From an optimization exercise on the open Yosys and OpenROAD flow, aimed at small area; shortcuts taken in it are not production practice. Only simulation tests tie the RTL to the original design; equivalence was not proved. The series may have gaps, and a smaller design here may also do less where the tests do not look. In runs 11 to 13 the design's own scripts or RTL, not TritonCTS, make the clock network. The clock input has no modelled driver; a real chip could not lean on it and would need a root buffer or a full tree. Power and IR drop assume default switching activity.

Figure 1. Routed metal per tile (run 1).
29 x 29 tiles, from black (low) to pale yellow (high), scaled to the fullest tile. Values are wire area over tile area, all layers added.
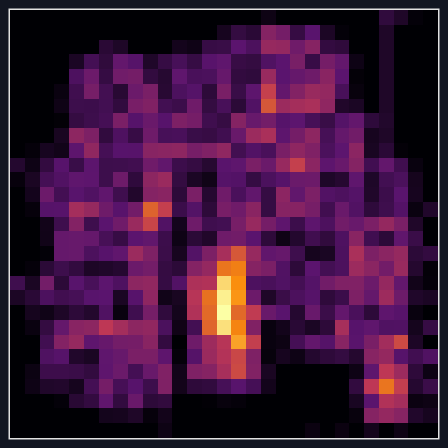
Figure 2. Layout detail (run 1).
Region (61, 61) to (86, 86) um. Cells in gray, sequential cells in the stronger gray; small squares are vias.
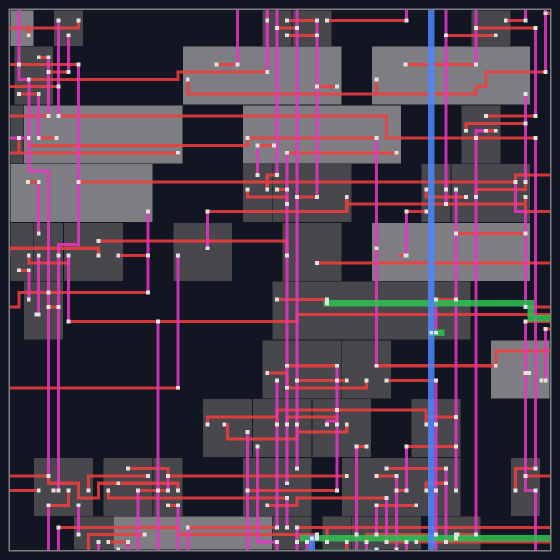
Figure 3. I/O pins on the die edge (run 1).
Pins as bars across the die edge, other pins in gray.
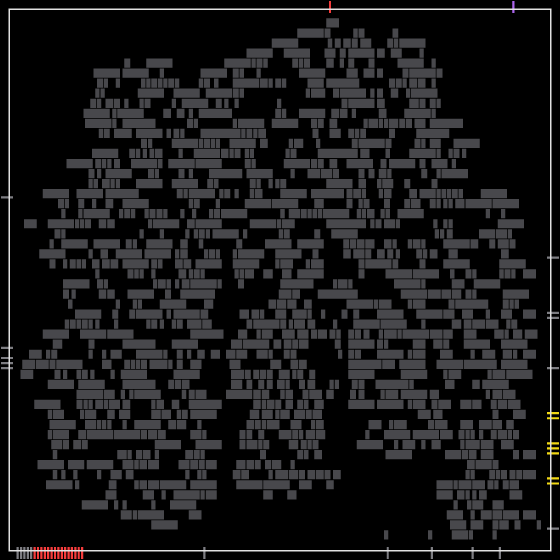
File: flow/config.mk
export PLATFORM = sky130hd
export DESIGN_NAME = morse_code_interpreter_top
export DESIGN_NICKNAME = morse_code_interpreter_top
export VERILOG_FILES = /design/flow/design.v
export SDC_FILE = /design/flow/constraint.sdc
export NUM_CORES = 4
export LEC_CHECK = 0
export CAP_MARGIN = 20
export CORE_MARGIN = 2
export CORE_UTILIZATION = 40
export SLEW_MARGIN = 20
File: flow/constraint.sdc
create_clock -name core_clock -period 10.0 [get_ports {clk}]
set_input_delay 2.0000 -clock core_clock [delete_from_list [all_inputs] [get_ports {clk}]]
set_output_delay 2.0000 -clock core_clock [all_outputs]
set_load 0.01 [all_outputs]
File: flow/design.v
`timescale 1ns / 1ps
module clk_1khz(
    input clk,
    input rst,
    output reg clock_1khz_output,
    output tick
    );
    parameter HALF_PERIOD = 4; 
    reg [19:0] clock_counter;
    always @(posedge clk)
    begin
        if (rst) begin
            clock_counter <= 0;
            clock_1khz_output <= 0;
        end
        else begin
            clock_counter <= clock_counter +1;
            if (clock_counter == HALF_PERIOD) begin 
                clock_counter <= 0;
                clock_1khz_output <= ~clock_1khz_output;
            end
        end
    end
    assign tick = !rst && (clock_counter == HALF_PERIOD) && !clock_1khz_output;
endmodule
`timescale 1ns / 1ps
module clock_display_refresh(
    input clk,
    input rst,
    output clk_div,
    output tick
    );
    parameter DIV_BIT = 4; 
    reg [25:0] count;
    always @(posedge clk)
    begin
        if (rst) begin
            count <= 0;
        end
        else begin
            count <= count +1;
        end
    end
    assign clk_div = count[DIV_BIT];
    assign tick = !rst && !count[DIV_BIT] && (&count[DIV_BIT-1:0]);
endmodule
`timescale 1ns / 1ps
module pulse_interpreter(
    input morse_in,
    input spaceKey,
    input clk,
    input tick, 
    input includeSpaces,
    input rst,
    output reg [2:0] pulse_event
    );
    parameter dash_time                 = 200; 
    parameter inter_letter_space_time   = 500; 
    parameter inter_word_space_time     = 1600; 
    parameter debounce_width = 30;
    parameter timer_width = 12;
    parameter MAX_TIMER_COUNT = (1 << timer_width) - 1; 
    parameter nothing                   = 0;
    parameter dit                       = 1;
    parameter dash                      = 2;
    parameter inter_letter_space        = 3;
    parameter inter_word_space          = 4;
    reg includeSpaces_registered;
    reg [debounce_width-1:0] morse_shift;
    wire debounced_morse;
    reg debounced_morse_d1;  
    reg [debounce_width-1:0] spaceKey_shift;
    wire debounced_spaceKey;
    reg debounced_spaceKey_d1;
    reg [2:0] next_pulse_event;
    reg [timer_width-1:0] high_pulse_counter;  
    reg [timer_width-1:0] low_pulse_counter;  
    reg high_pulse_counter_enable;
    reg low_pulse_counter_enable;
    always @(posedge clk) begin
        if (rst) begin
            morse_shift <= 0;
            spaceKey_shift <= 0;
        end else if (tick) begin
            morse_shift <= {morse_shift[debounce_width-2:0], morse_in};
            spaceKey_shift <= {spaceKey_shift[debounce_width-2:0], spaceKey};
        end
    end
    assign debounced_morse = &morse_shift;
    assign debounced_spaceKey = &spaceKey_shift;
    always @(posedge clk) begin
        if (rst) begin
            high_pulse_counter_enable <= 0;
            low_pulse_counter_enable <= 0;
            high_pulse_counter <= 0;
            low_pulse_counter <= 0;
            debounced_morse_d1 <= 0;
            debounced_spaceKey_d1 <= 0;
            next_pulse_event <= nothing;
            pulse_event <= nothing;
        end else if (tick) begin
            includeSpaces_registered <= includeSpaces;
            debounced_morse_d1 <= debounced_morse;  
            debounced_spaceKey_d1 <= debounced_spaceKey;
            next_pulse_event <= nothing;  
            if (debounced_spaceKey && !debounced_spaceKey_d1) begin 
                next_pulse_event <= inter_word_space;
            end
            else begin
                if (high_pulse_counter_enable) begin
                    high_pulse_counter <= high_pulse_counter + 1;
                    if (high_pulse_counter == MAX_TIMER_COUNT) begin
                        high_pulse_counter_enable <= 0;
                    end
                end else begin
                    high_pulse_counter <= 0;
                end
                if (low_pulse_counter_enable) begin
                    low_pulse_counter <= low_pulse_counter + 1;
                    if (low_pulse_counter == MAX_TIMER_COUNT) begin
                        low_pulse_counter_enable <= 0;
                    end
                end else begin
                    low_pulse_counter <= 0;
                end
                if (debounced_morse && !debounced_morse_d1) begin
                    high_pulse_counter_enable <= 1;
                    low_pulse_counter_enable <= 0;
                end
                else if (!debounced_morse && debounced_morse_d1) begin
                    high_pulse_counter_enable <= 0;
                    low_pulse_counter_enable <= 1;
                    if (high_pulse_counter < dash_time) begin
                        next_pulse_event <= dit;  
                    end else begin
                        next_pulse_event <= dash;  
                    end
                end
                else if (low_pulse_counter_enable) begin
                    if (low_pulse_counter == inter_word_space_time && includeSpaces_registered) begin
                        next_pulse_event <= inter_word_space;
                    end else if (low_pulse_counter == inter_letter_space_time) begin
                        next_pulse_event <= inter_letter_space;
                    end
                end
                if (next_pulse_event != nothing) begin
                    pulse_event <= next_pulse_event;  
                end else begin
                    pulse_event <= nothing;  
                end
            end
        end
    end
endmodule
`timescale 1ns / 1ps
module translate_morse(
    input clk,
    input tick, 
    input rst,
    input [2:0] pulse_event,
    output reg [4:0] letter,
    output reg shift,
    output shift_done 
    );
    parameter Init = 31;
    parameter ShiftOut = 30;
    parameter Space = 0;
    parameter A = 1;
    parameter B = 2;
    parameter C = 3;
    parameter D = 4;
    parameter E = 5;
    parameter F = 6;
    parameter G = 7;
    parameter H = 8;
    parameter I = 9;
    parameter J = 10;
    parameter K = 11;
    parameter L = 12;
    parameter M = 13;
    parameter N = 14;
    parameter O = 15;
    parameter P = 16;
    parameter Q = 17;
    parameter R = 18;
    parameter S = 19;
    parameter T = 20;
    parameter U = 21;
    parameter V = 22;
    parameter W = 23;
    parameter X = 24;
    parameter Y = 25;
    parameter Z = 26;
    parameter nothing                   = 0;
    parameter dit                       = 1;
    parameter dash                      = 2;
    parameter inter_letter_space        = 3;
    parameter inter_word_space          = 4;
    reg [4:0] current_state;
    reg [4:0] next_state;
    reg [4:0] next_letter;
    reg next_shift;
    always @(posedge clk) begin
        if (rst) begin
            current_state <= Init;
            letter <= 0;
        end
        else if (tick) begin
            current_state   <= next_state; 
            letter          <= next_letter; 
            shift <= next_shift;
        end
    end
    assign shift_done = tick && !rst && shift && !next_shift;
    always @(*) begin
        next_state = current_state;  
        next_letter = letter;        
        next_shift = 0;           
        case (current_state)
            Init: begin
                case (pulse_event)
                    nothing:                next_state = Init;
                    dit:                    next_state = E;
                    dash:                   next_state = T;
                    inter_letter_space: begin
                                            next_state = Init;
                                        end
                    inter_word_space:   begin
                                            next_state = Init;
                                            next_letter = Space;
                                            next_shift = 1;
                                        end
                endcase
                end
            A: begin
                case (pulse_event)
                    nothing:                next_state = current_state;
                    dit:                    next_state = R;
                    dash:                   next_state = W;
                    inter_letter_space: begin
                                            next_state = Init;
                                            next_letter = current_state;
                                            next_shift = 1;
                                        end
                    inter_word_space:   begin
                                            next_state = Init;
                                            next_letter = Space;
                                            next_shift = 1;
                                        end
                endcase
                end
            B: begin
                case (pulse_event)
                    nothing:                next_state = current_state;
                    dit:                    next_state = Init; 
                    dash:                   next_state = Init; 
                    inter_letter_space: begin
                                            next_state = Init;
                                            next_letter = current_state;
                                            next_shift = 1;
                                        end
                    inter_word_space:   begin
                                            next_state = Init;
                                            next_letter = Space;
                                            next_shift = 1;
                                        end
                endcase
                end
            C: begin
                case (pulse_event)
                    nothing:                next_state = current_state;
                    dit:                    next_state = Init; 
                    dash:                   next_state = Init; 
                    inter_letter_space: begin
                                            next_state = Init;
                                            next_letter = current_state;
                                            next_shift = 1;
                                        end
                    inter_word_space:   begin
                                            next_state = Init;
                                            next_letter = Space;
                                            next_shift = 1;
                                        end
                endcase
                end
            D: begin
                case (pulse_event)
                    nothing:                next_state = current_state;
                    dit:                    next_state = B;
                    dash:                   next_state = X;
                    inter_letter_space: begin
                                            next_state = Init;
                                            next_letter = current_state;
                                            next_shift = 1;
                                        end
                    inter_word_space:   begin
                                            next_state = Init;
                                            next_letter = Space;
                                            next_shift = 1;
                                        end
                endcase
                end
            E: begin
                case (pulse_event)
                    nothing:                next_state = current_state;
                    dit:                    next_state = I;
                    dash:                   next_state = A;
                    inter_letter_space: begin
                                            next_state = Init;
                                            next_letter = current_state;
                                            next_shift = 1;
                                        end
                    inter_word_space:   begin
                                            next_state = Init;
                                            next_letter = Space;
                                            next_shift = 1;
                                        end
                endcase
                end
            F: begin
                case (pulse_event)
                    nothing:                next_state = current_state;
                    dit:                    next_state = Init; 
                    dash:                   next_state = Init; 
                    inter_letter_space: begin
                                            next_state = Init;
                                            next_letter = current_state;
                                            next_shift = 1;
                                        end
                    inter_word_space:   begin
                                            next_state = Init;
                                            next_letter = Space;
                                            next_shift = 1;
                                        end
                endcase
                end
            G: begin
                case (pulse_event)
                    nothing:                next_state = current_state;
                    dit:                    next_state = Z;
                    dash:                   next_state = Q;
                    inter_letter_space: begin
                                            next_state = Init;
                                            next_letter = current_state;
                                            next_shift = 1;
                                        end
                    inter_word_space:   begin
                                            next_state = Init;
                                            next_letter = Space;
                                            next_shift = 1;
                                        end
                endcase
                end
            H: begin
                case (pulse_event)
                    nothing:                next_state = current_state;
                    dit:                    next_state = Init; 
                    dash:                   next_state = Init; 
                    inter_letter_space: begin
                                            next_state = Init;
                                            next_letter = current_state;
                                            next_shift = 1;
                                        end
                    inter_word_space:   begin
                                            next_state = Init;
                                            next_letter = Space;
                                            next_shift = 1;
                                        end
                endcase
                end
            I: begin
                case (pulse_event)
                    nothing:                next_state = current_state;
                    dit:                    next_state = S;
                    dash:                   next_state = U;
                    inter_letter_space: begin
                                            next_state = Init;
                                            next_letter = current_state;
                                            next_shift = 1;
                                        end
                    inter_word_space:   begin
                                            next_state = Init;
                                            next_letter = Space;
                                            next_shift = 1;
                                        end
                endcase
                end
            J: begin
                case (pulse_event)
                    nothing:                next_state = current_state;
                    dit:                    next_state = Init; 
                    dash:                   next_state = Init; 
                    inter_letter_space: begin
                                            next_state = Init;
                                            next_letter = current_state;
                                            next_shift = 1;
                                        end
                    inter_word_space:   begin
                                            next_state = Init;
                                            next_letter = Space;
                                            next_shift = 1;
                                        end
                endcase
                end
            K: begin
                case (pulse_event)
                    nothing:                next_state = current_state;
                    dit:                    next_state = C;
                    dash:                   next_state = Y;
                    inter_letter_space: begin
                                            next_state = Init;
                                            next_letter = current_state;
                                            next_shift = 1;
                                        end
                    inter_word_space:   begin
                                            next_state = Init;
                                            next_letter = Space;
                                            next_shift = 1;
                                        end
                endcase
                end
            L: begin
                case (pulse_event)
                    nothing:                next_state = current_state;
                    dit:                    next_state = Init; 
                    dash:                   next_state = Init; 
                    inter_letter_space: begin
                                            next_state = Init;
                                            next_letter = current_state;
                                            next_shift = 1;
                                        end
                    inter_word_space:   begin
                                            next_state = Init;
                                            next_letter = Space;
                                            next_shift = 1;
                                        end
                endcase
                end
            M: begin
                case (pulse_event)
                    nothing:                next_state = current_state;
                    dit:                    next_state = G;
                    dash:                   next_state = O;
                    inter_letter_space: begin
                                            next_state = Init;
                                            next_letter = current_state;
                                            next_shift = 1;
                                        end
                    inter_word_space:   begin
                                            next_state = Init;
                                            next_letter = Space;
                                            next_shift = 1;
                                        end
                endcase
                end
            N: begin
                case (pulse_event)
                    nothing:                next_state = current_state;
                    dit:                    next_state = D;
                    dash:                   next_state = K;
                    inter_letter_space: begin
                                            next_state = Init;
                                            next_letter = current_state;
                                            next_shift = 1;
                                        end
                    inter_word_space:   begin
                                            next_state = Init;
                                            next_letter = Space;
                                            next_shift = 1;
                                        end
                endcase
                end
            O: begin
                case (pulse_event)
                    nothing:                next_state = current_state;
                    dit:                    next_state = Init; 
                    dash:                   next_state = Init; 
                    inter_letter_space: begin
                                            next_state = Init;
                                            next_letter = current_state;
                                            next_shift = 1;
                                        end
                    inter_word_space:   begin
                                            next_state = Init;
                                            next_letter = Space;
                                            next_shift = 1;
                                        end
                endcase
                end
            P: begin
                case (pulse_event)
                    nothing:                next_state = current_state;
                    dit:                    next_state = Init; 
                    dash:                   next_state = Init; 
                    inter_letter_space: begin
                                            next_state = Init;
                                            next_letter = current_state;
                                            next_shift = 1;
                                        end
                    inter_word_space:   begin
                                            next_state = Init;
                                            next_letter = Space;
                                            next_shift = 1;
                                        end
                endcase
                end
            Q: begin
                case (pulse_event)
                    nothing:                next_state = current_state;
                    dit:                    next_state = Init; 
                    dash:                   next_state = Init; 
                    inter_letter_space: begin
                                            next_state = Init;
                                            next_letter = current_state;
                                            next_shift = 1;
                                        end
                    inter_word_space:   begin
                                            next_state = Init;
                                            next_letter = Space;
                                            next_shift = 1;
                                        end
                endcase
                end
            R: begin
                case (pulse_event)
                    nothing:                next_state = current_state;
                    dit:                    next_state = L;
                    dash:                   next_state = Init; 
                    inter_letter_space: begin
                                            next_state = Init;
                                            next_letter = current_state;
                                            next_shift = 1;
                                        end
                    inter_word_space:   begin
                                            next_state = Init;
                                            next_letter = Space;
                                            next_shift = 1;
                                        end
                endcase
                end
            S: begin
                case (pulse_event)
                    nothing:                next_state = current_state;
                    dit:                    next_state = H;
                    dash:                   next_state = V;
                    inter_letter_space: begin
                                            next_state = Init;
                                            next_letter = current_state;
                                            next_shift = 1;
                                        end
                    inter_word_space:   begin
                                            next_state = Init;
                                            next_letter = Space;
                                            next_shift = 1;
                                        end
                endcase
                end
            T: begin
                case (pulse_event)
                    nothing:                next_state = current_state;
                    dit:                    next_state = N;
                    dash:                   next_state = M;
                    inter_letter_space: begin
                                            next_state = Init;
                                            next_letter = current_state;
                                            next_shift = 1;
                                        end
                    inter_word_space:   begin
                                            next_state = Init;
                                            next_letter = Space;
                                            next_shift = 1;
                                        end
                endcase
                end
            U: begin
                case (pulse_event)
                    nothing:                next_state = current_state;
                    dit:                    next_state = F;
                    dash:                   next_state = Init; 
                    inter_letter_space: begin
                                            next_state = Init;
                                            next_letter = current_state;
                                            next_shift = 1;
                                        end
                    inter_word_space:   begin
                                            next_state = Init;
                                            next_letter = Space;
                                            next_shift = 1;
                                        end
                endcase
                end
            V: begin
                case (pulse_event)
                    nothing:                next_state = current_state;
                    dit:                    next_state = Init; 
                    dash:                   next_state = Init; 
                    inter_letter_space: begin
                                            next_state = Init;
                                            next_letter = current_state;
                                            next_shift = 1;
                                        end
                    inter_word_space:   begin
                                            next_state = Init;
                                            next_letter = Space;
                                            next_shift = 1;
                                        end
                endcase
                end
            W: begin
                case (pulse_event)
                    nothing:                next_state = current_state;
                    dit:                    next_state = P;
                    dash:                   next_state = J;
                    inter_letter_space: begin
                                            next_state = Init;
                                            next_letter = current_state;
                                            next_shift = 1;
                                        end
                    inter_word_space:   begin
                                            next_state = Init;
                                            next_letter = Space;
                                            next_shift = 1;
                                        end
                endcase
                end
            X: begin
                case (pulse_event)
                    nothing:                next_state = current_state;
                    dit:                    next_state = Init; 
                    dash:                   next_state = Init; 
                    inter_letter_space: begin
                                            next_state = Init;
                                            next_letter = current_state;
                                            next_shift = 1;
                                        end
                    inter_word_space:   begin
                                            next_state = Init;
                                            next_letter = Space;
                                            next_shift = 1;
                                        end
                endcase
                end
            Y: begin
                case (pulse_event)
                    nothing:                next_state = current_state;
                    dit:                    next_state = Init; 
                    dash:                   next_state = Init; 
                    inter_letter_space: begin
                                            next_state = Init;
                                            next_letter = current_state;
                                            next_shift = 1;
                                        end
                    inter_word_space:   begin
                                            next_state = Init;
                                            next_letter = Space;
                                            next_shift = 1;
                                        end
                endcase
                end
            Z: begin
                case (pulse_event)
                    nothing:                next_state = current_state;
                    dit:                    next_state = Init; 
                    dash:                   next_state = Init; 
                    inter_letter_space: begin
                                            next_state = Init;
                                            next_letter = current_state;
                                            next_shift = 1;
                                        end
                    inter_word_space:   begin
                                            next_state = Init;
                                            next_letter = Space;
                                            next_shift = 1;
                                        end
                endcase
                end
        endcase
    end
endmodule
`timescale 1ns / 1ps
module digit_selector(
    input clk,
    input tick, 
    input rst,
    output reg [3:0] digit_sel
    );
    always @(posedge clk)
    begin
        if (rst) begin
            digit_sel <= 4'b1110;
        end
        else if (tick) begin
            case (digit_sel)
            4'b1110: digit_sel <= 4'b1101;
            4'b1101: digit_sel <= 4'b1011;
            4'b1011: digit_sel <= 4'b0111;
            4'b0111: digit_sel <= 4'b1110;
            default: digit_sel <= 4'b1110;
            endcase
        end
    end
endmodule
`timescale 1ns / 1ps
module character_selector(
    input clk,
    input [3:0] digit_sel, 
    input [4:0] char_num, 
    input shift, 
    input rst, 
    output reg [4:0] char_num_output 
    );
    reg [19:0] digits;
    always @(posedge clk) begin
        if (rst) begin
            digits <= 0;
        end else if (shift) begin
            digits <= {digits[14:0], char_num};
        end
    end
    always @(*)
    begin
    case (digit_sel)
        4'b1110: char_num_output = digits[4:0];
        4'b1101: char_num_output = digits[9:5];
        4'b1011: char_num_output = digits[14:10];
        4'b0111: char_num_output = digits[19:15];
        default: char_num_output = digits[4:0];
        endcase
    end
endmodule
`timescale 1ns / 1ps
module sseg_display(
    output reg [6:0] seg,
    output dp,
    input [4:0] char_num
    );
    assign dp = 1'b1; 
    always @(*) begin
        case (char_num)
            5'd0: seg = 7'b1111111;  
            5'd1:  seg = 7'b0001000;  
            5'd2:  seg = 7'b0000011;  
            5'd3:  seg = 7'b1000110;  
            5'd4:  seg = 7'b0100001;  
            5'd5:  seg = 7'b0000110;  
            5'd6:  seg = 7'b0001110;  
            5'd7:  seg = 7'b0010000;  
            5'd8:  seg = 7'b0001011;  
            5'd9:  seg = 7'b1001111;  
            5'd10:  seg = 7'b1100001;  
            5'd11: seg = 7'b0001010;  
            5'd12: seg = 7'b1000111;  
            5'd13: seg = 7'b0101010;  
            5'd14: seg = 7'b0101011;  
            5'd15: seg = 7'b0100011;  
            5'd16: seg = 7'b0001100;  
            5'd17: seg = 7'b0011000;  
            5'd18: seg = 7'b0101111;  
            5'd19: seg = 7'b0010010;  
            5'd20: seg = 7'b0000111;  
            5'd21: seg = 7'b1100011;  
            5'd22: seg = 7'b1010101;  
            5'd23: seg = 7'b0010101;  
            5'd24: seg = 7'b1101011;  
            5'd25: seg = 7'b0010001;  
            5'd26: seg = 7'b0100100;  
            default: seg = 7'b1111111;
        endcase
    end
endmodule
`timescale 1ns / 1ps
module morse_code_interpreter_top (
    input clk,
    input btnL,
    input btnC,
    input btnR,
    input btnD,
    input [15:0] sw,
    input [4:0] JB,  
    output [6:0] seg,
    output [3:0] an,
    output dp,
    output [4:0] JA,
    output led
    );
    wire d_out;
    wire d_out_raw;
    wire rst;
    wire clock_1khz;
    wire tick_1khz;
    reg source_talking;
    reg source_talking_d1;
    assign rst = btnC || (source_talking ^ source_talking_d1);
    assign JA[0] = btnR;
    assign JA[4:1] = 4'b0000; 
    assign d_out_raw = btnR || JB[0];
    assign led = ~source_talking;
    reg [4:0] d_out_shift;
    always @(posedge clk) begin
        if (btnC) begin
            source_talking <= 0;
            source_talking_d1 <= 0; 
            d_out_shift <= 0; 
        end
        else if (tick_1khz) begin
            if (JB[0]) begin
                source_talking <= 0;
            end
            else if (btnR) begin
                source_talking <= 1;
            end
            d_out_shift <= {d_out_shift[3:0], d_out_raw};
            source_talking_d1 <= source_talking;
        end
    end
    assign d_out = d_out_shift[4];
    clk_1khz U1 (
        .clk(clk),
        .rst(btnC),
        .clock_1khz_output(clock_1khz),
        .tick(tick_1khz)
    );
    wire clk_display_refresh;
    wire tick_refresh;
    clock_display_refresh U2 (
        .clk(clk),
        .rst(rst),
        .clk_div(clk_display_refresh),
        .tick(tick_refresh)
    );
    wire [2:0] output_pulse_event;
    pulse_interpreter U3 (
        .morse_in(d_out),
        .spaceKey(btnD),
        .includeSpaces(sw[15]),
        .clk(clk),
        .tick(tick_1khz),
        .rst(rst),
        .pulse_event(output_pulse_event)
    );
    wire [4:0] letter;
    wire shift_letters;
    wire shift_done;
    translate_morse U4 (
        .clk(clk),
        .tick(tick_1khz),
        .rst(rst),
        .pulse_event(output_pulse_event),
        .letter(letter),
        .shift(shift_letters),
        .shift_done(shift_done)
    );
    digit_selector U5 ( 
    .clk(clk),
    .tick(tick_refresh),
    .rst(rst),
    .digit_sel(an)
    );
    wire [4:0] selected_letter;
    character_selector U6 ( 
    .clk(clk),
    .digit_sel(an),
    .char_num(letter),
    .shift(shift_done),
    .rst(rst),
    .char_num_output(selected_letter)
    );
    sseg_display U7 (
    .seg(seg),
    .dp(dp),
    .char_num(selected_letter)
    );
endmodule
File: flow/run.sh
#!/bin/bash
# synth_recipe.tcl (not shown) runs the flow's synth.tcl, then flattens the netlist and writes it again
# the make line also repeats each setting of config.mk as NAME=value (left out here)
make -C /OpenROAD-flow-scripts/flow DESIGN_CONFIG=/design/flow/config.mk WORK_HOME=/design/flow/orfs CLKGATE_MAP_FILE= SYNTH_SCRIPT=/design/flow/synth_recipe.tcl finish
==> results.toml, run 1 <==
[cells_and_area]
clkCellAreaFrac = 0.0641
layout.cells.most_common = "sky130_fd_sc_hd__nand2_1"
layout_cell_share_with_drive_strength_beyond_1 = 0.0480
final.fill_count = 2059
layout.cell_area.non_filler_um2 = 8990
layout.cells.most_common_list = "sky130_fd_sc_hd__nand2_1, sky130_fd_sc_hd__dfxtp_1, sky130_fd_sc_hd__a21oi_1"
num_antenna_cells = 0
area_dominant_class = "multi-input combinational cells"
buffers_outside_the_clock_class = 28
final_core_utilization = 0.449
reg.largest.list = "U3.morse_shift (30), U3.spaceKey_shift (30)"
multi_input_area_share = 0.497

[setup_path]
startpoint = "U5.digit_sel[3]"
timing.critical_path.buf_inv = 2
crit_path_max_incr_delay_ps = 670
critPathMaxFanout = 19
worstSetupPathType = "flop to primary output"
cp_top_family = "compound AO/OA/AOI/OAI gates"
timing.critical_path.arrival_ps = 3740
critical_path_depth = 8

[timing]
grt_setup_unrepaired = "no"
achievable-frequency_ghz = 0.174
hold_slack_ps = 452
worstMarginPinSlew_ps = 1100
fin_skew_ps = 10.8
finalSetupViolations = 0

[grt]
antenna_found_initial = 0
grt_start_max_net_pins = 86
grt.busiest_layer = "met2"

[synthesis]
synth_commonest_cells = "sky130_fd_sc_hd__nand2_1, sky130_fd_sc_hd__dfxtp_1, sky130_fd_sc_hd__a21oi_1, sky130_fd_sc_hd__nor2_1, sky130_fd_sc_hd__clkbuf_1"
number_of_warnings_issued_by_yosys = 8
netlist.area_leader.share = 0.398
synth_top_family_by_area = "simple AND/OR/NAND/NOR gates"
synth_adder_area_share = 0.0229
post_synth_instance_area_um2 = 8100
post_synth_mux_area_share = 0.0411
ys_ff_latch = 163

[worst_hold_path]
min_path_type = "flop to flop"
holdPathEnd = "d_out_shift[1]"
hold_path_startpoint = "d_out_shift[1]"
hold_path_depth = 2

[routing]
top_signal_layer_used = "met4"
drt-vias-per-instance = 5.34
iter_0_drt_violations = 518

[clocking]
cts_tree = "yes"
ctsResizeCount = 0
worst_skew_pair.late_latency_ps = 430
cts-buffers-inserted = 17
cts_max_level = 4
count_of_hold_buffers_inserted_by_post_cts_repair = 0

[power]
pwr-share-clk = 0.476
comb-power_uw = 42.4
power.share.sequential = 0.492
powerSeq_uw = 658

[placement]
placed_area_um2 = 8420
post-dp-hpwl_um = 11000

[run_status]
outcome = "finished clean"

[die]
core_region_area_um2 = 20000
dieArea_um2 = 21400
Notes on Figure 1 above:
emptiest ninth of the die: north-west
mean over tiles: 0.13
fullest tile: 0.70
nearly empty tiles: 25%

Notes on Figure 2 above:
| layer | color |
|---|---|
| met2 | magenta |
| met1 | red |
| met4 | blue |
| met3 | green |
sequential cells in the window: 7
netlist names of flops here include: U3.next_pulse_event (2), U3.pulse_event (2)
cells with their middle in the window: 42
most frequent: dfxtp_1 (7), nor2_1 (6), a21oi_1 (5)

Notes on Figure 3 above:
| port | color | pins | direction | edge |
|---|---|---|---|---|
| seg | yellow | 7 | output | east |
| sw | red | 16 | input | 15 south, 1 north |
| clk | purple | 1 | input | north |

## Run 2: files that changed since run 1, shown whole
==> flow/design.v <==
`timescale 1ns / 1ps
module morse_code_interpreter_top (
    input clk,
    input btnL,
    input btnC,
    input btnR,
    input btnD,
    input [15:0] sw,
    input [4:0] JB,
    output reg [6:0] seg,
    output [3:0] an,
    output dp,
    output [4:0] JA,
    output led
    );
    localparam EV_NONE = 3'b000, EV_LETTER = 3'b010, EV_WORD = 3'b011,
               EV_DIT = 3'b100, EV_DASH = 3'b101;
    reg [4:0] ph;  
    always @(posedge clk) begin
        if (btnC) ph <= 5'd0;
        else ph <= {ph[3:0], ~ph[4]};
    end
    wire tick = !btnC && ph[3] && !ph[4];
    reg source_talking, source_talking_d1;
    reg [4:0] d_out_shift;
    always @(posedge clk) begin
        if (btnC) begin
            source_talking <= 1'b0;
            source_talking_d1 <= 1'b0;
            d_out_shift <= 5'd0;
        end else if (tick) begin
            if (JB[0]) source_talking <= 1'b0;
            else if (btnR) source_talking <= 1'b1;
            source_talking_d1 <= source_talking;
            d_out_shift <= {d_out_shift[3:0], btnR | JB[0]};
        end
    end
    wire rst = btnC | (source_talking ^ source_talking_d1);
    assign JA = {4'b0000, btnR};
    assign dp = 1'b1;
    assign led = ~source_talking;
    reg [6:0] refresh;
    always @(posedge clk) begin
        if (rst) refresh <= 7'd16;
        else refresh <= refresh + 7'd1;
    end
    wire [1:0] digit = refresh[6:5];
    assign an = ~(4'b0001 << digit);
    reg [4:0] mcnt, scnt;
    reg md1, incl;
    reg mode_h, mode_l;
    reg [11:0] timer;
    reg tflag;
    reg [2:0] next_ev, ev;
    wire m30   = mcnt == 5'b10000;
    wire deb   = m30 | (&mcnt);
    wire rise  = m30;
    wire fall  = md1 & ~deb;
    wire sedge = scnt == 5'b10000;
    wire [4:0] mnext = m30 ? 5'b11111 : {mcnt[3:0], ~(mcnt[4] ^ mcnt[2])};
    wire [4:0] snext = sedge ? 5'b11111 : {scnt[3:0], ~(scnt[4] ^ scnt[2])};
    localparam [11:0] T199 = 12'b100000000100, T500 = 12'b001100001000,
                      T1600 = 12'b110010110011;
    wire tmax = tflag && timer == 12'd0;
    always @(posedge clk) begin
        if (rst) begin
            mcnt <= 5'd0;
            scnt <= 5'd0;
            md1 <= 1'b0;
            mode_h <= 1'b0;
            mode_l <= 1'b0;
            next_ev <= EV_NONE;
            ev <= EV_NONE;
        end else if (tick) begin
            mcnt <= d_out_shift[4] ? mnext : 5'd0;
            scnt <= btnD ? snext : 5'd0;
            md1 <= deb;
            incl <= sw[15];
            if (sedge) begin
                next_ev <= EV_WORD;
            end else begin
                next_ev <= EV_NONE;
                if (tmax) begin
                    mode_h <= 1'b0;
                    mode_l <= 1'b0;
                end
                if (rise) begin
                    mode_h <= 1'b1;
                    mode_l <= 1'b0;
                end else if (fall) begin
                    mode_h <= 1'b0;
                    mode_l <= 1'b1;
                    next_ev <= (mode_h && tflag) ? EV_DASH : EV_DIT;
                end else if (mode_l) begin
                    if (timer == T1600 && incl) next_ev <= EV_WORD;
                    else if (timer == T500) next_ev <= EV_LETTER;
                end
                ev <= next_ev;
            end
        end
    end
    always @(posedge clk) begin
        if (tick && !sedge) begin
            if ((rise && !mode_h) || (fall && !mode_l)) begin
                timer <= 12'd0;
                tflag <= 1'b0;
            end else begin
                timer <= {timer[10:0], ~(timer[11] ^ timer[7] ^ timer[1] ^ timer[0])};
                if (timer == T199) tflag <= 1'b1;
            end
        end
    end
    reg [4:0] state;
    reg sh;
    wire [4:0] node = sh ? 5'd1 : state;
    wire is_elem = ev[2];
    wire [4:0] child = {node[3:0], ev[0]};
    wire child_bad = node[4] || (node == 5'd9 && ev[0]) || (node == 5'd10 && ev[0]) || node == 5'd15;
    wire emit_letter = ev == EV_LETTER && node != 5'd1;
    wire emit_word = ev == EV_WORD;
    wire next_sh = emit_letter | emit_word;
    always @(posedge clk) begin
        if (rst) begin
            state <= 5'd1;
            sh <= 1'b0;
        end else if (tick) begin
            sh <= next_sh;
            if (emit_word) state <= 5'd0;
            else if (is_elem) state <= child_bad ? 5'd1 : child;
            else state <= node;
        end
    end
    wire shift_done = tick && sh && !next_sh;
    reg [19:0] digits;
    always @(posedge clk) begin
        if (rst) digits <= 20'd0;
        else if (shift_done) digits <= {digits[14:0], state};
    end
    reg [4:0] ch;
    always @(*) begin
        case (digit)
            2'd0: ch = digits[4:0];
            2'd1: ch = digits[9:5];
            2'd2: ch = digits[14:10];
            default: ch = digits[19:15];
        endcase
    end
    always @(*) begin
        case (ch)
            5'd2:  seg = 7'b0000110;  
            5'd3:  seg = 7'b0000111;  
            5'd4:  seg = 7'b1001111;  
            5'd5:  seg = 7'b0001000;  
            5'd6:  seg = 7'b0101011;  
            5'd7:  seg = 7'b0101010;  
            5'd8:  seg = 7'b0010010;  
            5'd9:  seg = 7'b1100011;  
            5'd10: seg = 7'b0101111;  
            5'd11: seg = 7'b0010101;  
            5'd12: seg = 7'b0100001;  
            5'd13: seg = 7'b0001010;  
            5'd14: seg = 7'b0010000;  
            5'd15: seg = 7'b0100011;  
            5'd16: seg = 7'b0001011;  
            5'd17: seg = 7'b1010101;  
            5'd18: seg = 7'b0001110;  
            5'd20: seg = 7'b1000111;  
            5'd22: seg = 7'b0001100;  
            5'd23: seg = 7'b1100001;  
            5'd24: seg = 7'b0000011;  
            5'd25: seg = 7'b1101011;  
            5'd26: seg = 7'b1000110;  
            5'd27: seg = 7'b0010001;  
            5'd28: seg = 7'b0100100;  
            5'd29: seg = 7'b0011000;  
            default: seg = 7'b1111111;  
        endcase
    end
endmodule
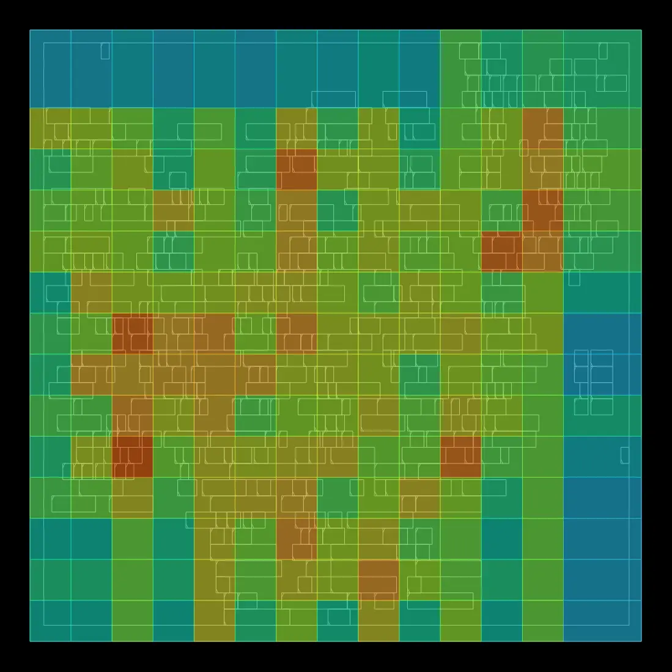
Figure 4: run 2, routing congestion.
Most Used Layer, Global Route: met2
GR met3 Demand/Resource: 0.0285
Avg WL per Cell: 12.9 um
Global Route Usage Sum: 0.146
GR met1 Demand/Resource: 0.192

==> results.toml, run 2 <==
[routing]
final_routed_drc_violation_total = 0
drt-vias-per-instance = 5.18
wirelength_met1_um = 3520
iter_0_drt_violations = 167
dr_total_vias = 2881
wl_um = 7170
top_signal_layer_used = "met4"

[grt]
gr-total-overflow = 0
antenna_found_initial = 0
grt_start_max_net_pins = 45
global_route.usage.met2 = 0.238

[setup_path]
regToRegEndpoint = "tflag"
critPathMaxFanout = 12
critical_path_depth = 7
crit_end = "seg[4]"
timing.critical_path.arrival_ps = 3440
cpMaxStageDelayCell = "sky130_fd_sc_hd__mux4_2"
cp_top_family = "buffers and inverters"
crit_path_max_incr_delay_ps = 720
end_kind = "primary output"
path_cells = "mux4_2 -> inv_1 -> ha_1 -> or2_0 -> a311oi_1 -> a31o_1 -> clkdlybuf4s50_1"
startpoint = "refresh[5]"
worstSetupPathType = "flop to primary output"
timing.critical_path.buf_inv = 2

[cells_and_area]
layout.cells.most_common = "sky130_fd_sc_hd__dfxtp_1"
largest_register_ffs = 20
multi_input_gates = 298
layout_cell_share_with_drive_strength_beyond_1 = 0.0827
clkCellAreaFrac = 0.0527
num_antenna_cells = 0
final_core_utilization = 0.453
multi_input_area_share = 0.463
layout.cells.most_common_list = "sky130_fd_sc_hd__dfxtp_1, sky130_fd_sc_hd__nor2_1, sky130_fd_sc_hd__nand2_1"
instances_no_fill = 556
final.fill_count = 961
reg.largest.list = "digits (20), timer (12), refresh (7)"
buffers_outside_the_clock_class = 21
layout.cell_area.non_filler_um2 = 4370
area_dominant_class = "multi-input combinational cells"

[synthesis]
netlist.area_leader.share = 0.328
synth_adder_area_share = 0.0384
synth_commonest_cells = "sky130_fd_sc_hd__dfxtp_1, sky130_fd_sc_hd__nor2_1, sky130_fd_sc_hd__nand2_1, sky130_fd_sc_hd__a21oi_1, sky130_fd_sc_hd__mux2i_1"
ys_ff_latch = 78
synth_simple_gate_area_frac = 0.210
postSynth.asyncResetShare = 0
number_of_warnings_issued_by_yosys = 1
post_synth_mux_area_share = 0.101
synth_enable_flop_cells = 14
post_synth_instance_area_um2 = 3900
yosys.area_share.xor_xnor = 0.0269
synthMostInstantiatedCell = "sky130_fd_sc_hd__dfxtp_1"
synth_top_family_by_area = "simple AND/OR/NAND/NOR gates"

[worst_hold_path]
hold_path_startpoint = "d_out_shift[0]"
hold_path_depth = 2
min_path_type = "flop to flop"
holdPathEnd = "d_out_shift[1]"

[die]
design.portCount = 44
tap-cell-count = 133
dieArea_um2 = 10600
core_region_area_um2 = 9640

[clocking]
worst_skew_pair.late_latency_ps = 340
count_of_hold_buffers_inserted_by_post_cts_repair = 0
cts-buffers-inserted = 9
ctsResizeCount = 0
cts_tree = "yes"
worst_setup_hold_path_clk_slew_ps = 80
cts_max_level = 3

[timing]
finalSetupViolations = 0
hold_slack_ps = 437
achievable-frequency_ghz = 0.184
grt_setup_unrepaired = "no"
worstMarginPinSlew_ps = 848
fin_skew_ps = 10.9

[power]
power.share.sequential = 0.537
logic_gate_share_of_total_power = 0.023
comb-power_uw = 13.9
pwr-share-clk = 0.440
vdd_drop_max_mv = 0.0606
internal-power_uw = 480
powerSeq_uw = 322
total_power_uw = 599

[run_status]
outcome = "finished clean"

[job]
max_capacitance_violation_count = 0

[placement]
post-dp-hpwl_um = 4870
placed_area_um2 = 4140
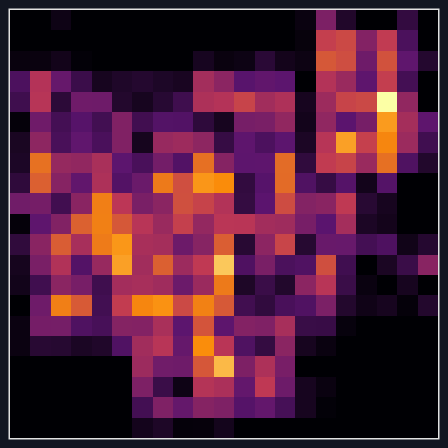
Figure 5: run 2, routed metal per tile.
21 x 21 tiles, from black (low) to pale yellow (high), scaled to the fullest tile. Values are wire area over tile area, all layers added.
tiles over half the peak: 14%
emptiest ninth of the die: south-east
fullest tile: 0.44
densest ninth of the die: center
mean over tiles: 0.11

==> inputs of run 3 (changes only) <==
--- a/flow/config.mk
+++ b/flow/config.mk
@@ -7,5 +7,6 @@
 export LEC_CHECK = 0
-export CAP_MARGIN = 20
+export CAP_MARGIN = 0
 export CORE_MARGIN = 2
-export CORE_UTILIZATION = 40
-export SLEW_MARGIN = 20
+export CORE_UTILIZATION = 60
+export CTS_BUF_LIST = sky130_fd_sc_hd__clkbuf_4 sky130_fd_sc_hd__clkbuf_8
+export SLEW_MARGIN = 0
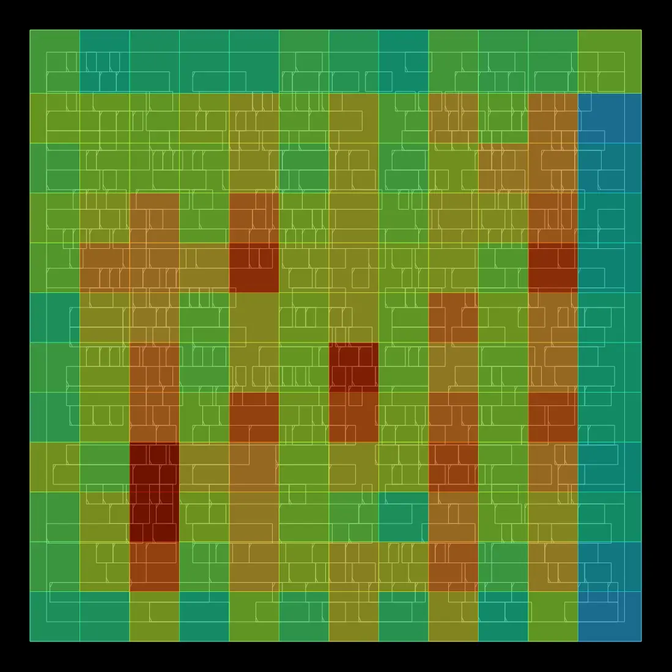
Figure 6: run 3, routing congestion.
Global Route Usage Sum: 0.204
Avg WL per Cell: 13.9 um
GR met1 Demand/Resource: 0.265

==> results.toml, run 3 <==
[setup_path]
crit_end = "seg[4]"
cpMaxStageDelayCell = "sky130_fd_sc_hd__mux4_2"
timing.critical_path.arrival_ps = 3460
regToRegEndpoint = "tflag"
timing.critical_path.buf_inv = 2
end_kind = "primary output"
crit_path_max_incr_delay_ps = 730
cp_top_family = "buffers and inverters"
startpoint = "refresh[5]"

[cells_and_area]
final.fill_count = 519
layout.cell_area.non_filler_um2 = 4260
final_core_utilization = 0.675
area_dominant_class = "multi-input combinational cells"
layout.cells.most_common_list = "sky130_fd_sc_hd__dfxtp_1, sky130_fd_sc_hd__nor2_1, sky130_fd_sc_hd__nand2_1"
multi_input_area_share = 0.475
num_antenna_cells = 0
instances_no_fill = 500
multi_input_gates = 298
clkCellAreaFrac = 0.0481

[routing]
dr_total_vias = 2888
wirelength_met1_um = 3350
wl_um = 6940
top_signal_layer_used = "met4"
iter_0_drt_violations = 69
drt-vias-per-instance = 5.78

[clocking]
ctsResizeCount = 0
count_of_hold_buffers_inserted_by_post_cts_repair = 0
worst_setup_hold_path_clk_slew_ps = 80
cts-buffers-inserted = 9

[die]
tap-cell-count = 77
dieArea_um2 = 7170
core_region_area_um2 = 6310

[timing]
hold_slack_ps = 436
achievable-frequency_ghz = 0.183
grt_setup_unrepaired = "no"

[worst_hold_path]
holdPathEnd = "ph[3]"
hold_path_startpoint = "ph[2]"
min_path_type = "flop to flop"
hold_path_depth = 1

[synthesis]
synth_commonest_cells = "sky130_fd_sc_hd__dfxtp_1, sky130_fd_sc_hd__nor2_1, sky130_fd_sc_hd__nand2_1, sky130_fd_sc_hd__a21oi_1, sky130_fd_sc_hd__mux2i_1"
post_synth_mux_area_share = 0.101
synth_top_family_by_area = "simple AND/OR/NAND/NOR gates"
netlist.area_leader.share = 0.328
ys_ff_latch = 78
synth_adder_area_share = 0.0384
post_synth_instance_area_um2 = 3900
yosys.area_share.xor_xnor = 0.0269
synth_simple_gate_area_frac = 0.210

[grt]
grt_start_max_net_pins = 31
gr-total-overflow = 0
antenna_found_initial = 0
global_route.usage.met3 = 0.0521
global_route.usage.met2 = 0.328

[power]
internal-power_uw = 454
vdd_drop_max_mv = 0.124
total_power_uw = 578
logic_gate_share_of_total_power = 0.025

[job]
max_capacitance_violation_count = 0

[run_status]
outcome = "finished clean"

[placement]
placed_area_um2 = 4060
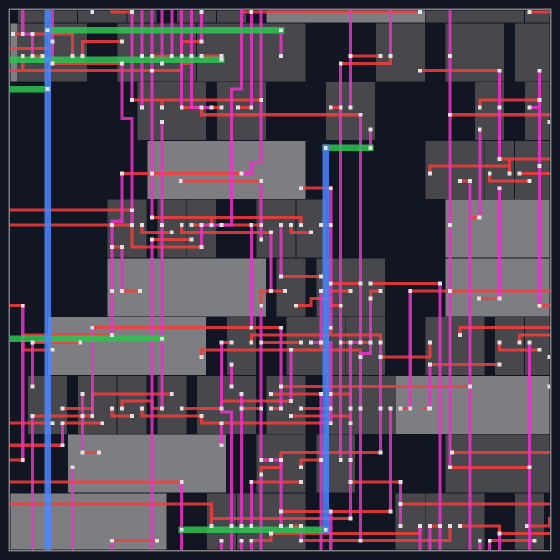
Figure 7: run 3, layout detail.
Region (30, 30) to (55, 55) um. Cells in gray, sequential cells in the stronger gray; small squares are vias.
| layer | color |
|---|---|
| met2 | magenta |
| met4 | blue |
| met1 | red |
| met3 | green |
most frequent: nor2_1 (7), dfxtp_1 (7), a21oi_1 (6)
sequential cells in the window: 8
cells with their middle in the window: 47
netlist names of flops here include: digits (3), ev (3)

==> inputs of run 4 (changes only) <==
==> flow/flow/run.sh (new file) <==
#!/bin/bash
# Standard ORFS layout with three changes to how the layout is made:
#  - port buffers use the smallest buffer cell (buf_1)
#  - CTS uses clkbuf_4 and inserts no dummy clock loads
set -euo pipefail
export BUFFER_PORTS_ARGS="-buffer_cell sky130_fd_sc_hd__buf_1"
export CTS_ARGS="-sink_clustering_enable -repair_clock_nets -buf_list sky130_fd_sc_hd__clkbuf_4 -dont_use_dummy_load ${CTS_EXTRA:-}"
bash standard.sh > standard.log 2>&1
==> flow/standard.sh (new file) <==
#!/bin/bash
# synth_recipe.tcl (not shown) runs the flow's synth.tcl, then flattens the netlist and writes it again
# the make line also repeats each setting of config.mk as NAME=value (left out here)
make -C /OpenROAD-flow-scripts/flow DESIGN_CONFIG=/design/flow/config.mk WORK_HOME=/design/flow/orfs CLKGATE_MAP_FILE= SYNTH_SCRIPT=/design/flow/synth_recipe.tcl "${@:-finish}"
--- a/flow/config.mk
+++ b/flow/config.mk
@@ -10,3 +10,2 @@
 export CORE_UTILIZATION = 60
-export CTS_BUF_LIST = sky130_fd_sc_hd__clkbuf_4 sky130_fd_sc_hd__clkbuf_8
 export SLEW_MARGIN = 0
removed: flow/run.sh
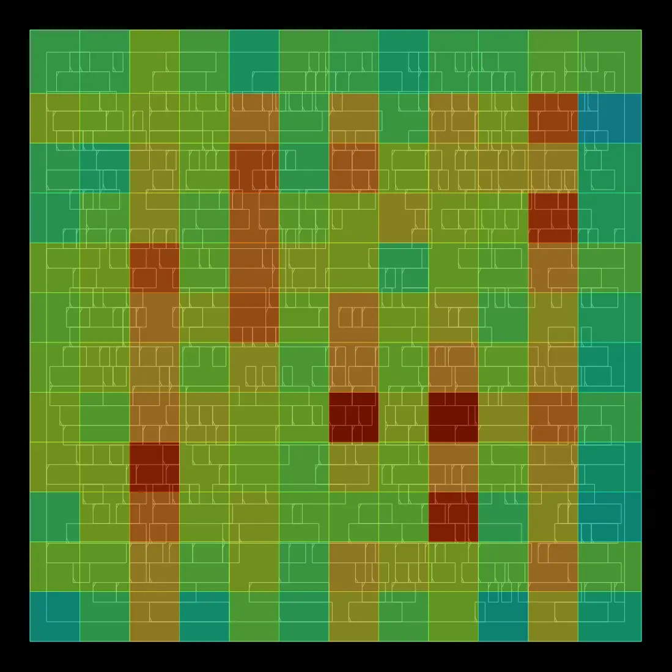
Figure 8: run 4, routing congestion.
met2 Usage GRT: 0.335
GR met3 Demand/Resource: 0.0374

==> results.toml, run 4 <==
[timing]
worstMarginPinSlew_ps = 929
finalSetupViolations = 0
hold_slack_ps = 449
grt_setup_unrepaired = "no"
achievable-frequency_ghz = 0.194

[setup_path]
cp_top_family = "multiplexers"
worstSetupPathType = "flop to primary output"
timing.critical_path.buf_inv = 2
startpoint = "refresh[5]"
cpMaxStageDelayCell = "sky130_fd_sc_hd__mux4_2"
crit_path_max_incr_delay_ps = 730
timing.critical_path.arrival_ps = 3160
crit_end = "seg[4]"
critical_path_depth = 7
critPathMaxFanout = 12

[placement]
post-dp-hpwl_um = 4700

[routing]
wl_um = 7000
top_signal_layer_used = "met4"
avgRoutedWirePerCell_um = 14.2
drt-vias-per-instance = 5.84
dr_total_vias = 2877

[worst_hold_path]
hold_path_depth = 2
holdPathEnd = "d_out_shift[4]"
hold_path_startpoint = "d_out_shift[3]"

[cells_and_area]
instances_no_fill = 493
clkCellAreaFrac = 0.0168
multi_input_gates = 298
area_dominant_class = "multi-input combinational cells"
layout_cell_share_with_drive_strength_beyond_1 = 0.0673
buffers_outside_the_clock_class = 20
final_core_utilization = 0.636
layout.cell_area.non_filler_um2 = 4010
final.fill_count = 575

[clocking]
ctsResizeCount = 0
cts_max_level = 3
worst_skew_pair.late_latency_ps = 400

[synthesis]
post_synth_mux_area_share = 0.101
synth_adder_area_share = 0.0384
synth_simple_gate_area_frac = 0.210

[power]
power.share.sequential = 0.691
comb-power_uw = 12.7
pwr-share-clk = 0.282

[grt]
gr-total-overflow = 0
global_route.usage.met1 = 0.270
antenna_found_initial = 0
grt.busiest_layer = "met2"

[run_status]
outcome = "finished clean"

[die]
design.portCount = 44
core_region_area_um2 = 6310

[job]
max_capacitance_violation_count = 0
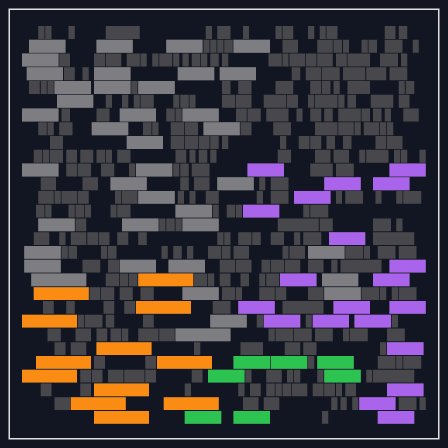
Figure 9: run 4, sequential cells colored by netlist name.
Other sequential cells in the stronger gray, the rest of the logic in the fainter gray.
| name in the netlist | color | placed flops |
|---|---|---|
| digits | purple | 20 |
| refresh | green | 7 |
| timer | orange | 12 |
not colored: 39

==> inputs of run 5 (changes only) <==
--- a/flow/design.v
+++ b/flow/design.v
@@ -17,8 +17,8 @@
                EV_DIT = 3'b100, EV_DASH = 3'b101;
-    reg [4:0] ph;  
+    reg [3:0] ph;
     always @(posedge clk) begin
-        if (btnC) ph <= 5'd0;
-        else ph <= {ph[3:0], ~ph[4]};
+        if (btnC || ph == 4'd9) ph <= 4'd0;
+        else ph <= ph + 4'd1;
     end
-    wire tick = !btnC && ph[3] && !ph[4];
+    wire tick = !btnC && ph == 4'd4;
     reg source_talking, source_talking_d1;
@@ -52,14 +52,8 @@
     reg [11:0] timer;
-    reg tflag;
     reg [2:0] next_ev, ev;
-    wire m30   = mcnt == 5'b10000;
-    wire deb   = m30 | (&mcnt);
-    wire rise  = m30;
+    wire deb   = &mcnt[4:1];
+    wire rise  = deb & ~mcnt[0];
     wire fall  = md1 & ~deb;
-    wire sedge = scnt == 5'b10000;
-    wire [4:0] mnext = m30 ? 5'b11111 : {mcnt[3:0], ~(mcnt[4] ^ mcnt[2])};
-    wire [4:0] snext = sedge ? 5'b11111 : {scnt[3:0], ~(scnt[4] ^ scnt[2])};
-    localparam [11:0] T199 = 12'b100000000100, T500 = 12'b001100001000,
-                      T1600 = 12'b110010110011;
-    wire tmax = tflag && timer == 12'd0;
+    wire sedge = scnt == 5'd30;
+    wire tmax  = &timer;
     always @(posedge clk) begin
@@ -74,4 +68,4 @@
         end else if (tick) begin
-            mcnt <= d_out_shift[4] ? mnext : 5'd0;
-            scnt <= btnD ? snext : 5'd0;
+            mcnt <= d_out_shift[4] ? (mcnt | {4'd0, &mcnt} ) + {4'd0, ~&mcnt} : 5'd0;
+            scnt <= btnD ? (scnt | {4'd0, &scnt}) + {4'd0, ~&scnt} : 5'd0;
             md1 <= deb;
@@ -92,6 +86,6 @@
                     mode_l <= 1'b1;
-                    next_ev <= (mode_h && tflag) ? EV_DASH : EV_DIT;
+                    next_ev <= (mode_h && timer >= 12'd200) ? EV_DASH : EV_DIT;
                 end else if (mode_l) begin
-                    if (timer == T1600 && incl) next_ev <= EV_WORD;
-                    else if (timer == T500) next_ev <= EV_LETTER;
+                    if (timer == 12'd1600 && incl) next_ev <= EV_WORD;
+                    else if (timer == 12'd500) next_ev <= EV_LETTER;
                 end
@@ -103,9 +97,4 @@
         if (tick && !sedge) begin
-            if ((rise && !mode_h) || (fall && !mode_l)) begin
-                timer <= 12'd0;
-                tflag <= 1'b0;
-            end else begin
-                timer <= {timer[10:0], ~(timer[11] ^ timer[7] ^ timer[1] ^ timer[0])};
-                if (timer == T199) tflag <= 1'b1;
-            end
+            if ((rise && !mode_h) || (fall && !mode_l)) timer <= 12'd0;
+            else timer <= timer + 12'd1;
         end
==> flow/run.sh (new file) <==
#!/bin/bash
# synth_recipe.tcl (not shown) runs the flow's synth.tcl, then flattens the netlist and writes it again
# the make line also repeats each setting of config.mk as NAME=value (left out here)
make -C /OpenROAD-flow-scripts/flow DESIGN_CONFIG=/design/flow/config.mk WORK_HOME=/design/flow/orfs CLKGATE_MAP_FILE= SYNTH_SCRIPT=/design/flow/synth_recipe.tcl finish
--- a/flow/config.mk
+++ b/flow/config.mk
@@ -7,5 +7,5 @@
 export LEC_CHECK = 0
-export CAP_MARGIN = 0
+export CAP_MARGIN = 20
 export CORE_MARGIN = 2
-export CORE_UTILIZATION = 60
-export SLEW_MARGIN = 0
+export CORE_UTILIZATION = 40
+export SLEW_MARGIN = 20
removed: flow/flow/run.sh
removed: flow/standard.sh
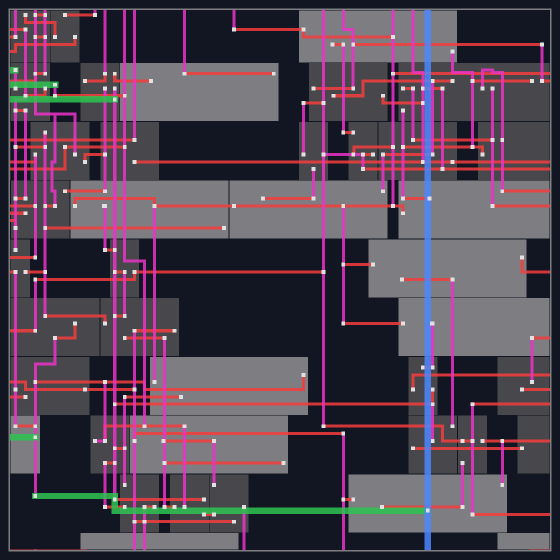
Figure 10: run 5, layout detail.
Region (40, 40) to (65, 65) um. Cells in gray, sequential cells in the stronger gray; small squares are vias.
| layer | color |
|---|---|
| met2 | magenta |
| met3 | green |
| met1 | red |
| met4 | blue |
sequential cells in the window: 10
most frequent: dfxtp_1 (10), mux2i_1 (5), nor2_1 (5)
netlist names of flops here include: digits (3), refresh (3), next_ev (2)
cells with their middle in the window: 37

==> results.toml, run 5 <==
[grt]
global_route.usage.met3 = 0.0260
global_route.usage.met1 = 0.186
antenna_found_initial = 0
grt.busiest_layer = "met2"
grt_start_max_net_pins = 45
gr-total-overflow = 0

[synthesis]
synth_enable_flop_cells = 13
synth_adder_area_share = 0.0573
synth_simple_gate_area_frac = 0.212
netlist.area_leader.share = 0.304
synth_commonest_cells = "sky130_fd_sc_hd__nor2_1, sky130_fd_sc_hd__dfxtp_1, sky130_fd_sc_hd__nand2_1, sky130_fd_sc_hd__a21oi_1, sky130_fd_sc_hd__mux2i_1"
post_synthesis_cell_type_with_the_largest_combined_area = "sky130_fd_sc_hd__dfxtp_1"
post_synth_instance_area_um2 = 4150
netlist_top_cells_area = "sky130_fd_sc_hd__dfxtp_1, sky130_fd_sc_hd__edfxtp_1, sky130_fd_sc_hd__nor2_1"
ys_types = 63
postSynthCellCount = 463
ys_ff_latch = 76
postSynth.asyncResetShare = 0
post_synth_mux_area_share = 0.101
synth_top_family_by_area = "simple AND/OR/NAND/NOR gates"
synthMostInstantiatedCell = "sky130_fd_sc_hd__nor2_1"
number_of_warnings_issued_by_yosys = 1
yosys.area_share.xor_xnor = 0.0465
synth_compound_gate_area_share = 0.126

[cells_and_area]
final_core_utilization = 0.451
layout-area-overhead-vs-synth_pct = 10.7
layout_cell_share_with_drive_strength_beyond_1 = 0.0678
layout.cells.most_common_list = "sky130_fd_sc_hd__nor2_1, sky130_fd_sc_hd__dfxtp_1, sky130_fd_sc_hd__nand2_1"
instances_no_fill = 608
area_dominant_class = "multi-input combinational cells"
largest_register_ffs = 20
seqCellArea_um2 = 1650
multi_input_gates = 346
reg.largest.list = "digits (20), timer (12), refresh (7)"
final.fill_count = 995
num_antenna_cells = 0
final.signal_inverter_count = 12
layout.cell_area.non_filler_um2 = 4590
clkCellAreaFrac = 0.0499
layout.cells.most_common = "sky130_fd_sc_hd__nor2_1"
multi_input_area_share = 0.498
buffers_outside_the_clock_class = 22

[clocking]
worst_setup_hold_path_clk_slew_ps = 80
cts-buffers-inserted = 9
ctsResizeCount = 0
count_of_hold_buffers_inserted_by_post_cts_repair = 0
worst_skew_pair.late_latency_ps = 350
cts_tree = "yes"
cts_max_level = 3

[routing]
iter_0_drt_violations = 110
wl_um = 7770
wirelength_met1_um = 3850
met3RoutedLength_um = 212
drt-vias-per-instance = 5.28
dr_total_vias = 3211
top_signal_layer_used = "met4"
final_routed_drc_violation_total = 0

[power]
power.share.sequential = 0.532
vdd_drop_max_mv = 0.0726
powerSeq_uw = 317
comb-power_uw = 19.6
internal-power_uw = 466
logic_gate_share_of_total_power = 0.033
total_power_uw = 595
pwr-share-clk = 0.435

[worst_hold_path]
hold_path_startpoint = "d_out_shift[1]"
holdPathEnd = "d_out_shift[2]"
min_path_type = "flop to flop"
hold_path_depth = 2

[die]
rows = 37
tap-cell-count = 136
dieArea_um2 = 11200
design.portCount = 44
die_height_um = 106
core_region_area_um2 = 10200

[setup_path]
end_kind = "primary output"
cp_top_family = "multiplexers"
cpMaxStageDelayCell = "sky130_fd_sc_hd__mux4_1"
worstSetupPathType = "flop to primary output"
timing.critical_path.buf_inv = 2
regToRegEndpoint = "mode_h"
critical_path_depth = 7
startpoint = "refresh[6]"
critPathMaxFanout = 11
path_cells = "mux4_1 -> inv_1 -> ha_1 -> o211ai_1 -> o21ai_0 -> o21ai_0 -> clkdlybuf4s50_1"
crit_end = "seg[4]"
timing.critical_path.arrival_ps = 3420
crit_path_max_incr_delay_ps = 810

[job]
max_capacitance_violation_count = 0

[timing]
totalNegativeSetupSlack_ps = 0
worstMarginPinSlew_ps = 947
achievable-frequency_ghz = 0.184
fin_skew_ps = 11.4
final_min_period_over_clock_period = 0.542
final_period_minus_worst_setup_slack_ps = 5420
hold_slack_ps = 438
grt_setup_unrepaired = "no"
finalSetupViolations = 0
hold_violations = 0
layout_setup_ws_ps = 4580

[run_status]
outcome = "finished clean"

[placement]
post-dp-hpwl_um = 5230
placed_area_um2 = 4360
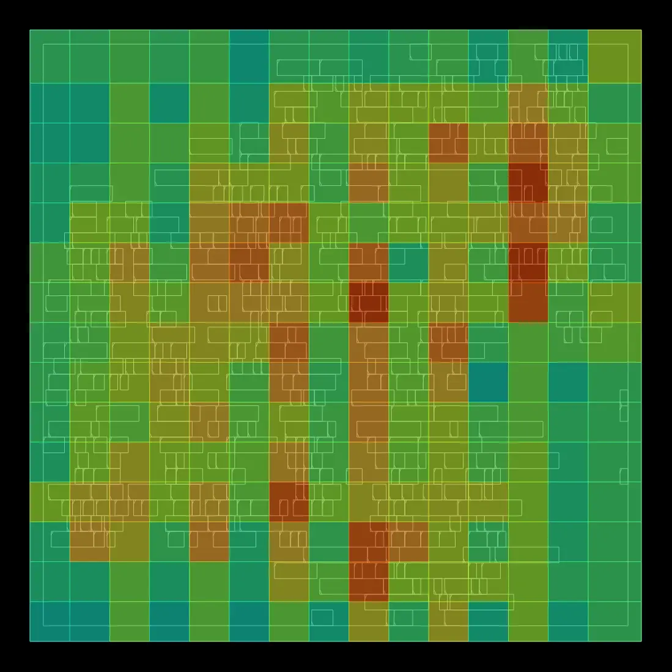
Figure 11: run 5, routing congestion.
Global Route Usage Sum: 0.147
met2 Usage GRT: 0.241
Avg WL per Cell: 12.8 um

## Run 6: files that changed since run 5, shown whole
removed: flow/run.sh
==> flow/design.v <==
`timescale 1ns / 1ps
module morse_code_interpreter_top (
    input clk,
    input btnL,
    input btnC,
    input btnR,
    input btnD,
    input [15:0] sw,
    input [4:0] JB,
    output reg [6:0] seg,
    output [3:0] an,
    output dp,
    output [4:0] JA,
    output led
    );
    localparam EV_NONE = 3'b000, EV_LETTER = 3'b010, EV_WORD = 3'b011,
               EV_DIT = 3'b100, EV_DASH = 3'b101;
    reg [4:0] ph;  
    always @(posedge clk) begin
        if (btnC) ph <= 5'd0;
        else ph <= {ph[3:0], ~ph[4]};
    end
    wire tick = !btnC && ph[3] && !ph[4];
    reg source_talking, source_talking_d1;
    reg [4:0] d_out_shift;
    always @(posedge clk) begin
        if (btnC) begin
            source_talking <= 1'b0;
            source_talking_d1 <= 1'b0;
            d_out_shift <= 5'd0;
        end else if (tick) begin
            if (JB[0]) source_talking <= 1'b0;
            else if (btnR) source_talking <= 1'b1;
            source_talking_d1 <= source_talking;
            d_out_shift <= {d_out_shift[3:0], btnR | JB[0]};
        end
    end
    wire rst = btnC | (source_talking ^ source_talking_d1);
    assign JA = {4'b0000, btnR};
    assign dp = 1'b1;
    assign led = ~source_talking;
    reg [6:0] refresh;
    always @(posedge clk) begin
        if (rst) refresh <= 7'd16;
        else refresh <= refresh + 7'd1;
    end
    wire [1:0] digit = refresh[6:5];
    assign an = ~(4'b0001 << digit);
    reg [4:0] mcnt, scnt;
    reg md1, incl;
    reg mode_h, mode_l;
    reg [11:0] timer;
    reg tflag;
    reg [2:0] next_ev, ev;
    wire m30   = mcnt == 5'b10000;
    wire deb   = m30 | (&mcnt);
    wire rise  = m30;
    wire fall  = md1 & ~deb;
    wire sedge = scnt == 5'b10000;
    wire [4:0] mnext = m30 ? 5'b11111 : {mcnt[3:0], ~(mcnt[4] ^ mcnt[2])};
    wire [4:0] snext = sedge ? 5'b11111 : {scnt[3:0], ~(scnt[4] ^ scnt[2])};
    localparam [11:0] T199 = 12'b100000000100, T500 = 12'b001100001000,
                      T1600 = 12'b110010110011;
    wire tmax = tflag && timer == 12'd0;
    always @(posedge clk) begin
        if (rst) begin
            mcnt <= 5'd0;
            scnt <= 5'd0;
            md1 <= 1'b0;
            mode_h <= 1'b0;
            mode_l <= 1'b0;
            next_ev <= EV_NONE;
            ev <= EV_NONE;
        end else if (tick) begin
            mcnt <= d_out_shift[4] ? mnext : 5'd0;
            scnt <= btnD ? snext : 5'd0;
            md1 <= deb;
            incl <= sw[15];
            if (sedge) begin
                next_ev <= EV_WORD;
            end else begin
                next_ev <= EV_NONE;
                if (tmax) begin
                    mode_h <= 1'b0;
                    mode_l <= 1'b0;
                end
                if (rise) begin
                    mode_h <= 1'b1;
                    mode_l <= 1'b0;
                end else if (fall) begin
                    mode_h <= 1'b0;
                    mode_l <= 1'b1;
                    next_ev <= (mode_h && tflag) ? EV_DASH : EV_DIT;
                end else if (mode_l) begin
                    if (timer == T1600 && incl) next_ev <= EV_WORD;
                    else if (timer == T500) next_ev <= EV_LETTER;
                end
                ev <= next_ev;
            end
        end
    end
    always @(posedge clk) begin
        if (tick && !sedge) begin
            if ((rise && !mode_h) || (fall && !mode_l)) begin
                timer <= 12'd0;
                tflag <= 1'b0;
            end else begin
                timer <= {timer[10:0], ~(timer[11] ^ timer[7] ^ timer[1] ^ timer[0])};
                if (timer == T199) tflag <= 1'b1;
            end
        end
    end
    reg [4:0] state;
    reg sh;
    wire [4:0] node = sh ? 5'd1 : state;
    wire is_elem = ev[2];
    wire [4:0] child = {node[3:0], ev[0]};
    wire child_bad = node[4] || (node == 5'd9 && ev[0]) || (node == 5'd10 && ev[0]) || node == 5'd15;
    wire emit_letter = ev == EV_LETTER && node != 5'd1;
    wire emit_word = ev == EV_WORD;
    wire next_sh = emit_letter | emit_word;
    always @(posedge clk) begin
        if (rst) begin
            state <= 5'd1;
            sh <= 1'b0;
        end else if (tick) begin
            sh <= next_sh;
            if (emit_word) state <= 5'd0;
            else if (is_elem) state <= child_bad ? 5'd1 : child;
            else state <= node;
        end
    end
    wire shift_done = tick && sh && !next_sh;
    reg [19:0] digits;
    always @(posedge clk) begin
        if (rst) digits <= 20'd0;
        else if (shift_done) digits <= {digits[14:0], state};
    end
    reg [4:0] ch;
    always @(*) begin
        case (digit)
            2'd0: ch = digits[4:0];
            2'd1: ch = digits[9:5];
            2'd2: ch = digits[14:10];
            default: ch = digits[19:15];
        endcase
    end
    always @(*) begin
        case (ch)
            5'd2:  seg = 7'b0000110;  
            5'd3:  seg = 7'b0000111;  
            5'd4:  seg = 7'b1001111;  
            5'd5:  seg = 7'b0001000;  
            5'd6:  seg = 7'b0101011;  
            5'd7:  seg = 7'b0101010;  
            5'd8:  seg = 7'b0010010;  
            5'd9:  seg = 7'b1100011;  
            5'd10: seg = 7'b0101111;  
            5'd11: seg = 7'b0010101;  
            5'd12: seg = 7'b0100001;  
            5'd13: seg = 7'b0001010;  
            5'd14: seg = 7'b0010000;  
            5'd15: seg = 7'b0100011;  
            5'd16: seg = 7'b0001011;  
            5'd17: seg = 7'b1010101;  
            5'd18: seg = 7'b0001110;  
            5'd20: seg = 7'b1000111;  
            5'd22: seg = 7'b0001100;  
            5'd23: seg = 7'b1100001;  
            5'd24: seg = 7'b0000011;  
            5'd25: seg = 7'b1101011;  
            5'd26: seg = 7'b1000110;  
            5'd27: seg = 7'b0010001;  
            5'd28: seg = 7'b0100100;  
            5'd29: seg = 7'b0011000;  
            default: seg = 7'b1111111;  
        endcase
    end
endmodule
==> flow/flow/run.sh <==
#!/bin/bash
# Own layout flow: the standard ORFS flow (standard.sh) with these changes
# to how the layout is made:
#  1. after the standard synthesis, the combinational logic is mapped again for
#     area (Yosys + ABC); every flip-flop of the standard synthesis is kept as
#     it is (same instance, name and cell type). Each candidate netlist must be
#     proven equivalent to the standard netlist (Yosys equiv_*); the smallest
#     proven one is used, else the standard netlist is kept.
#  2. port buffers use the smallest buffer cell (buf_1)
#  3. CTS uses clkbuf_4 and inserts no dummy clock loads; afterwards a clock
#     buffer that drives more than 10 pins is made a clkbuf_8 (flow/post_cts.tcl)
# Each tool's output goes to a log file in this folder.
set -euo pipefail
cd "$(dirname "$0")/.."
export BUFFER_PORTS_ARGS="-buffer_cell sky130_fd_sc_hd__buf_1"
export CTS_ARGS="-sink_clustering_enable -repair_clock_nets -buf_list sky130_fd_sc_hd__clkbuf_4 -dont_use_dummy_load"
export POST_CTS_TCL="$PWD/flow/post_cts.tcl"
YOSYS="$FLOW_HOME/../tools/install/yosys/bin/yosys"
[[ -x "$YOSYS" ]] || YOSYS=yosys
PLATFORM="${FLOW_PLATFORM:-sky130hd}"
RES="orfs/results/$PLATFORM/morse_code_interpreter_top/base"
export REOPT_LIB="$FLOW_HOME/platforms/$PLATFORM/lib/sky130_fd_sc_hd__tt_025C_1v80.lib"
export REOPT_TOP="${FLOW_TOP:-morse_code_interpreter_top}"

bash standard.sh synth > flow_synth.log 2>&1
mkdir -p reopt
cp "$RES/1_2_yosys.v" reopt/std.v

best=""
best_area=""
i=0
while read -r script; do
  [[ -z "$script" || "$script" == \#* ]] && continue
  i=$((i + 1))
  export REOPT_IN=reopt/std.v REOPT_OUT=reopt/cand$i.v REOPT_STAT=reopt/cand$i.stat REOPT_SCRIPT="$script"
  if "$YOSYS" -c flow/reopt.tcl > reopt_map_$i.log 2>&1 \
     && REOPT_GATE=reopt/cand$i.v "$YOSYS" -c flow/equiv.tcl > reopt_equiv_$i.log 2>&1; then
    area=$(awk '/Chip area/ {print $NF}' reopt/cand$i.stat)
    echo "candidate $i: area $area, proven equivalent" >> reopt.log
    if [[ -z "$best" ]] || awk -v a="$area" -v b="$best_area" 'BEGIN {exit !(a < b)}'; then
      best=reopt/cand$i.v
      best_area=$area
    fi
  else
    echo "candidate $i: failed or not proven" >> reopt.log
  fi
done < flow/abc_scripts.txt

if [[ -n "$best" ]]; then
  echo "using $best (area $best_area)" >> reopt.log
  cp "$best" "$RES/1_2_yosys.v"
else
  echo "keeping the standard netlist" >> reopt.log
fi

bash standard.sh > flow_layout.log 2>&1
==> flow/flow/abc_scripts.txt <==
# ABC scripts tried for the area re-mapping, one per line
+strash;&get,-n;&st;&syn2;&dch,-f;&nf,-R,1000,-p;&st;&syn2;&dch,-f;&nf,-R,1000,-p;&put;topo;
+strash;&get,-n;&st;&dc2;&syn2;&dch,-f;&nf,-R,1000,-p;&st;&dc2;&syn2;&dch,-f;&nf,-R,1000,-p;&put;topo;
+strash;compress2rs;compress2rs;&get,-n;&dch,-f;&nf,-R,1000,-p;&put;topo;
+strash;&get,-n;&dch,-f;&nf,-R,1000,-p;&put;topo;
+strash;dch,-f;map,-a;topo;
==> flow/flow/equiv.tcl <==
# Prove the re-mapped netlist equivalent to the standard one: flip-flops are
# paired by instance name, every other net name is hidden.
set lib $::env(REOPT_LIB)
yosys read_liberty -ignore_miss_func $lib
yosys read_verilog $::env(REOPT_IN)
yosys rename $::env(REOPT_TOP) gold
yosys read_verilog $::env(REOPT_GATE)
yosys rename $::env(REOPT_TOP) gate
yosys hierarchy -check
yosys rename -hide gold/w:_* gold/c:_* gate/w:_* gate/c:_*
yosys flatten gold gate
yosys opt_clean
yosys equiv_make gold gate equiv
yosys hierarchy -top equiv
yosys equiv_simple -seq 2
yosys equiv_induct
yosys equiv_status -assert
==> flow/flow/post_cts.tcl <==
# After CTS: a clkbuf_4 that drives more than 10 clock pins becomes a clkbuf_8,
# to keep the flip-flop clock-pin slew low; then the placement is legalized again.
set block [ord::get_db_block]
set master8 [[ord::get_db] findMaster sky130_fd_sc_hd__clkbuf_8]
set changed 0
foreach inst [$block getInsts] {
  if { [[$inst getMaster] getName] ne "sky130_fd_sc_hd__clkbuf_4" } { continue }
  set net [[$inst findITerm X] getNet]
  if { $net eq "NULL" } { continue }
  set fanout [expr { [llength [$net getITerms]] - 1 }]
  if { $fanout > 10 } {
    puts "post_cts: [$inst getName] drives $fanout pins: clkbuf_8"
    $inst swapMaster $master8
    incr changed
  }
}
if { $changed } {
  detailed_placement
  check_placement -verbose
  estimate_parasitics -placement
}
==> flow/flow/reopt.tcl <==
# Map the combinational logic of the standard netlist again; flip-flop cells are
# black boxes, so they stay exactly as the standard synthesis made them.
set lib $::env(REOPT_LIB)
yosys read_liberty -ignore_miss_func $lib
yosys blackbox =sky130_fd_sc_hd__*df* =sky130_fd_sc_hd__*dl*
yosys read_verilog $::env(REOPT_IN)
yosys hierarchy -check -top $::env(REOPT_TOP)
yosys flatten
yosys opt -purge
set dont_use {}
foreach c {probe_p_8 probec_p_8 lpflow_bleeder_1 lpflow_clkbufkapwr_1 lpflow_clkbufkapwr_16
  lpflow_clkbufkapwr_2 lpflow_clkbufkapwr_4 lpflow_clkbufkapwr_8 lpflow_clkinvkapwr_1
  lpflow_clkinvkapwr_16 lpflow_clkinvkapwr_2 lpflow_clkinvkapwr_4 lpflow_clkinvkapwr_8
  lpflow_decapkapwr_12 lpflow_decapkapwr_3 lpflow_decapkapwr_4 lpflow_decapkapwr_6
  lpflow_decapkapwr_8 lpflow_inputiso0n_1 lpflow_inputiso0p_1 lpflow_inputiso1n_1
  lpflow_inputiso1p_1 lpflow_inputisolatch_1 lpflow_isobufsrc_1 lpflow_isobufsrc_16
  lpflow_isobufsrc_2 lpflow_isobufsrc_4 lpflow_isobufsrc_8 lpflow_isobufsrckapwr_16
  lpflow_lsbuf_lh_hl_isowell_tap_1 lpflow_lsbuf_lh_hl_isowell_tap_2
  lpflow_lsbuf_lh_hl_isowell_tap_4 lpflow_lsbuf_lh_isowell_4 lpflow_lsbuf_lh_isowell_tap_1
  lpflow_lsbuf_lh_isowell_tap_2 lpflow_lsbuf_lh_isowell_tap_4} {
  lappend dont_use -dont_use sky130_fd_sc_hd__$c
}
yosys abc -liberty $lib {*}$dont_use -script $::env(REOPT_SCRIPT)
yosys splitnets
yosys opt_clean -purge
yosys hilomap -singleton -hicell sky130_fd_sc_hd__conb_1 HI -locell sky130_fd_sc_hd__conb_1 LO
yosys tee -o $::env(REOPT_STAT) stat -liberty $lib
yosys write_verilog -noattr -nohex -nodec $::env(REOPT_OUT)
==> flow/standard.sh <==
#!/bin/bash
# synth_recipe.tcl (not shown) runs the flow's synth.tcl, then flattens the netlist and writes it again
# the make line also repeats each setting of config.mk as NAME=value (left out here)
make -C /OpenROAD-flow-scripts/flow DESIGN_CONFIG=/design/flow/config.mk WORK_HOME=/design/flow/orfs CLKGATE_MAP_FILE= SYNTH_SCRIPT=/design/flow/synth_recipe.tcl "${@:-finish}"
==> flow/config.mk <==
export PLATFORM = sky130hd
export DESIGN_NAME = morse_code_interpreter_top
export DESIGN_NICKNAME = morse_code_interpreter_top
export VERILOG_FILES = /design/flow/design.v
export SDC_FILE = /design/flow/constraint.sdc
export NUM_CORES = 4
export LEC_CHECK = 0
export CAP_MARGIN = 0
export CORE_MARGIN = 2
export CORE_UTILIZATION = 60
export SLEW_MARGIN = 0
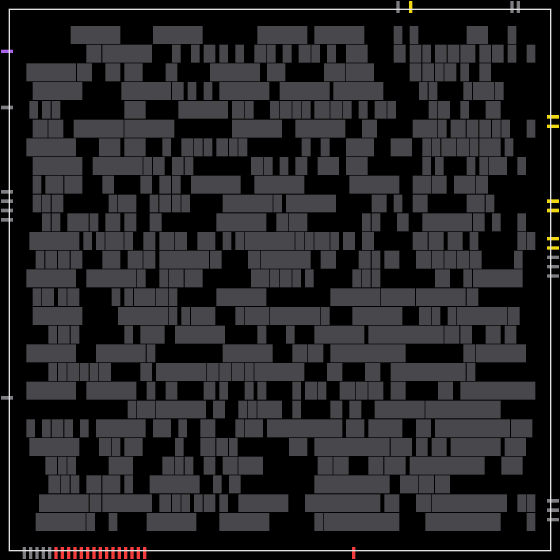
Figure 12: run 6, I/O pins on the die edge.
Pins as bars across the die edge, other pins in gray.
| port | color | pins | direction | edge |
|---|---|---|---|---|
| seg | yellow | 7 | output | 6 east, 1 north |
| clk | purple | 1 | input | west |
| sw | red | 16 | input | south |

==> results.toml, run 6 <==
[run_status]
outcome = "finished clean"

[grt]
global_route.usage.met3 = 0.0632
global_route.usage.met2 = 0.332
antenna_found_initial = 0
grt.busiest_layer = "met2"
global_route.usage.met1 = 0.322

[routing]
drt-vias-per-instance = 5.67
dr_total_vias = 2842
top_signal_layer_used = "met4"
iter_0_drt_violations = 119
wl_um = 6390
met3RoutedLength_um = 299

[cells_and_area]
final_core_utilization = 0.662
layout_cell_share_with_drive_strength_beyond_1 = 0.0303
final.fill_count = 490
area_dominant_class = "sequential cells"
multi_input_area_share = 0.448
seqCellArea_um2 = 1700
layout.cells.most_common_list = "sky130_fd_sc_hd__nor2_1, sky130_fd_sc_hd__dfxtp_1, sky130_fd_sc_hd__o21ai_0"
layout.cells.most_common = "sky130_fd_sc_hd__nor2_1"
multi_input_gates = 315
final.signal_inverter_count = 5
clkCellAreaFrac = 0.0222
layout-area-overhead-vs-synth_pct = 8.40
largest_register_ffs = 20

[setup_path]
regToRegEndpoint = "mode_h"
timing.critical_path.arrival_ps = 3040
critical_path_depth = 9
critPathMaxFanout = 14
worstSetupPathType = "flop to primary output"
crit_end = "seg[1]"
end_kind = "primary output"

[power]
pwr-share-clk = 0.292
power.share.sequential = 0.673
powerSeq_uw = 325
internal-power_uw = 378
logic_gate_share_of_total_power = 0.035

[timing]
final_min_period_over_clock_period = 0.504
finalSetupViolations = 0
hold_violations = 0
grt_setup_unrepaired = "no"
hold_slack_ps = 429
layout_setup_ws_ps = 4960
worstMarginPinSlew_ps = 875
fin_skew_ps = 23.3

[job]
max_capacitance_violation_count = 0

[die]
rows = 27
core_region_area_um2 = 5440

[clocking]
worst_setup_hold_path_clk_slew_ps = 100
cts_tree = "yes"
worst_skew_pair.late_latency_ps = 410

[placement]
post-dp-hpwl_um = 4360
placed_area_um2 = 3520

[synthesis]
number_of_warnings_issued_by_yosys = 1
postSynthCellCount = 395

[worst_hold_path]
hold_path_depth = 1
min_path_type = "flop to flop"
hold_path_startpoint = "ph[4]"
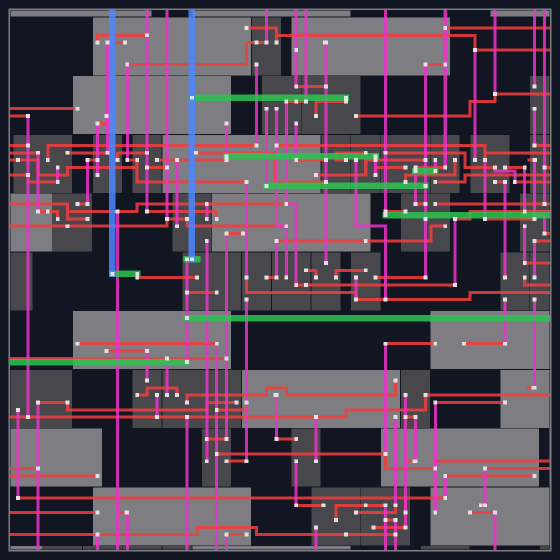
Figure 13: run 6, layout detail.
Region (27, 27) to (52, 52) um. Cells in gray, sequential cells in the stronger gray; small squares are vias.
| layer | color |
|---|---|
| met1 | red |
| met3 | green |
| met4 | blue |
| met2 | magenta |
sequential cells in the window: 12
most frequent: nor2_1 (16), dfxtp_1 (11), o21ai_0 (7)
cells with their middle in the window: 44
netlist names of flops here include: digits (6), ev (2), next_ev (2)

==> inputs of run 7 (changes only) <==
--- a/flow/design.v
+++ b/flow/design.v
@@ -41,8 +41,13 @@
     assign led = ~source_talking;
-    reg [6:0] refresh;
+    reg [4:0] refresh;
+    reg [1:0] digit;
     always @(posedge clk) begin
-        if (rst) refresh <= 7'd16;
-        else refresh <= refresh + 7'd1;
+        if (rst) begin
+            refresh <= 5'd0;
+            digit <= 2'd0;
+        end else begin
+            refresh <= refresh + 5'd1;
+            if (refresh == 5'd15) digit <= digit + 2'd1;
+        end
     end
-    wire [1:0] digit = refresh[6:5];
     assign an = ~(4'b0001 << digit);
@@ -175,2 +180,6 @@
             5'd29: seg = 7'b0011000;  
+            5'd19: seg = 7'b0001110;
+            5'd21: seg = 7'b1000111;
+            5'd30: seg = 7'b0100100;
+            5'd31: seg = 7'b0011000;
             default: seg = 7'b1111111;  
--- a/flow/flow/run.sh
+++ b/flow/flow/run.sh
@@ -28,4 +28,11 @@
 
-best=""
-best_area=""
+# map every candidate (up to NUM_CORES at a time), prove each one, keep the smallest
+run_candidate() {
+  local i=$1 script=$2
+  export REOPT_IN=reopt/std.v REOPT_OUT=reopt/cand$i.v REOPT_STAT=reopt/cand$i.stat REOPT_SCRIPT="$script"
+  if "$YOSYS" -c flow/reopt.tcl > reopt_map_$i.log 2>&1 \
+     && REOPT_GATE=reopt/cand$i.v "$YOSYS" -c flow/equiv.tcl > reopt_equiv_$i.log 2>&1; then
+    touch reopt/cand$i.ok
+  fi
+}
 i=0
@@ -34,9 +41,15 @@
   i=$((i + 1))
-  export REOPT_IN=reopt/std.v REOPT_OUT=reopt/cand$i.v REOPT_STAT=reopt/cand$i.stat REOPT_SCRIPT="$script"
-  if "$YOSYS" -c flow/reopt.tcl > reopt_map_$i.log 2>&1 \
-     && REOPT_GATE=reopt/cand$i.v "$YOSYS" -c flow/equiv.tcl > reopt_equiv_$i.log 2>&1; then
-    area=$(awk '/Chip area/ {print $NF}' reopt/cand$i.stat)
-    echo "candidate $i: area $area, proven equivalent" >> reopt.log
+  run_candidate $i "$script" &
+  while (( $(jobs -rp | wc -l) >= ${NUM_CORES:-4} )); do sleep 1; done
+done < flow/abc_scripts.txt
+wait
+
+best=""
+best_area=""
+for ((j = 1; j <= i; j++)); do
+  if [[ -f reopt/cand$j.ok ]]; then
+    area=$(awk '/Chip area/ {print $NF}' reopt/cand$j.stat)
+    echo "candidate $j: area $area, proven equivalent" >> reopt.log
     if [[ -z "$best" ]] || awk -v a="$area" -v b="$best_area" 'BEGIN {exit !(a < b)}'; then
-      best=reopt/cand$i.v
+      best=reopt/cand$j.v
       best_area=$area
@@ -44,5 +57,5 @@
   else
-    echo "candidate $i: failed or not proven" >> reopt.log
+    echo "candidate $j: failed or not proven" >> reopt.log
   fi
-done < flow/abc_scripts.txt
+done
 
==> flow/flow/abc_scripts.txt (replaced) <==
# ABC scripts tried for the area re-mapping, one per line
+strash;&get,-n;&deepsyn,-T,30,-S,0;&dch,-f;&nf,-R,1000,-p;&put;topo;
+strash;&get,-n;&deepsyn,-T,30,-S,2;&dch,-f;&nf,-R,1000,-p;&put;topo;
+strash;&get,-n;&deepsyn,-T,30,-S,1;&dch,-f;&nf,-R,1000,-p;&put;topo;
+strash;&get,-n;&deepsyn,-T,30,-S,3;&dch,-f;&nf,-R,1000,-p;&put;topo;
+strash;&get,-n;&st;&syn2;&dch,-f;&nf,-R,1000,-p;&st;&syn2;&dch,-f;&nf,-R,1000,-p;&put;topo;
+strash;&get,-n;&st;&dc2;&syn2;&dch,-f;&nf,-R,1000,-p;&st;&dc2;&syn2;&dch,-f;&nf,-R,1000,-p;&put;topo;
+strash;&get,-n;&dch,-f;&nf,-R,1000,-p;&put;topo;
+strash;dch,-f;map,-a;topo;
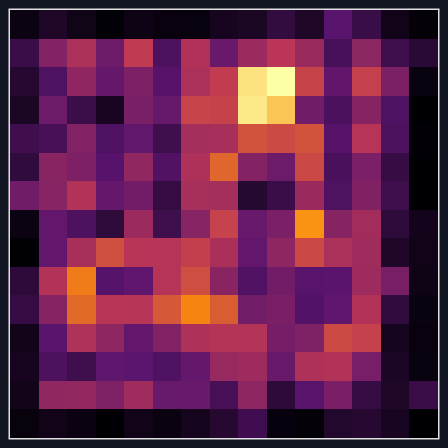
Figure 14: run 7, routed metal per tile.
15 x 15 tiles, from black (low) to pale yellow (high), scaled to the fullest tile. Values are wire area over tile area, all layers added.
mean over tiles: 0.17
fullest tile: 0.57
densest ninth of the die: north

==> results.toml, run 7 <==
[cells_and_area]
layout-area-overhead-vs-synth_pct = 8.11
layout.cells.most_common_list = "sky130_fd_sc_hd__dfxtp_1, sky130_fd_sc_hd__nor2_1, sky130_fd_sc_hd__nand2_1"
area_dominant_class = "sequential cells"
layout.cell_area.non_filler_um2 = 3380
reg.largest.list = "digits (20), timer (12)"
final.fill_count = 442

[routing]
iter_0_drt_violations = 215
final_routed_drc_violation_total = 0
drt-vias-per-instance = 5.89
dr_total_vias = 2540
top_signal_layer_used = "met4"
met3RoutedLength_um = 257

[worst_hold_path]
hold_path_startpoint = "ph[4]"
holdPathEnd = "ph[0]"

[timing]
achievable-frequency_ghz = 0.187
grt_setup_unrepaired = "no"
finalSetupViolations = 0
fin_skew_ps = 25.3
final_period_minus_worst_setup_slack_ps = 5360

[die]
die_height_um = 76.2
tap-cell-count = 70
dieArea_um2 = 5810
design.portCount = 44

[setup_path]
critical_path_depth = 10
crit_end = "seg[0]"
crit_path_max_incr_delay_ps = 450
timing.critical_path.arrival_ps = 3360
regToRegEndpoint = "tflag"
critPathMaxFanout = 9
startpoint = "digit[0]"

[run_status]
outcome = "finished clean"

[grt]
globalRouteTotalUtil = 0.227
grt_start_max_net_pins = 22

[job]
max_capacitance_violation_count = 0

[power]
power.share.sequential = 0.683
pwr-share-clk = 0.293
total_power_uw = 471
internal-power_uw = 374
comb-power_uw = 11.5

[clocking]
worst_setup_hold_path_clk_slew_ps = 80

[synthesis]
number_of_warnings_issued_by_yosys = 1
post_synth_instance_area_um2 = 3130
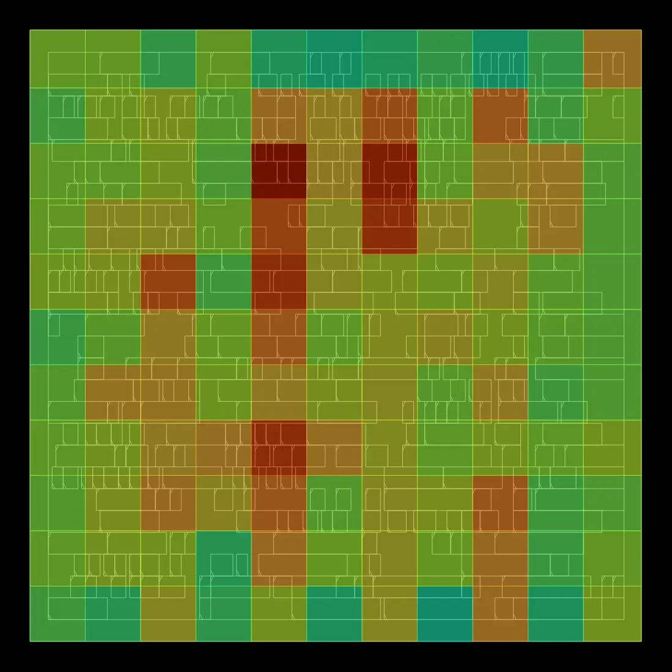
Figure 15: run 7, routing congestion.
GR met1 Demand/Resource: 0.304
GR met3 Demand/Resource: 0.0758

==> inputs of run 8 (changes only) <==
--- a/flow/flow/run.sh
+++ b/flow/flow/run.sh
@@ -9,3 +9,4 @@
 #  2. port buffers use the smallest buffer cell (buf_1)
-#  3. CTS uses clkbuf_4 and inserts no dummy clock loads; afterwards a clock
+#  3. constant outputs share one tie cell per value (no tie fan-out repair)
+#  4. CTS uses clkbuf_4 and inserts no dummy clock loads; afterwards a clock
 #     buffer that drives more than 10 pins is made a clkbuf_8 (flow/post_cts.tcl)
@@ -16,2 +17,3 @@
 export CTS_ARGS="-sink_clustering_enable -repair_clock_nets -buf_list sky130_fd_sc_hd__clkbuf_4 -dont_use_dummy_load"
+export SKIP_REPAIR_TIE_FANOUT=1
 export POST_CTS_TCL="$PWD/flow/post_cts.tcl"
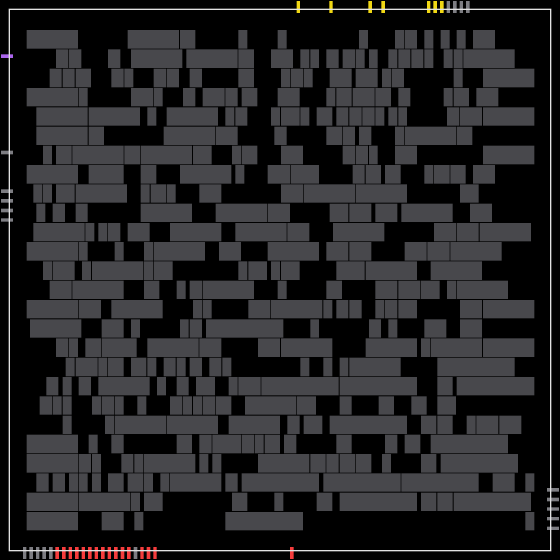
Figure 16: run 8, I/O pins on the die edge.
Pins as bars across the die edge, other pins in gray.
| port | color | pins | direction | edge |
|---|---|---|---|---|
| seg | yellow | 7 | output | north |
| clk | purple | 1 | input | west |
| sw | red | 16 | input | south |
all pins by edge: 22 south, 11 north, 6 west, 5 east

==> results.toml, run 8 <==
[setup_path]
worstSetupPathType = "flop to primary output"
timing.critical_path.buf_inv = 2
path_cells = "or2_0 -> o22a_1 -> o221a_1 -> o21ai_0 -> o21ai_0 -> nor2_1 -> a21oi_1 -> clkinv_1 -> a221oi_1 -> buf_1"
startpoint = "digit[0]"
regToRegEndpoint = "tflag"
critical_path_depth = 10
cpMaxStageDelayCell = "sky130_fd_sc_hd__dfxtp_1"
cp_top_family = "compound AO/OA/AOI/OAI gates"
timing.critical_path.arrival_ps = 3340
crit_end = "seg[0]"

[routing]
wirelength_met1_um = 3000
avgRoutedWirePerCell_um = 14.0
drt-vias-per-instance = 5.84
iter_0_drt_violations = 295
final_routed_drc_violation_total = 0
dr_total_vias = 2500

[die]
design.portCount = 44
die_height_um = 76.2
tap-cell-count = 70
dieArea_um2 = 5810
rows = 26

[grt]
grt.busiest_layer = "met2"
global_route.usage.met1 = 0.308
grt_start_max_net_pins = 22
antenna_found_initial = 0
global_route.usage.met3 = 0.0770
globalRouteTotalUtil = 0.226

[timing]
final_min_period_over_clock_period = 0.534
finalSetupViolations = 0
final_period_minus_worst_setup_slack_ps = 5340
fin_skew_ps = 30.8
achievable-frequency_ghz = 0.187
worstMarginPinSlew_ps = 1010
hold_violations = 0
hold_slack_ps = 415

[cells_and_area]
area_dominant_class = "sequential cells"
layout.cells.most_common_list = "sky130_fd_sc_hd__dfxtp_1, sky130_fd_sc_hd__nor2_1, sky130_fd_sc_hd__nand2_1"
final.signal_inverter_count = 7
seqCellArea_um2 = 1700
largest_register_ffs = 20
reg.largest.list = "digits (20), timer (12)"
instances_no_fill = 428
layout_cell_share_with_drive_strength_beyond_1 = 0.0279
layout.cells.most_common = "sky130_fd_sc_hd__dfxtp_1"
multi_input_area_share = 0.416
layout-area-overhead-vs-synth_pct = 7.75
layout.cell_area.non_filler_um2 = 3370

[placement]
post-dp-hpwl_um = 4240
placed_area_um2 = 3290

[worst_hold_path]
hold_path_startpoint = "ph[2]"
min_path_type = "flop to flop"

[job]
max_capacitance_violation_count = 0

[power]
internal-power_uw = 374
comb-power_uw = 11.4
power.share.sequential = 0.681
pwr-share-clk = 0.295
powerSeq_uw = 322
total_power_uw = 473

[synthesis]
post_synth_instance_area_um2 = 3130
postSynthCellCount = 330

[run_status]
outcome = "finished clean"

[clocking]
worst_skew_pair.late_latency_ps = 410
worst_setup_hold_path_clk_slew_ps = 100
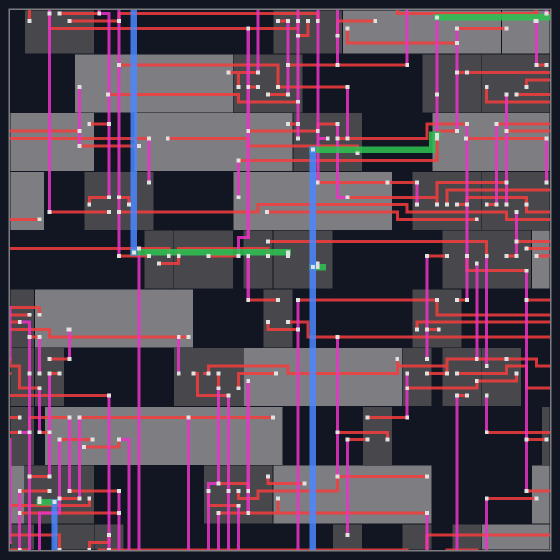
Figure 17: run 8, layout detail.
Region (26, 26) to (51, 51) um. Cells in gray, sequential cells in the stronger gray; small squares are vias.
| layer | color |
|---|---|
| met4 | blue |
| met2 | magenta |
| met3 | green |
| met1 | red |
most frequent: a22o_1 (10), dfxtp_1 (9), nor2_1 (4)
cells with their middle in the window: 37
netlist names of flops here include: digits (6), ev (2)
sequential cells in the window: 10

==> inputs of run 9 (changes only) <==
--- a/flow/flow/run.sh
+++ b/flow/flow/run.sh
@@ -16,3 +16,3 @@
 export BUFFER_PORTS_ARGS="-buffer_cell sky130_fd_sc_hd__buf_1"
-export CTS_ARGS="-sink_clustering_enable -repair_clock_nets -buf_list sky130_fd_sc_hd__clkbuf_4 -dont_use_dummy_load"
+export CTS_ARGS="-sink_clustering_enable -repair_clock_nets -buf_list sky130_fd_sc_hd__clkbuf_8 -dont_use_dummy_load -sink_clustering_size 25 -sink_clustering_max_diameter 100"
 export SKIP_REPAIR_TIE_FANOUT=1
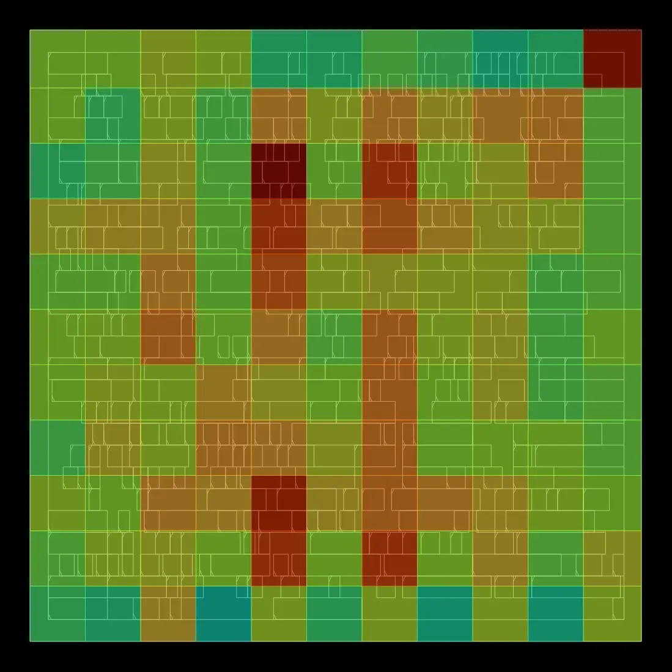
Figure 18: run 9, routing congestion.
GR met1 Demand/Resource: 0.318
met2 Usage GRT: 0.344
Global Route Usage Sum: 0.230

==> results.toml, run 9 <==
[timing]
hold_violations = 0
hold_slack_ps = 419
grt_setup_unrepaired = "no"
fin_skew_ps = 19.3
achievable-frequency_ghz = 0.189
final_period_minus_worst_setup_slack_ps = 5300
worstMarginPinSlew_ps = 1010
maxSlewHeadroom = 0.324
layout_setup_ws_ps = 4700
finalSetupViolations = 0
final_min_period_over_clock_period = 0.530

[setup_path]
crit_end = "seg[0]"
crit_path_max_incr_delay_ps = 450
end_kind = "primary output"
timing.critical_path.arrival_ps = 3300
startpoint = "digit[0]"
path_cells = "or2_0 -> o22a_1 -> o221a_1 -> o21ai_0 -> o21ai_0 -> nor2_1 -> a21oi_1 -> clkinv_1 -> a221oi_1 -> buf_1"
critical_path_depth = 10
cpMaxStageDelayCell = "sky130_fd_sc_hd__dfxtp_1"
timing.critical_path.buf_inv = 2
cp_top_family = "compound AO/OA/AOI/OAI gates"
worstSetupPathType = "flop to primary output"

[power]
clockNetworkPower_uw = 175
logic_gate_share_of_total_power = 0.023
vdd_drop_max_mv = 0.135
powerSeq_uw = 322
pwr-share-clk = 0.344
internal-power_uw = 404
total_power_uw = 508
power.share.sequential = 0.634
comb-power_uw = 11.6
switchingPower_uw = 104

[run_status]
outcome = "finished clean"

[routing]
dr_total_vias = 2516
met3RoutedLength_um = 289
wl_um = 6170
final_routed_drc_violation_total = 0
drt-vias-per-instance = 5.88
iter_0_drt_violations = 344
avgRoutedWirePerCell_um = 14.4

[grt]
grt.busiest_layer = "met2"
grt_start_max_net_pins = 22
gr-total-overflow = 0
antenna_found_initial = 0
global_route.usage.met3 = 0.0687

[job]
max_capacitance_violation_count = 0

[cells_and_area]
layout_cell_share_with_drive_strength_beyond_1 = 0.0279
final.fill_count = 438
multi_input_gates = 245
bufAreaShareNonClock = 0.0220
largest_register_ffs = 20
layout-area-overhead-vs-synth_pct = 9.15
seqCellArea_um2 = 1700
layout.cells.most_common = "sky130_fd_sc_hd__dfxtp_1"
instances_no_fill = 428
layout.cells.most_common_list = "sky130_fd_sc_hd__dfxtp_1, sky130_fd_sc_hd__nor2_1, sky130_fd_sc_hd__nand2_1"
layout.cell_area.non_filler_um2 = 3420
buffers_outside_the_clock_class = 19
final_core_utilization = 0.673
num_antenna_cells = 0
reg.largest.list = "digits (20), timer (12)"
multi_input_area_share = 0.410

[synthesis]
postSynthCellCount = 330
number_of_warnings_issued_by_yosys = 1
post_synth_instance_area_um2 = 3130

[die]
tap-cell-count = 70
core_region_area_um2 = 5070
die_height_um = 76.2
rows = 26
design.portCount = 44
dieArea_um2 = 5810

[worst_hold_path]
min_path_type = "flop to flop"
hold_path_startpoint = "ph[4]"
hold_path_depth = 1

[clocking]
worst_skew_pair.late_latency_ps = 340
worst_setup_hold_path_clk_slew_ps = 80
cts_tree = "yes"

[placement]
placed_area_um2 = 3290
post-dp-hpwl_um = 4240
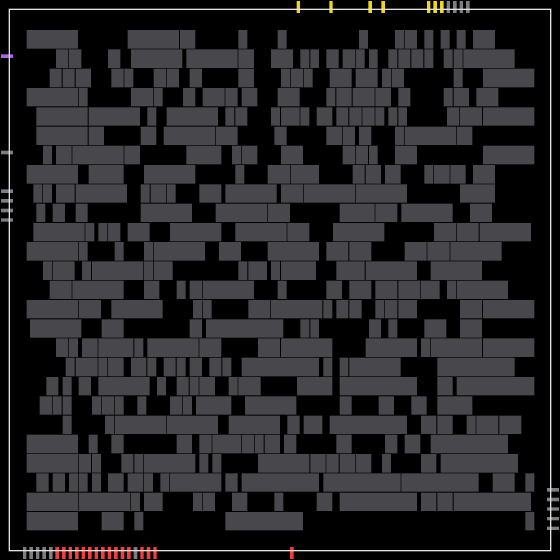
Figure 19: run 9, I/O pins on the die edge.
Pins as bars across the die edge, other pins in gray.
| port | color | pins | direction | edge |
|---|---|---|---|---|
| clk | purple | 1 | input | west |
| sw | red | 16 | input | south |
| seg | yellow | 7 | output | north |

==> inputs of run 10 (changes only) <==
--- a/flow/flow/run.sh
+++ b/flow/flow/run.sh
@@ -16,3 +16,3 @@
 export BUFFER_PORTS_ARGS="-buffer_cell sky130_fd_sc_hd__buf_1"
-export CTS_ARGS="-sink_clustering_enable -repair_clock_nets -buf_list sky130_fd_sc_hd__clkbuf_8 -dont_use_dummy_load -sink_clustering_size 25 -sink_clustering_max_diameter 100"
+export CTS_ARGS="-sink_clustering_enable -repair_clock_nets -buf_list sky130_fd_sc_hd__clkbuf_4 -dont_use_dummy_load -sink_clustering_size 30 -sink_clustering_max_diameter 200 -sink_clustering_levels 1"
 export SKIP_REPAIR_TIE_FANOUT=1
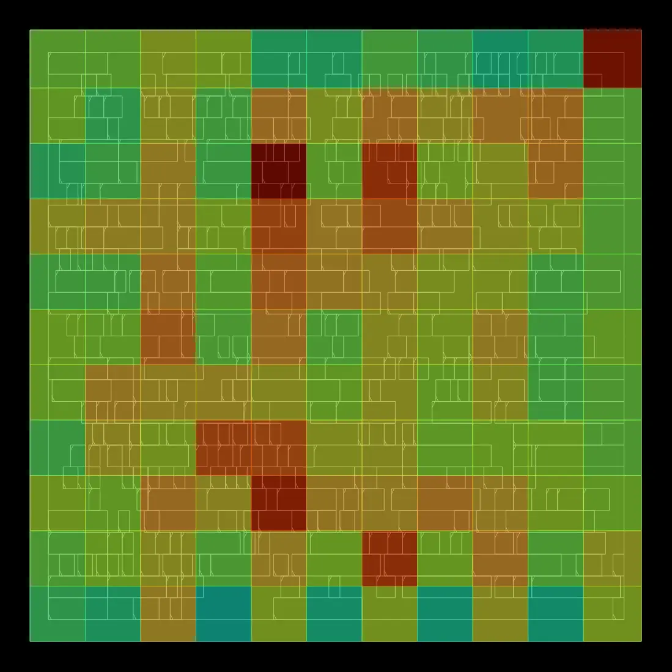
Figure 20: run 10, routing congestion.
Core Util, Final: 0.665
Avg WL per Cell: 14.0 um

==> results.toml, run 10 <==
[timing]
finalSetupViolations = 0
worstMarginPinSlew_ps = 1010
maxSlewHeadroom = 0.325
hold_slack_ps = 415
final_period_minus_worst_setup_slack_ps = 5340
totalNegativeSetupSlack_ps = 0

[grt]
grt_start_max_net_pins = 22
global_route.usage.met1 = 0.308
gr-total-overflow = 0

[worst_hold_path]
min_path_type = "flop to flop"
hold_path_startpoint = "ph[2]"
holdPathEnd = "ph[3]"

[die]
core_region_area_um2 = 5070
rows = 26
dieArea_um2 = 5810
design.portCount = 44
die_height_um = 76.2

[cells_and_area]
bufAreaShareNonClock = 0.0223
final.fill_count = 440
multi_input_gates = 245
largest_register_ffs = 20
num_antenna_cells = 0
layout.cells.most_common_list = "sky130_fd_sc_hd__dfxtp_1, sky130_fd_sc_hd__nor2_1, sky130_fd_sc_hd__nand2_1"
buffers_outside_the_clock_class = 19
seqCellArea_um2 = 1700
layout_cell_share_with_drive_strength_beyond_1 = 0.0279
layout-area-overhead-vs-synth_pct = 7.75

[power]
total_power_uw = 473
power.share.sequential = 0.681
internal-power_uw = 374
powerSeq_uw = 322
comb-power_uw = 11.4

[setup_path]
timing.critical_path.arrival_ps = 3340
crit_end = "seg[0]"
crit_path_max_incr_delay_ps = 460

[routing]
iter_0_drt_violations = 295
final_routed_drc_violation_total = 0
drt-vias-per-instance = 5.84
wl_um = 6010
met3RoutedLength_um = 314

[placement]
placed_area_um2 = 3290
post-dp-hpwl_um = 4240

[synthesis]
number_of_warnings_issued_by_yosys = 1

[run_status]
outcome = "finished clean"

[job]
max_capacitance_violation_count = 0
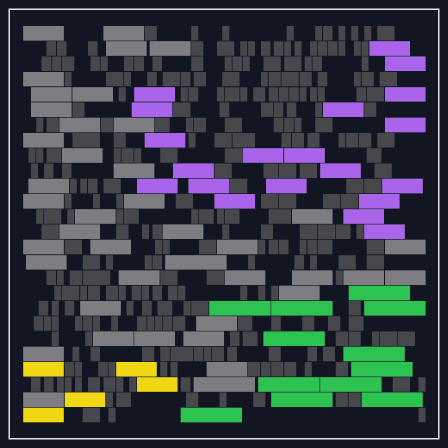
Figure 21: run 10, sequential cells colored by netlist name.
Other sequential cells in the stronger gray, the rest of the logic in the fainter gray.
| name in the netlist | color | placed flops |
|---|---|---|
| scnt | yellow | 5 |
| timer | green | 12 |
| digits | purple | 20 |
not colored: 41

==> inputs of run 11 (changes only) <==
--- a/flow/flow/run.sh
+++ b/flow/flow/run.sh
@@ -16,5 +16,5 @@
 export BUFFER_PORTS_ARGS="-buffer_cell sky130_fd_sc_hd__buf_1"
-export CTS_ARGS="-sink_clustering_enable -repair_clock_nets -buf_list sky130_fd_sc_hd__clkbuf_4 -dont_use_dummy_load -sink_clustering_size 30 -sink_clustering_max_diameter 200 -sink_clustering_levels 1"
+export CTS_ARGS="-sink_clustering_enable -repair_clock_nets -buf_list sky130_fd_sc_hd__clkbuf_4 -dont_use_dummy_load"
 export SKIP_REPAIR_TIE_FANOUT=1
-export POST_CTS_TCL="$PWD/flow/post_cts.tcl"
+export POST_CTS_TCL="$PWD/flow/post_cts_manual.tcl" CLKTREE_K=4 CLKTREE_BUF=sky130_fd_sc_hd__clkbuf_8
 YOSYS="$FLOW_HOME/../tools/install/yosys/bin/yosys"
==> flow/flow/post_cts_manual.tcl (new file) <==
# After CTS: replace the CTS clock tree by CLKTREE_K buffers of type CLKTREE_BUF,
# each fed by the clock port and driving the flip-flops of one region of the die
# (the flip-flops are split in two halves by x, and each half again by y when
# CLKTREE_K is 4). Then the placement is legalized again.
set k $::env(CLKTREE_K)
set bufcell $::env(CLKTREE_BUF)
set block [ord::get_db_block]
set db [ord::get_db]
set clk_net [$block findNet clk]
set master [$db findMaster $bufcell]

# clock pins of the flip-flops
set sinks {}
foreach inst [$block getInsts] {
  if { ![string match "sky130_fd_sc_hd__*df*" [[$inst getMaster] getName]] } { continue }
  set it [$inst findITerm CLK]
  if { $it eq "NULL" } { continue }
  lappend sinks $it
}
# the CTS buffers: every clock buffer reachable from the clock port
set todo [list $clk_net]
set bufs {}
set nets {}
while { [llength $todo] } {
  set net [lindex $todo 0]
  set todo [lrange $todo 1 end]
  foreach it [$net getITerms] {
    set inst [$it getInst]
    if { [string match "sky130_fd_sc_hd__clkbuf_*" [[$inst getMaster] getName]]
         && [[$it getMTerm] getName] eq "A" } {
      lappend bufs $inst
      set onet [[$inst findITerm X] getNet]
      if { $onet ne "NULL" } {
        lappend nets $onet
        lappend todo $onet
      }
    }
  }
}
puts "manual clock tree: [llength $sinks] flip-flops, removing [llength $bufs] CTS buffers"
foreach it $sinks { $it disconnect }
foreach b $bufs { odb::dbInst_destroy $b }
foreach n $nets { odb::dbNet_destroy $n }

proc center { it } {
  set bb [[$it getInst] getBBox]
  return [list [expr { ([$bb xMin] + [$bb xMax]) / 2 }] [expr { ([$bb yMin] + [$bb yMax]) / 2 }]]
}
proc split_by { items axis } {
  set keyed {}
  foreach it $items { lappend keyed [list [lindex [center $it] $axis] $it] }
  set sorted [lsort -integer -index 0 $keyed]
  set half [expr { [llength $sorted] / 2 }]
  set a {}
  set b {}
  set i 0
  foreach p $sorted {
    if { $i < $half } { lappend a [lindex $p 1] } else { lappend b [lindex $p 1] }
    incr i
  }
  return [list $a $b]
}
set groups [list $sinks]
if { $k >= 2 } { set groups [split_by $sinks 0] }
if { $k >= 4 } {
  set g {}
  foreach grp $groups {
    foreach h [split_by $grp 1] { lappend g $h }
  }
  set groups $g
}
set n 0
foreach grp $groups {
  set sx 0
  set sy 0
  foreach it $grp {
    lassign [center $it] x y
    incr sx $x
    incr sy $y
  }
  set cx [expr { $sx / [llength $grp] }]
  set cy [expr { $sy / [llength $grp] }]
  set inst [odb::dbInst_create $block $master "clkbuf_manual_$n"]
  $inst setLocation $cx $cy
  $inst setPlacementStatus PLACED
  set net [odb::dbNet_create $block "clknet_manual_$n"]
  $net setSigType CLOCK
  [$inst findITerm A] connect $clk_net
  [$inst findITerm X] connect $net
  foreach it $grp { $it connect $net }
  puts "manual clock tree: clkbuf_manual_$n ($bufcell) drives [llength $grp] flip-flops"
  incr n
}
detailed_placement
check_placement -verbose
estimate_parasitics -placement
global_connect
removed: flow/flow/post_cts.tcl
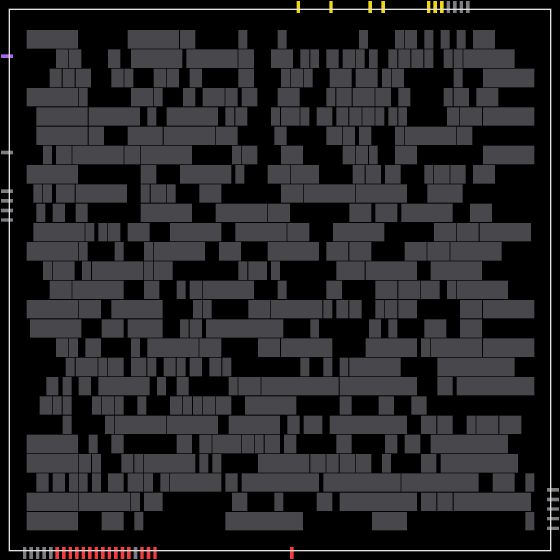
Figure 22: run 11, I/O pins on the die edge.
Pins as bars across the die edge, other pins in gray.
| port | color | pins | direction | edge |
|---|---|---|---|---|
| sw | red | 16 | input | south |
| seg | yellow | 7 | output | north |
| clk | purple | 1 | input | west |
all pins by edge: 22 south, 11 north, 6 west, 5 east

==> results.toml, run 11 <==
[setup_path]
startpoint = "digit[0]"
timing.critical_path.arrival_ps = 3150
critPathMaxFanout = 9
crit_path_max_incr_delay_ps = 460
end_kind = "primary output"
worstSetupPathType = "flop to primary output"
timing.critical_path.buf_inv = 2
crit_end = "seg[0]"
regToRegEndpoint = "tflag"
path_cells = "or2_0 -> o22a_1 -> o221a_1 -> o21ai_0 -> o21ai_0 -> nor2_1 -> a21oi_1 -> clkinv_1 -> a221oi_1 -> buf_1"
critical_path_depth = 10
cpMaxStageDelayCell = "sky130_fd_sc_hd__dfxtp_1"

[die]
design.portCount = 44
core_region_area_um2 = 5070
tap-cell-count = 70
die_height_um = 76.2
dieArea_um2 = 5810
rows = 26

[routing]
top_signal_layer_used = "met4"
drt-vias-per-instance = 5.83
wl_um = 5930
final_antenna_net_count = 0
iter_0_drt_violations = 255
met3RoutedLength_um = 262
final_routed_drc_violation_total = 0

[cells_and_area]
largest_register_ffs = 20
num_antenna_cells = 0
layout.cells.most_common = "sky130_fd_sc_hd__dfxtp_1"
area_dominant_class = "sequential cells"
final_core_utilization = 0.660
final.fill_count = 441
layout.cell_area.non_filler_um2 = 3350
reg.largest.list = "digits (20), timer (12)"
layout_cell_share_with_drive_strength_beyond_1 = 0.0142
multi_input_area_share = 0.419
instances_no_fill = 423
final.signal_inverter_count = 7
layout.cells.most_common_list = "sky130_fd_sc_hd__dfxtp_1, sky130_fd_sc_hd__nor2_1, sky130_fd_sc_hd__nand2_1"

[timing]
hold_slack_ps = 418
grt_setup_unrepaired = "no"
hold_violations = 0
layout_setup_ws_ps = 4850
maxSlewHeadroom = 0.317
worstMarginPinSlew_ps = 1020
final_min_period_over_clock_period = 0.515
final_period_minus_worst_setup_slack_ps = 5150
achievable-frequency_ghz = 0.194
totalNegativeSetupSlack_ps = 0
finalSetupViolations = 0

[power]
clockNetworkPower_uw = 110
logic_gate_share_of_total_power = 0.026
internal-power_uw = 361
pwr-share-clk = 0.249
switchingPower_uw = 82.7
power.share.sequential = 0.726
total_power_uw = 444
powerDensity_nw_per_um2 = 133
vdd_drop_max_mv = 0.130

[grt]
gr-total-overflow = 0
grt.busiest_layer = "met2"
grt_start_max_net_pins = 22
global_route.usage.met3 = 0.0296
antenna_found_initial = 0
global_route.usage.met1 = 0.319

[placement]
dpl_worst_slack_ps = 5170
placed_area_um2 = 3290

[synthesis]
postSynthCellCount = 330
post_synth_instance_area_um2 = 3130
number_of_warnings_issued_by_yosys = 1

[job]
max_capacitance_violation_count = 0

[worst_hold_path]
hold_path_depth = 1
hold_path_startpoint = "ph[4]"
holdPathEnd = "ph[0]"
min_path_type = "flop to flop"

[clocking]
worst_setup_hold_path_clk_slew_ps = 100

[run_status]
outcome = "finished clean"
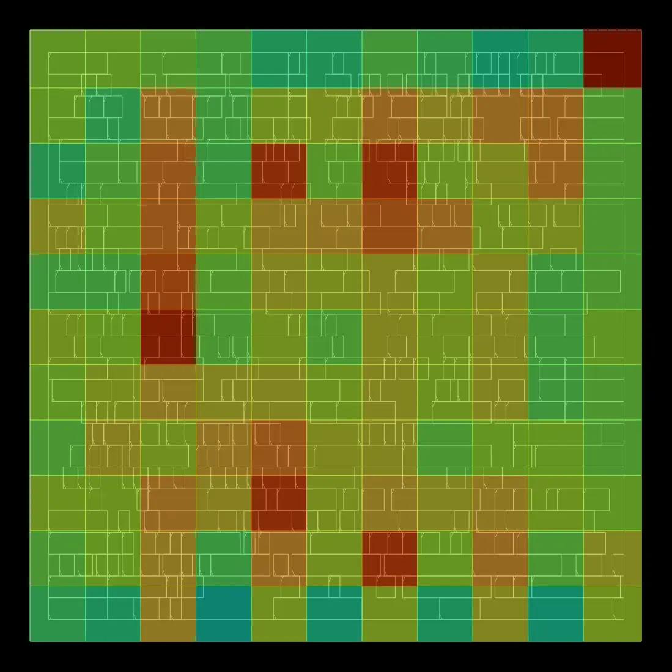
Figure 23: run 11, routing congestion.
met2 Usage GRT: 0.330
Avg WL per Cell: 14.0 um
Global Route Usage Sum: 0.217

==> inputs of run 12 (changes only) <==
--- a/flow/flow/run.sh
+++ b/flow/flow/run.sh
@@ -10,4 +10,5 @@
 #  3. constant outputs share one tie cell per value (no tie fan-out repair)
-#  4. CTS uses clkbuf_4 and inserts no dummy clock loads; afterwards a clock
-#     buffer that drives more than 10 pins is made a clkbuf_8 (flow/post_cts.tcl)
+#  4. CTS runs without dummy clock loads; afterwards its tree is replaced by
+#     four clkbuf_8, fed by the clock port, each driving the flip-flops of one
+#     quarter of the die (flow/post_cts_manual.tcl)
 # Each tool's output goes to a log file in this folder.
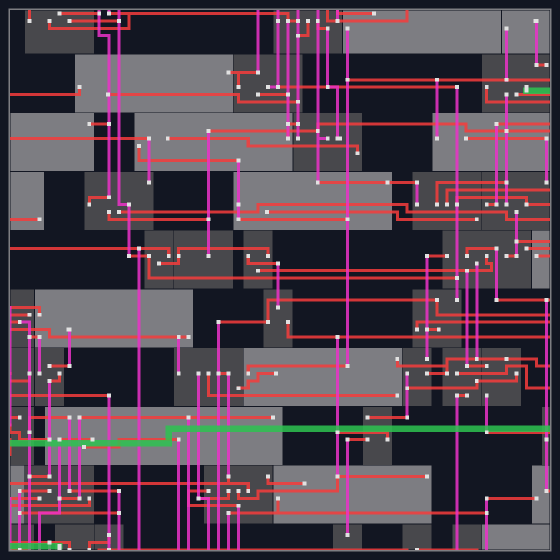
Figure 24: run 12, layout detail.
Region (26, 26) to (51, 51) um. Cells in gray, sequential cells in the stronger gray; small squares are vias.
| layer | color |
|---|---|
| met2 | magenta |
| met1 | red |
| met3 | green |
cells with their middle in the window: 35
netlist names of flops here include: digits (6), ev (2)
sequential cells in the window: 10
most frequent: a22o_1 (10), dfxtp_1 (9), nor2_1 (4)

==> results.toml, run 12 <==
[synthesis]
post_synth_instance_area_um2 = 3130
postSynthCellCount = 330
number_of_warnings_issued_by_yosys = 1

[routing]
avgRoutedWirePerCell_um = 14.0
final_antenna_net_count = 0
dr_total_vias = 2466
iter_0_drt_violations = 255
drt-vias-per-instance = 5.83
wl_um = 5930
wirelength_met1_um = 2990
met3RoutedLength_um = 262
top_signal_layer_used = "met4"
final_routed_drc_violation_total = 0

[grt]
grt.busiest_layer = "met2"
global_route.usage.met1 = 0.319
global_route.usage.met3 = 0.0296
globalRouteTotalUtil = 0.217
gr-total-overflow = 0
antenna_found_initial = 0

[power]
powerDensity_nw_per_um2 = 133
clockNetworkPower_uw = 110
powerSeq_uw = 322
power.share.sequential = 0.726
comb-power_uw = 11.4
total_power_uw = 444
internal-power_uw = 361
switchingPower_uw = 82.7
logic_gate_share_of_total_power = 0.026
pwr-share-clk = 0.249

[worst_hold_path]
hold_path_startpoint = "ph[4]"
min_path_type = "flop to flop"
hold_path_depth = 1
holdPathEnd = "ph[0]"

[timing]
final_min_period_over_clock_period = 0.515
grt_setup_unrepaired = "no"
layout_setup_ws_ps = 4850
achievable-frequency_ghz = 0.194
final_period_minus_worst_setup_slack_ps = 5150
worstMarginPinSlew_ps = 1020
totalNegativeSetupSlack_ps = 0

[cells_and_area]
final.fill_count = 441
layout_cell_share_with_drive_strength_beyond_1 = 0.0142
seqCellArea_um2 = 1700
multi_input_area_share = 0.419
area_dominant_class = "sequential cells"
multi_input_gates = 245
layout-area-overhead-vs-synth_pct = 6.95
final.signal_inverter_count = 7
layout.cells.most_common_list = "sky130_fd_sc_hd__dfxtp_1, sky130_fd_sc_hd__nor2_1, sky130_fd_sc_hd__nand2_1"
instances_no_fill = 423
layout.cells.most_common = "sky130_fd_sc_hd__dfxtp_1"
largest_register_ffs = 20
final_core_utilization = 0.660
layout.cell_area.non_filler_um2 = 3350
reg.largest.list = "digits (20), timer (12)"

[setup_path]
critPathMaxFanout = 9
worstSetupPathType = "flop to primary output"
path_cells = "or2_0 -> o22a_1 -> o221a_1 -> o21ai_0 -> o21ai_0 -> nor2_1 -> a21oi_1 -> clkinv_1 -> a221oi_1 -> buf_1"
end_kind = "primary output"
cp_top_family = "compound AO/OA/AOI/OAI gates"
crit_path_max_incr_delay_ps = 460
cpMaxStageDelayCell = "sky130_fd_sc_hd__dfxtp_1"
timing.critical_path.buf_inv = 2
startpoint = "digit[0]"
critical_path_depth = 10
regToRegEndpoint = "tflag"

[clocking]
worst_skew_pair.late_latency_ps = 170
worst_setup_hold_path_clk_slew_ps = 100
cts_num_sinks = 78

[die]
die_height_um = 76.2
tap-cell-count = 70
core_region_area_um2 = 5070
dieArea_um2 = 5810
design.portCount = 44

[placement]
post-dp-hpwl_um = 4240
dpl.cell_count = 419
placed_area_um2 = 3290
dpl_worst_slack_ps = 5170

[run_status]
outcome = "finished clean"
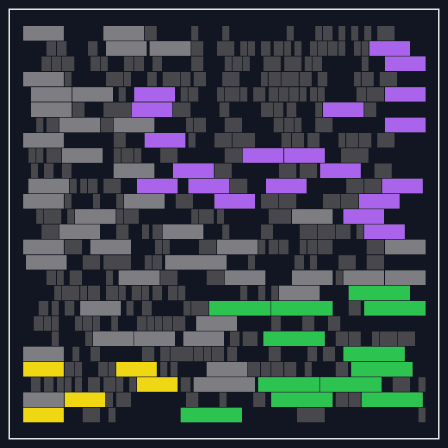
Figure 25: run 12, sequential cells colored by netlist name.
Other sequential cells in the stronger gray, the rest of the logic in the fainter gray.
| name in the netlist | color | placed flops |
|---|---|---|
| timer | green | 12 |
| digits | purple | 20 |
| scnt | yellow | 5 |

==> inputs of run 13 (changes only) <==
--- a/flow/config.mk
+++ b/flow/config.mk
@@ -9,3 +9,4 @@
 export CORE_MARGIN = 2
-export CORE_UTILIZATION = 60
+export CORE_UTILIZATION = 75
+export PLACE_DENSITY = 0.85
 export SLEW_MARGIN = 0
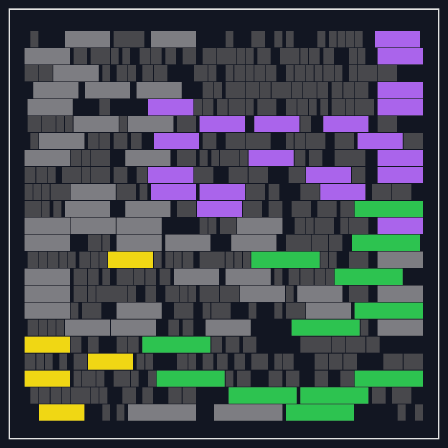
Figure 26: run 13, sequential cells colored by netlist name.
Other sequential cells in the stronger gray, the rest of the logic in the fainter gray.
| name in the netlist | color | placed flops |
|---|---|---|
| timer | green | 12 |
| scnt | yellow | 5 |
| digits | purple | 20 |

==> results.toml, run 13 <==
[run_status]
outcome = "finished clean"

[cells_and_area]
layout_cell_share_with_drive_strength_beyond_1 = 0.0142
layout.cells.most_common_list = "sky130_fd_sc_hd__dfxtp_1, sky130_fd_sc_hd__nor2_1, sky130_fd_sc_hd__nand2_1"
multi_input_gates = 245
layout.cells.most_common = "sky130_fd_sc_hd__dfxtp_1"
multi_input_area_share = 0.422
final.fill_count = 241
seqCellArea_um2 = 1700
layout.cell_area.non_filler_um2 = 3320
largest_register_ffs = 20
final.signal_inverter_count = 7
nNetsFinal = 381

[setup_path]
critPathMaxFanout = 9
regToRegEndpoint = "tflag"
cp_top_family = "compound AO/OA/AOI/OAI gates"
worstSetupPathType = "flop to primary output"
crit_end = "seg[0]"
path_cells = "or2_0 -> o22a_1 -> o221a_1 -> o21ai_0 -> o21ai_0 -> nor2_1 -> a21oi_1 -> clkinv_1 -> a221oi_1 -> buf_1"
end_kind = "primary output"
startpoint = "digit[0]"
cpMaxStageDelayCell = "sky130_fd_sc_hd__dfxtp_1"

[power]
comb-power_uw = 11.5
powerDensity_nw_per_um2 = 135
switchingPower_uw = 87.7
logic_gate_share_of_total_power = 0.026
pwr-share-clk = 0.256
clockNetworkPower_uw = 115
power.share.sequential = 0.718
internal-power_uw = 361
powerSeq_uw = 322
total_power_uw = 449
vdd_drop_max_mv = 0.131

[timing]
hold_slack_ps = 409
fin_skew_ps = 8.33
grt_setup_unrepaired = "no"
hold_violations = 0
worstMarginPinSlew_ps = 1030
layout_setup_ws_ps = 4860
maxSlewHeadroom = 0.313
final_min_period_over_clock_period = 0.514
achievable-frequency_ghz = 0.194
final_period_minus_worst_setup_slack_ps = 5140
totalNegativeSetupSlack_ps = 0

[routing]
iter_0_drt_violations = 296
met3RoutedLength_um = 397
final_antenna_net_count = 0
dr_total_vias = 2650
drt-vias-per-instance = 6.58
wl_um = 6690

[worst_hold_path]
min_path_type = "flop to flop"
hold_path_startpoint = "ph[4]"
hold_path_depth = 1
holdPathEnd = "ph[0]"

[placement]
placed_area_um2 = 3270
post-dp-hpwl_um = 4560
dpl.cell_count = 399

[grt]
grt.busiest_layer = "met2"
antenna_found_initial = 0
gr-total-overflow = 0
first_global_vias = 2341

[die]
die_height_um = 68.6
design.portCount = 44
dieArea_um2 = 4710
rows = 23
tap-cell-count = 50

[clocking]
worst_skew_pair.late_latency_ps = 170
cts_num_sinks = 78
worst_setup_hold_path_clk_slew_ps = 110

[job]
max_capacitance_violation_count = 0

[synthesis]
number_of_warnings_issued_by_yosys = 1
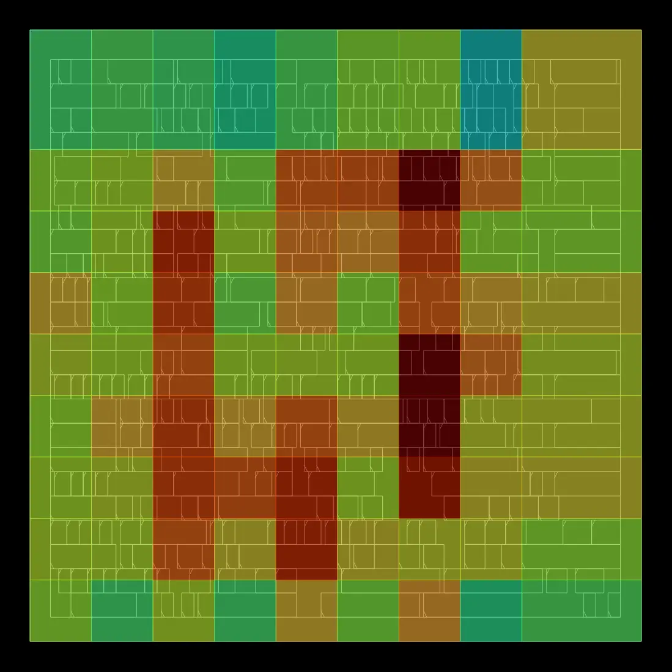
Figure 27: run 13, routing congestion.
Avg WL per Cell: 16.6 um
met2 Usage GRT: 0.510
GR met1 Demand/Resource: 0.372
Core Util, Final: 0.831
GR met3 Demand/Resource: 0.0747


==> gallery <==
Sequential cells colored by netlist name.
Other sequential cells in the stronger gray, the rest of the logic in the fainter gray.
panel A
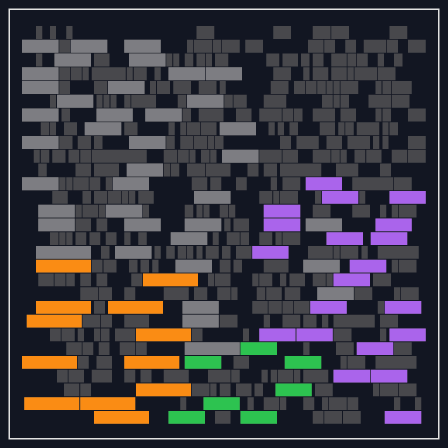
panel B
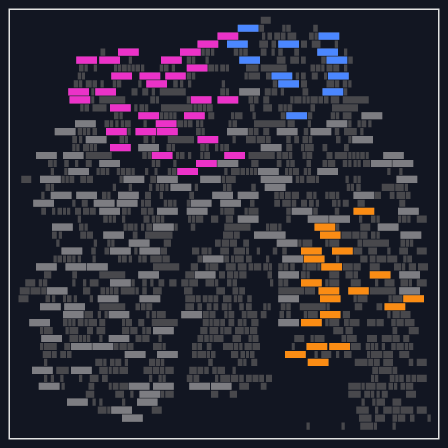
panel C
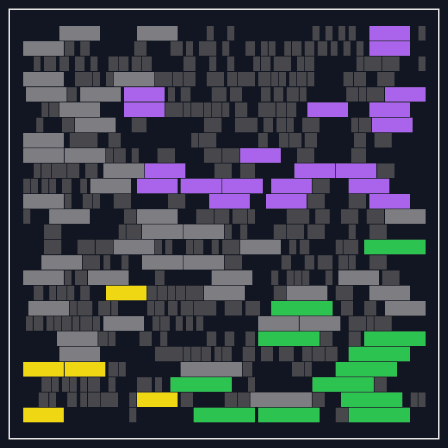
panel D
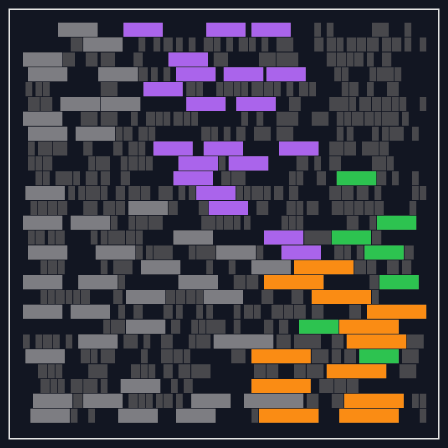
panel E
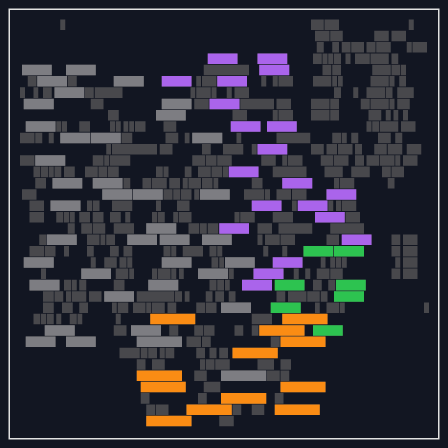
panel F
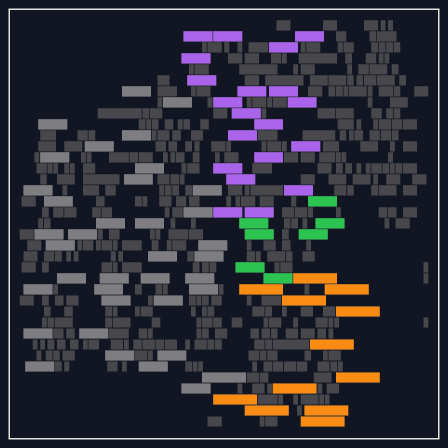
run 1: panel B
run 3: panel A
run 2: panel E
run 7: panel C
run 5: panel F
run 6: panel D
Of these, most sequential cells: panel B
Of these, fewest cells: panel C


## Gallery

Routed metal per tile.
image #1
21 x 21 tiles, from black (low) to pale yellow (high), scaled to the fullest tile. Values are wire area over tile area, all layers added.
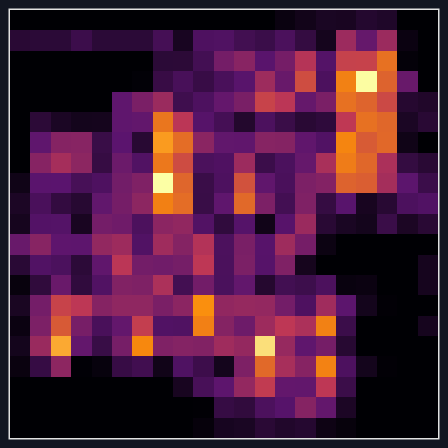
image #2
14 x 14 tiles, from black (low) to pale yellow (high), scaled to the fullest tile. Values are wire area over tile area, all layers added.
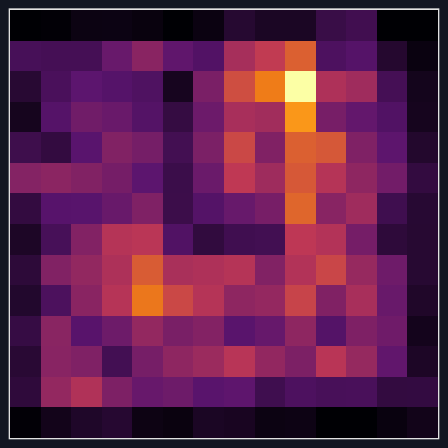
image #3
15 x 15 tiles, from black (low) to pale yellow (high), scaled to the fullest tile. Values are wire area over tile area, all layers added.
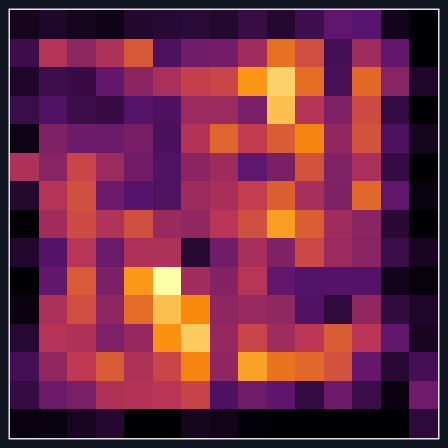
image #4
17 x 17 tiles, from black (low) to pale yellow (high), scaled to the fullest tile. Values are wire area over tile area, all layers added.
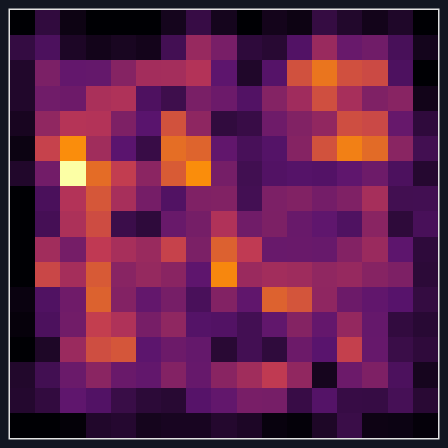
image #5
16 x 16 tiles, from black (low) to pale yellow (high), scaled to the fullest tile. Values are wire area over tile area, all layers added.
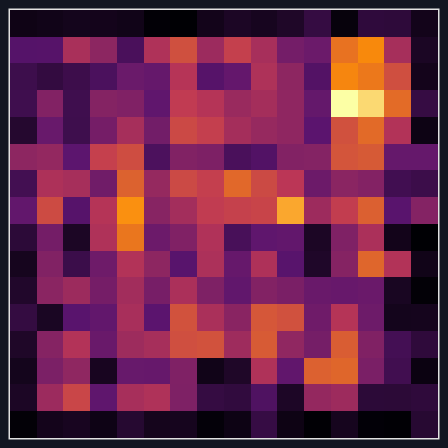
- run 5 = image #1
- run 13 = image #2
- run 6 = image #5
- run 3 = image #4
- run 9 = image #3

Key to image #1:
mean over tiles: 0.11
densest ninth of the die: center
emptiest ninth of the die: north-west
nearly empty tiles: 25%
tiles over half the peak: 11%
fullest tile: 0.49

afterwards: timing with drivers on the ports:
The flow's constraints put no driver on any port. The routed layouts listed below were extracted and timed again, unchanged, in two steps.
Step 1 (the two cells are an assumption about what drives the block):
set clk [get_ports {clk}]
set_driving_cell -lib_cell sky130_fd_sc_hd__clkbuf_16 $clk
set_driving_cell -lib_cell sky130_fd_sc_hd__buf_2 [delete_from_list [all_inputs] $clk]
Step 2, shift: input delay + t, output delay - t, t = (earliest + latest rising clock arrival at the registers) / 2. This alone moves slack from input paths to output paths.
Three values: no drivers, after step 1, after step 2; two values: the first two.
run | t, ns | slack for setup (ns) | worst hold slack (ns) | worst setup path after step 2 | latest minus earliest clock arrival (ns)
run 1 | 0.466 | 4.259 / 4.215 / 4.680 | 0.452 / 0.452 / 0.452 | register to output | 0.011 / 0.011
run 2 | 0.364 | 4.561 / 4.530 / 4.894 | 0.437 / 0.437 / 0.437 | register to output | 0.011 / 0.011
run 3 | 0.370 | 4.540 / 4.512 / 4.882 | 0.436 / 0.436 / 0.436 | register to output | 0.014 / 0.014
run 4 | 0.409 | 4.840 / 4.812 / 5.221 | 0.449 / 0.449 / 0.449 | register to output | 0.042 / 0.042
run 5 | 0.379 | 4.577 / 4.546 / 4.925 | 0.438 / 0.438 / 0.438 | register to output | 0.012 / 0.011
run 6 | 0.428 | 4.961 / 4.935 / 5.363 | 0.429 / 0.429 / 0.429 | register to output | 0.023 / 0.024
run 7 | 0.415 | 4.641 / 4.613 / 5.029 | 0.415 / 0.415 / 0.415 | register to output | 0.025 / 0.025
run 8 | 0.419 | 4.656 / 4.629 / 5.048 | 0.415 / 0.415 / 0.415 | register to output | 0.031 / 0.031
run 9 | 0.364 | 4.697 / 4.668 / 5.032 | 0.419 / 0.419 / 0.419 | register to output | 0.020 / 0.020
run 10 | 0.419 | 4.656 / 4.629 / 5.048 | 0.415 / 0.415 / 0.415 | register to output | 0.031 / 0.031
run 11 | 0.222 | 4.846 / 4.787 / 5.009 | 0.418 / 0.418 / 0.418 | register to output | 0.013 / 0.012
run 12 | 0.222 | 4.846 / 4.787 / 5.009 | 0.418 / 0.418 / 0.418 | register to output | 0.013 / 0.012
run 13 | 0.230 | 4.859 / 4.797 / 5.026 | 0.409 / 0.409 / 0.409 | register to output | 0.009 / 0.009
After both steps every run listed still meets setup and hold.
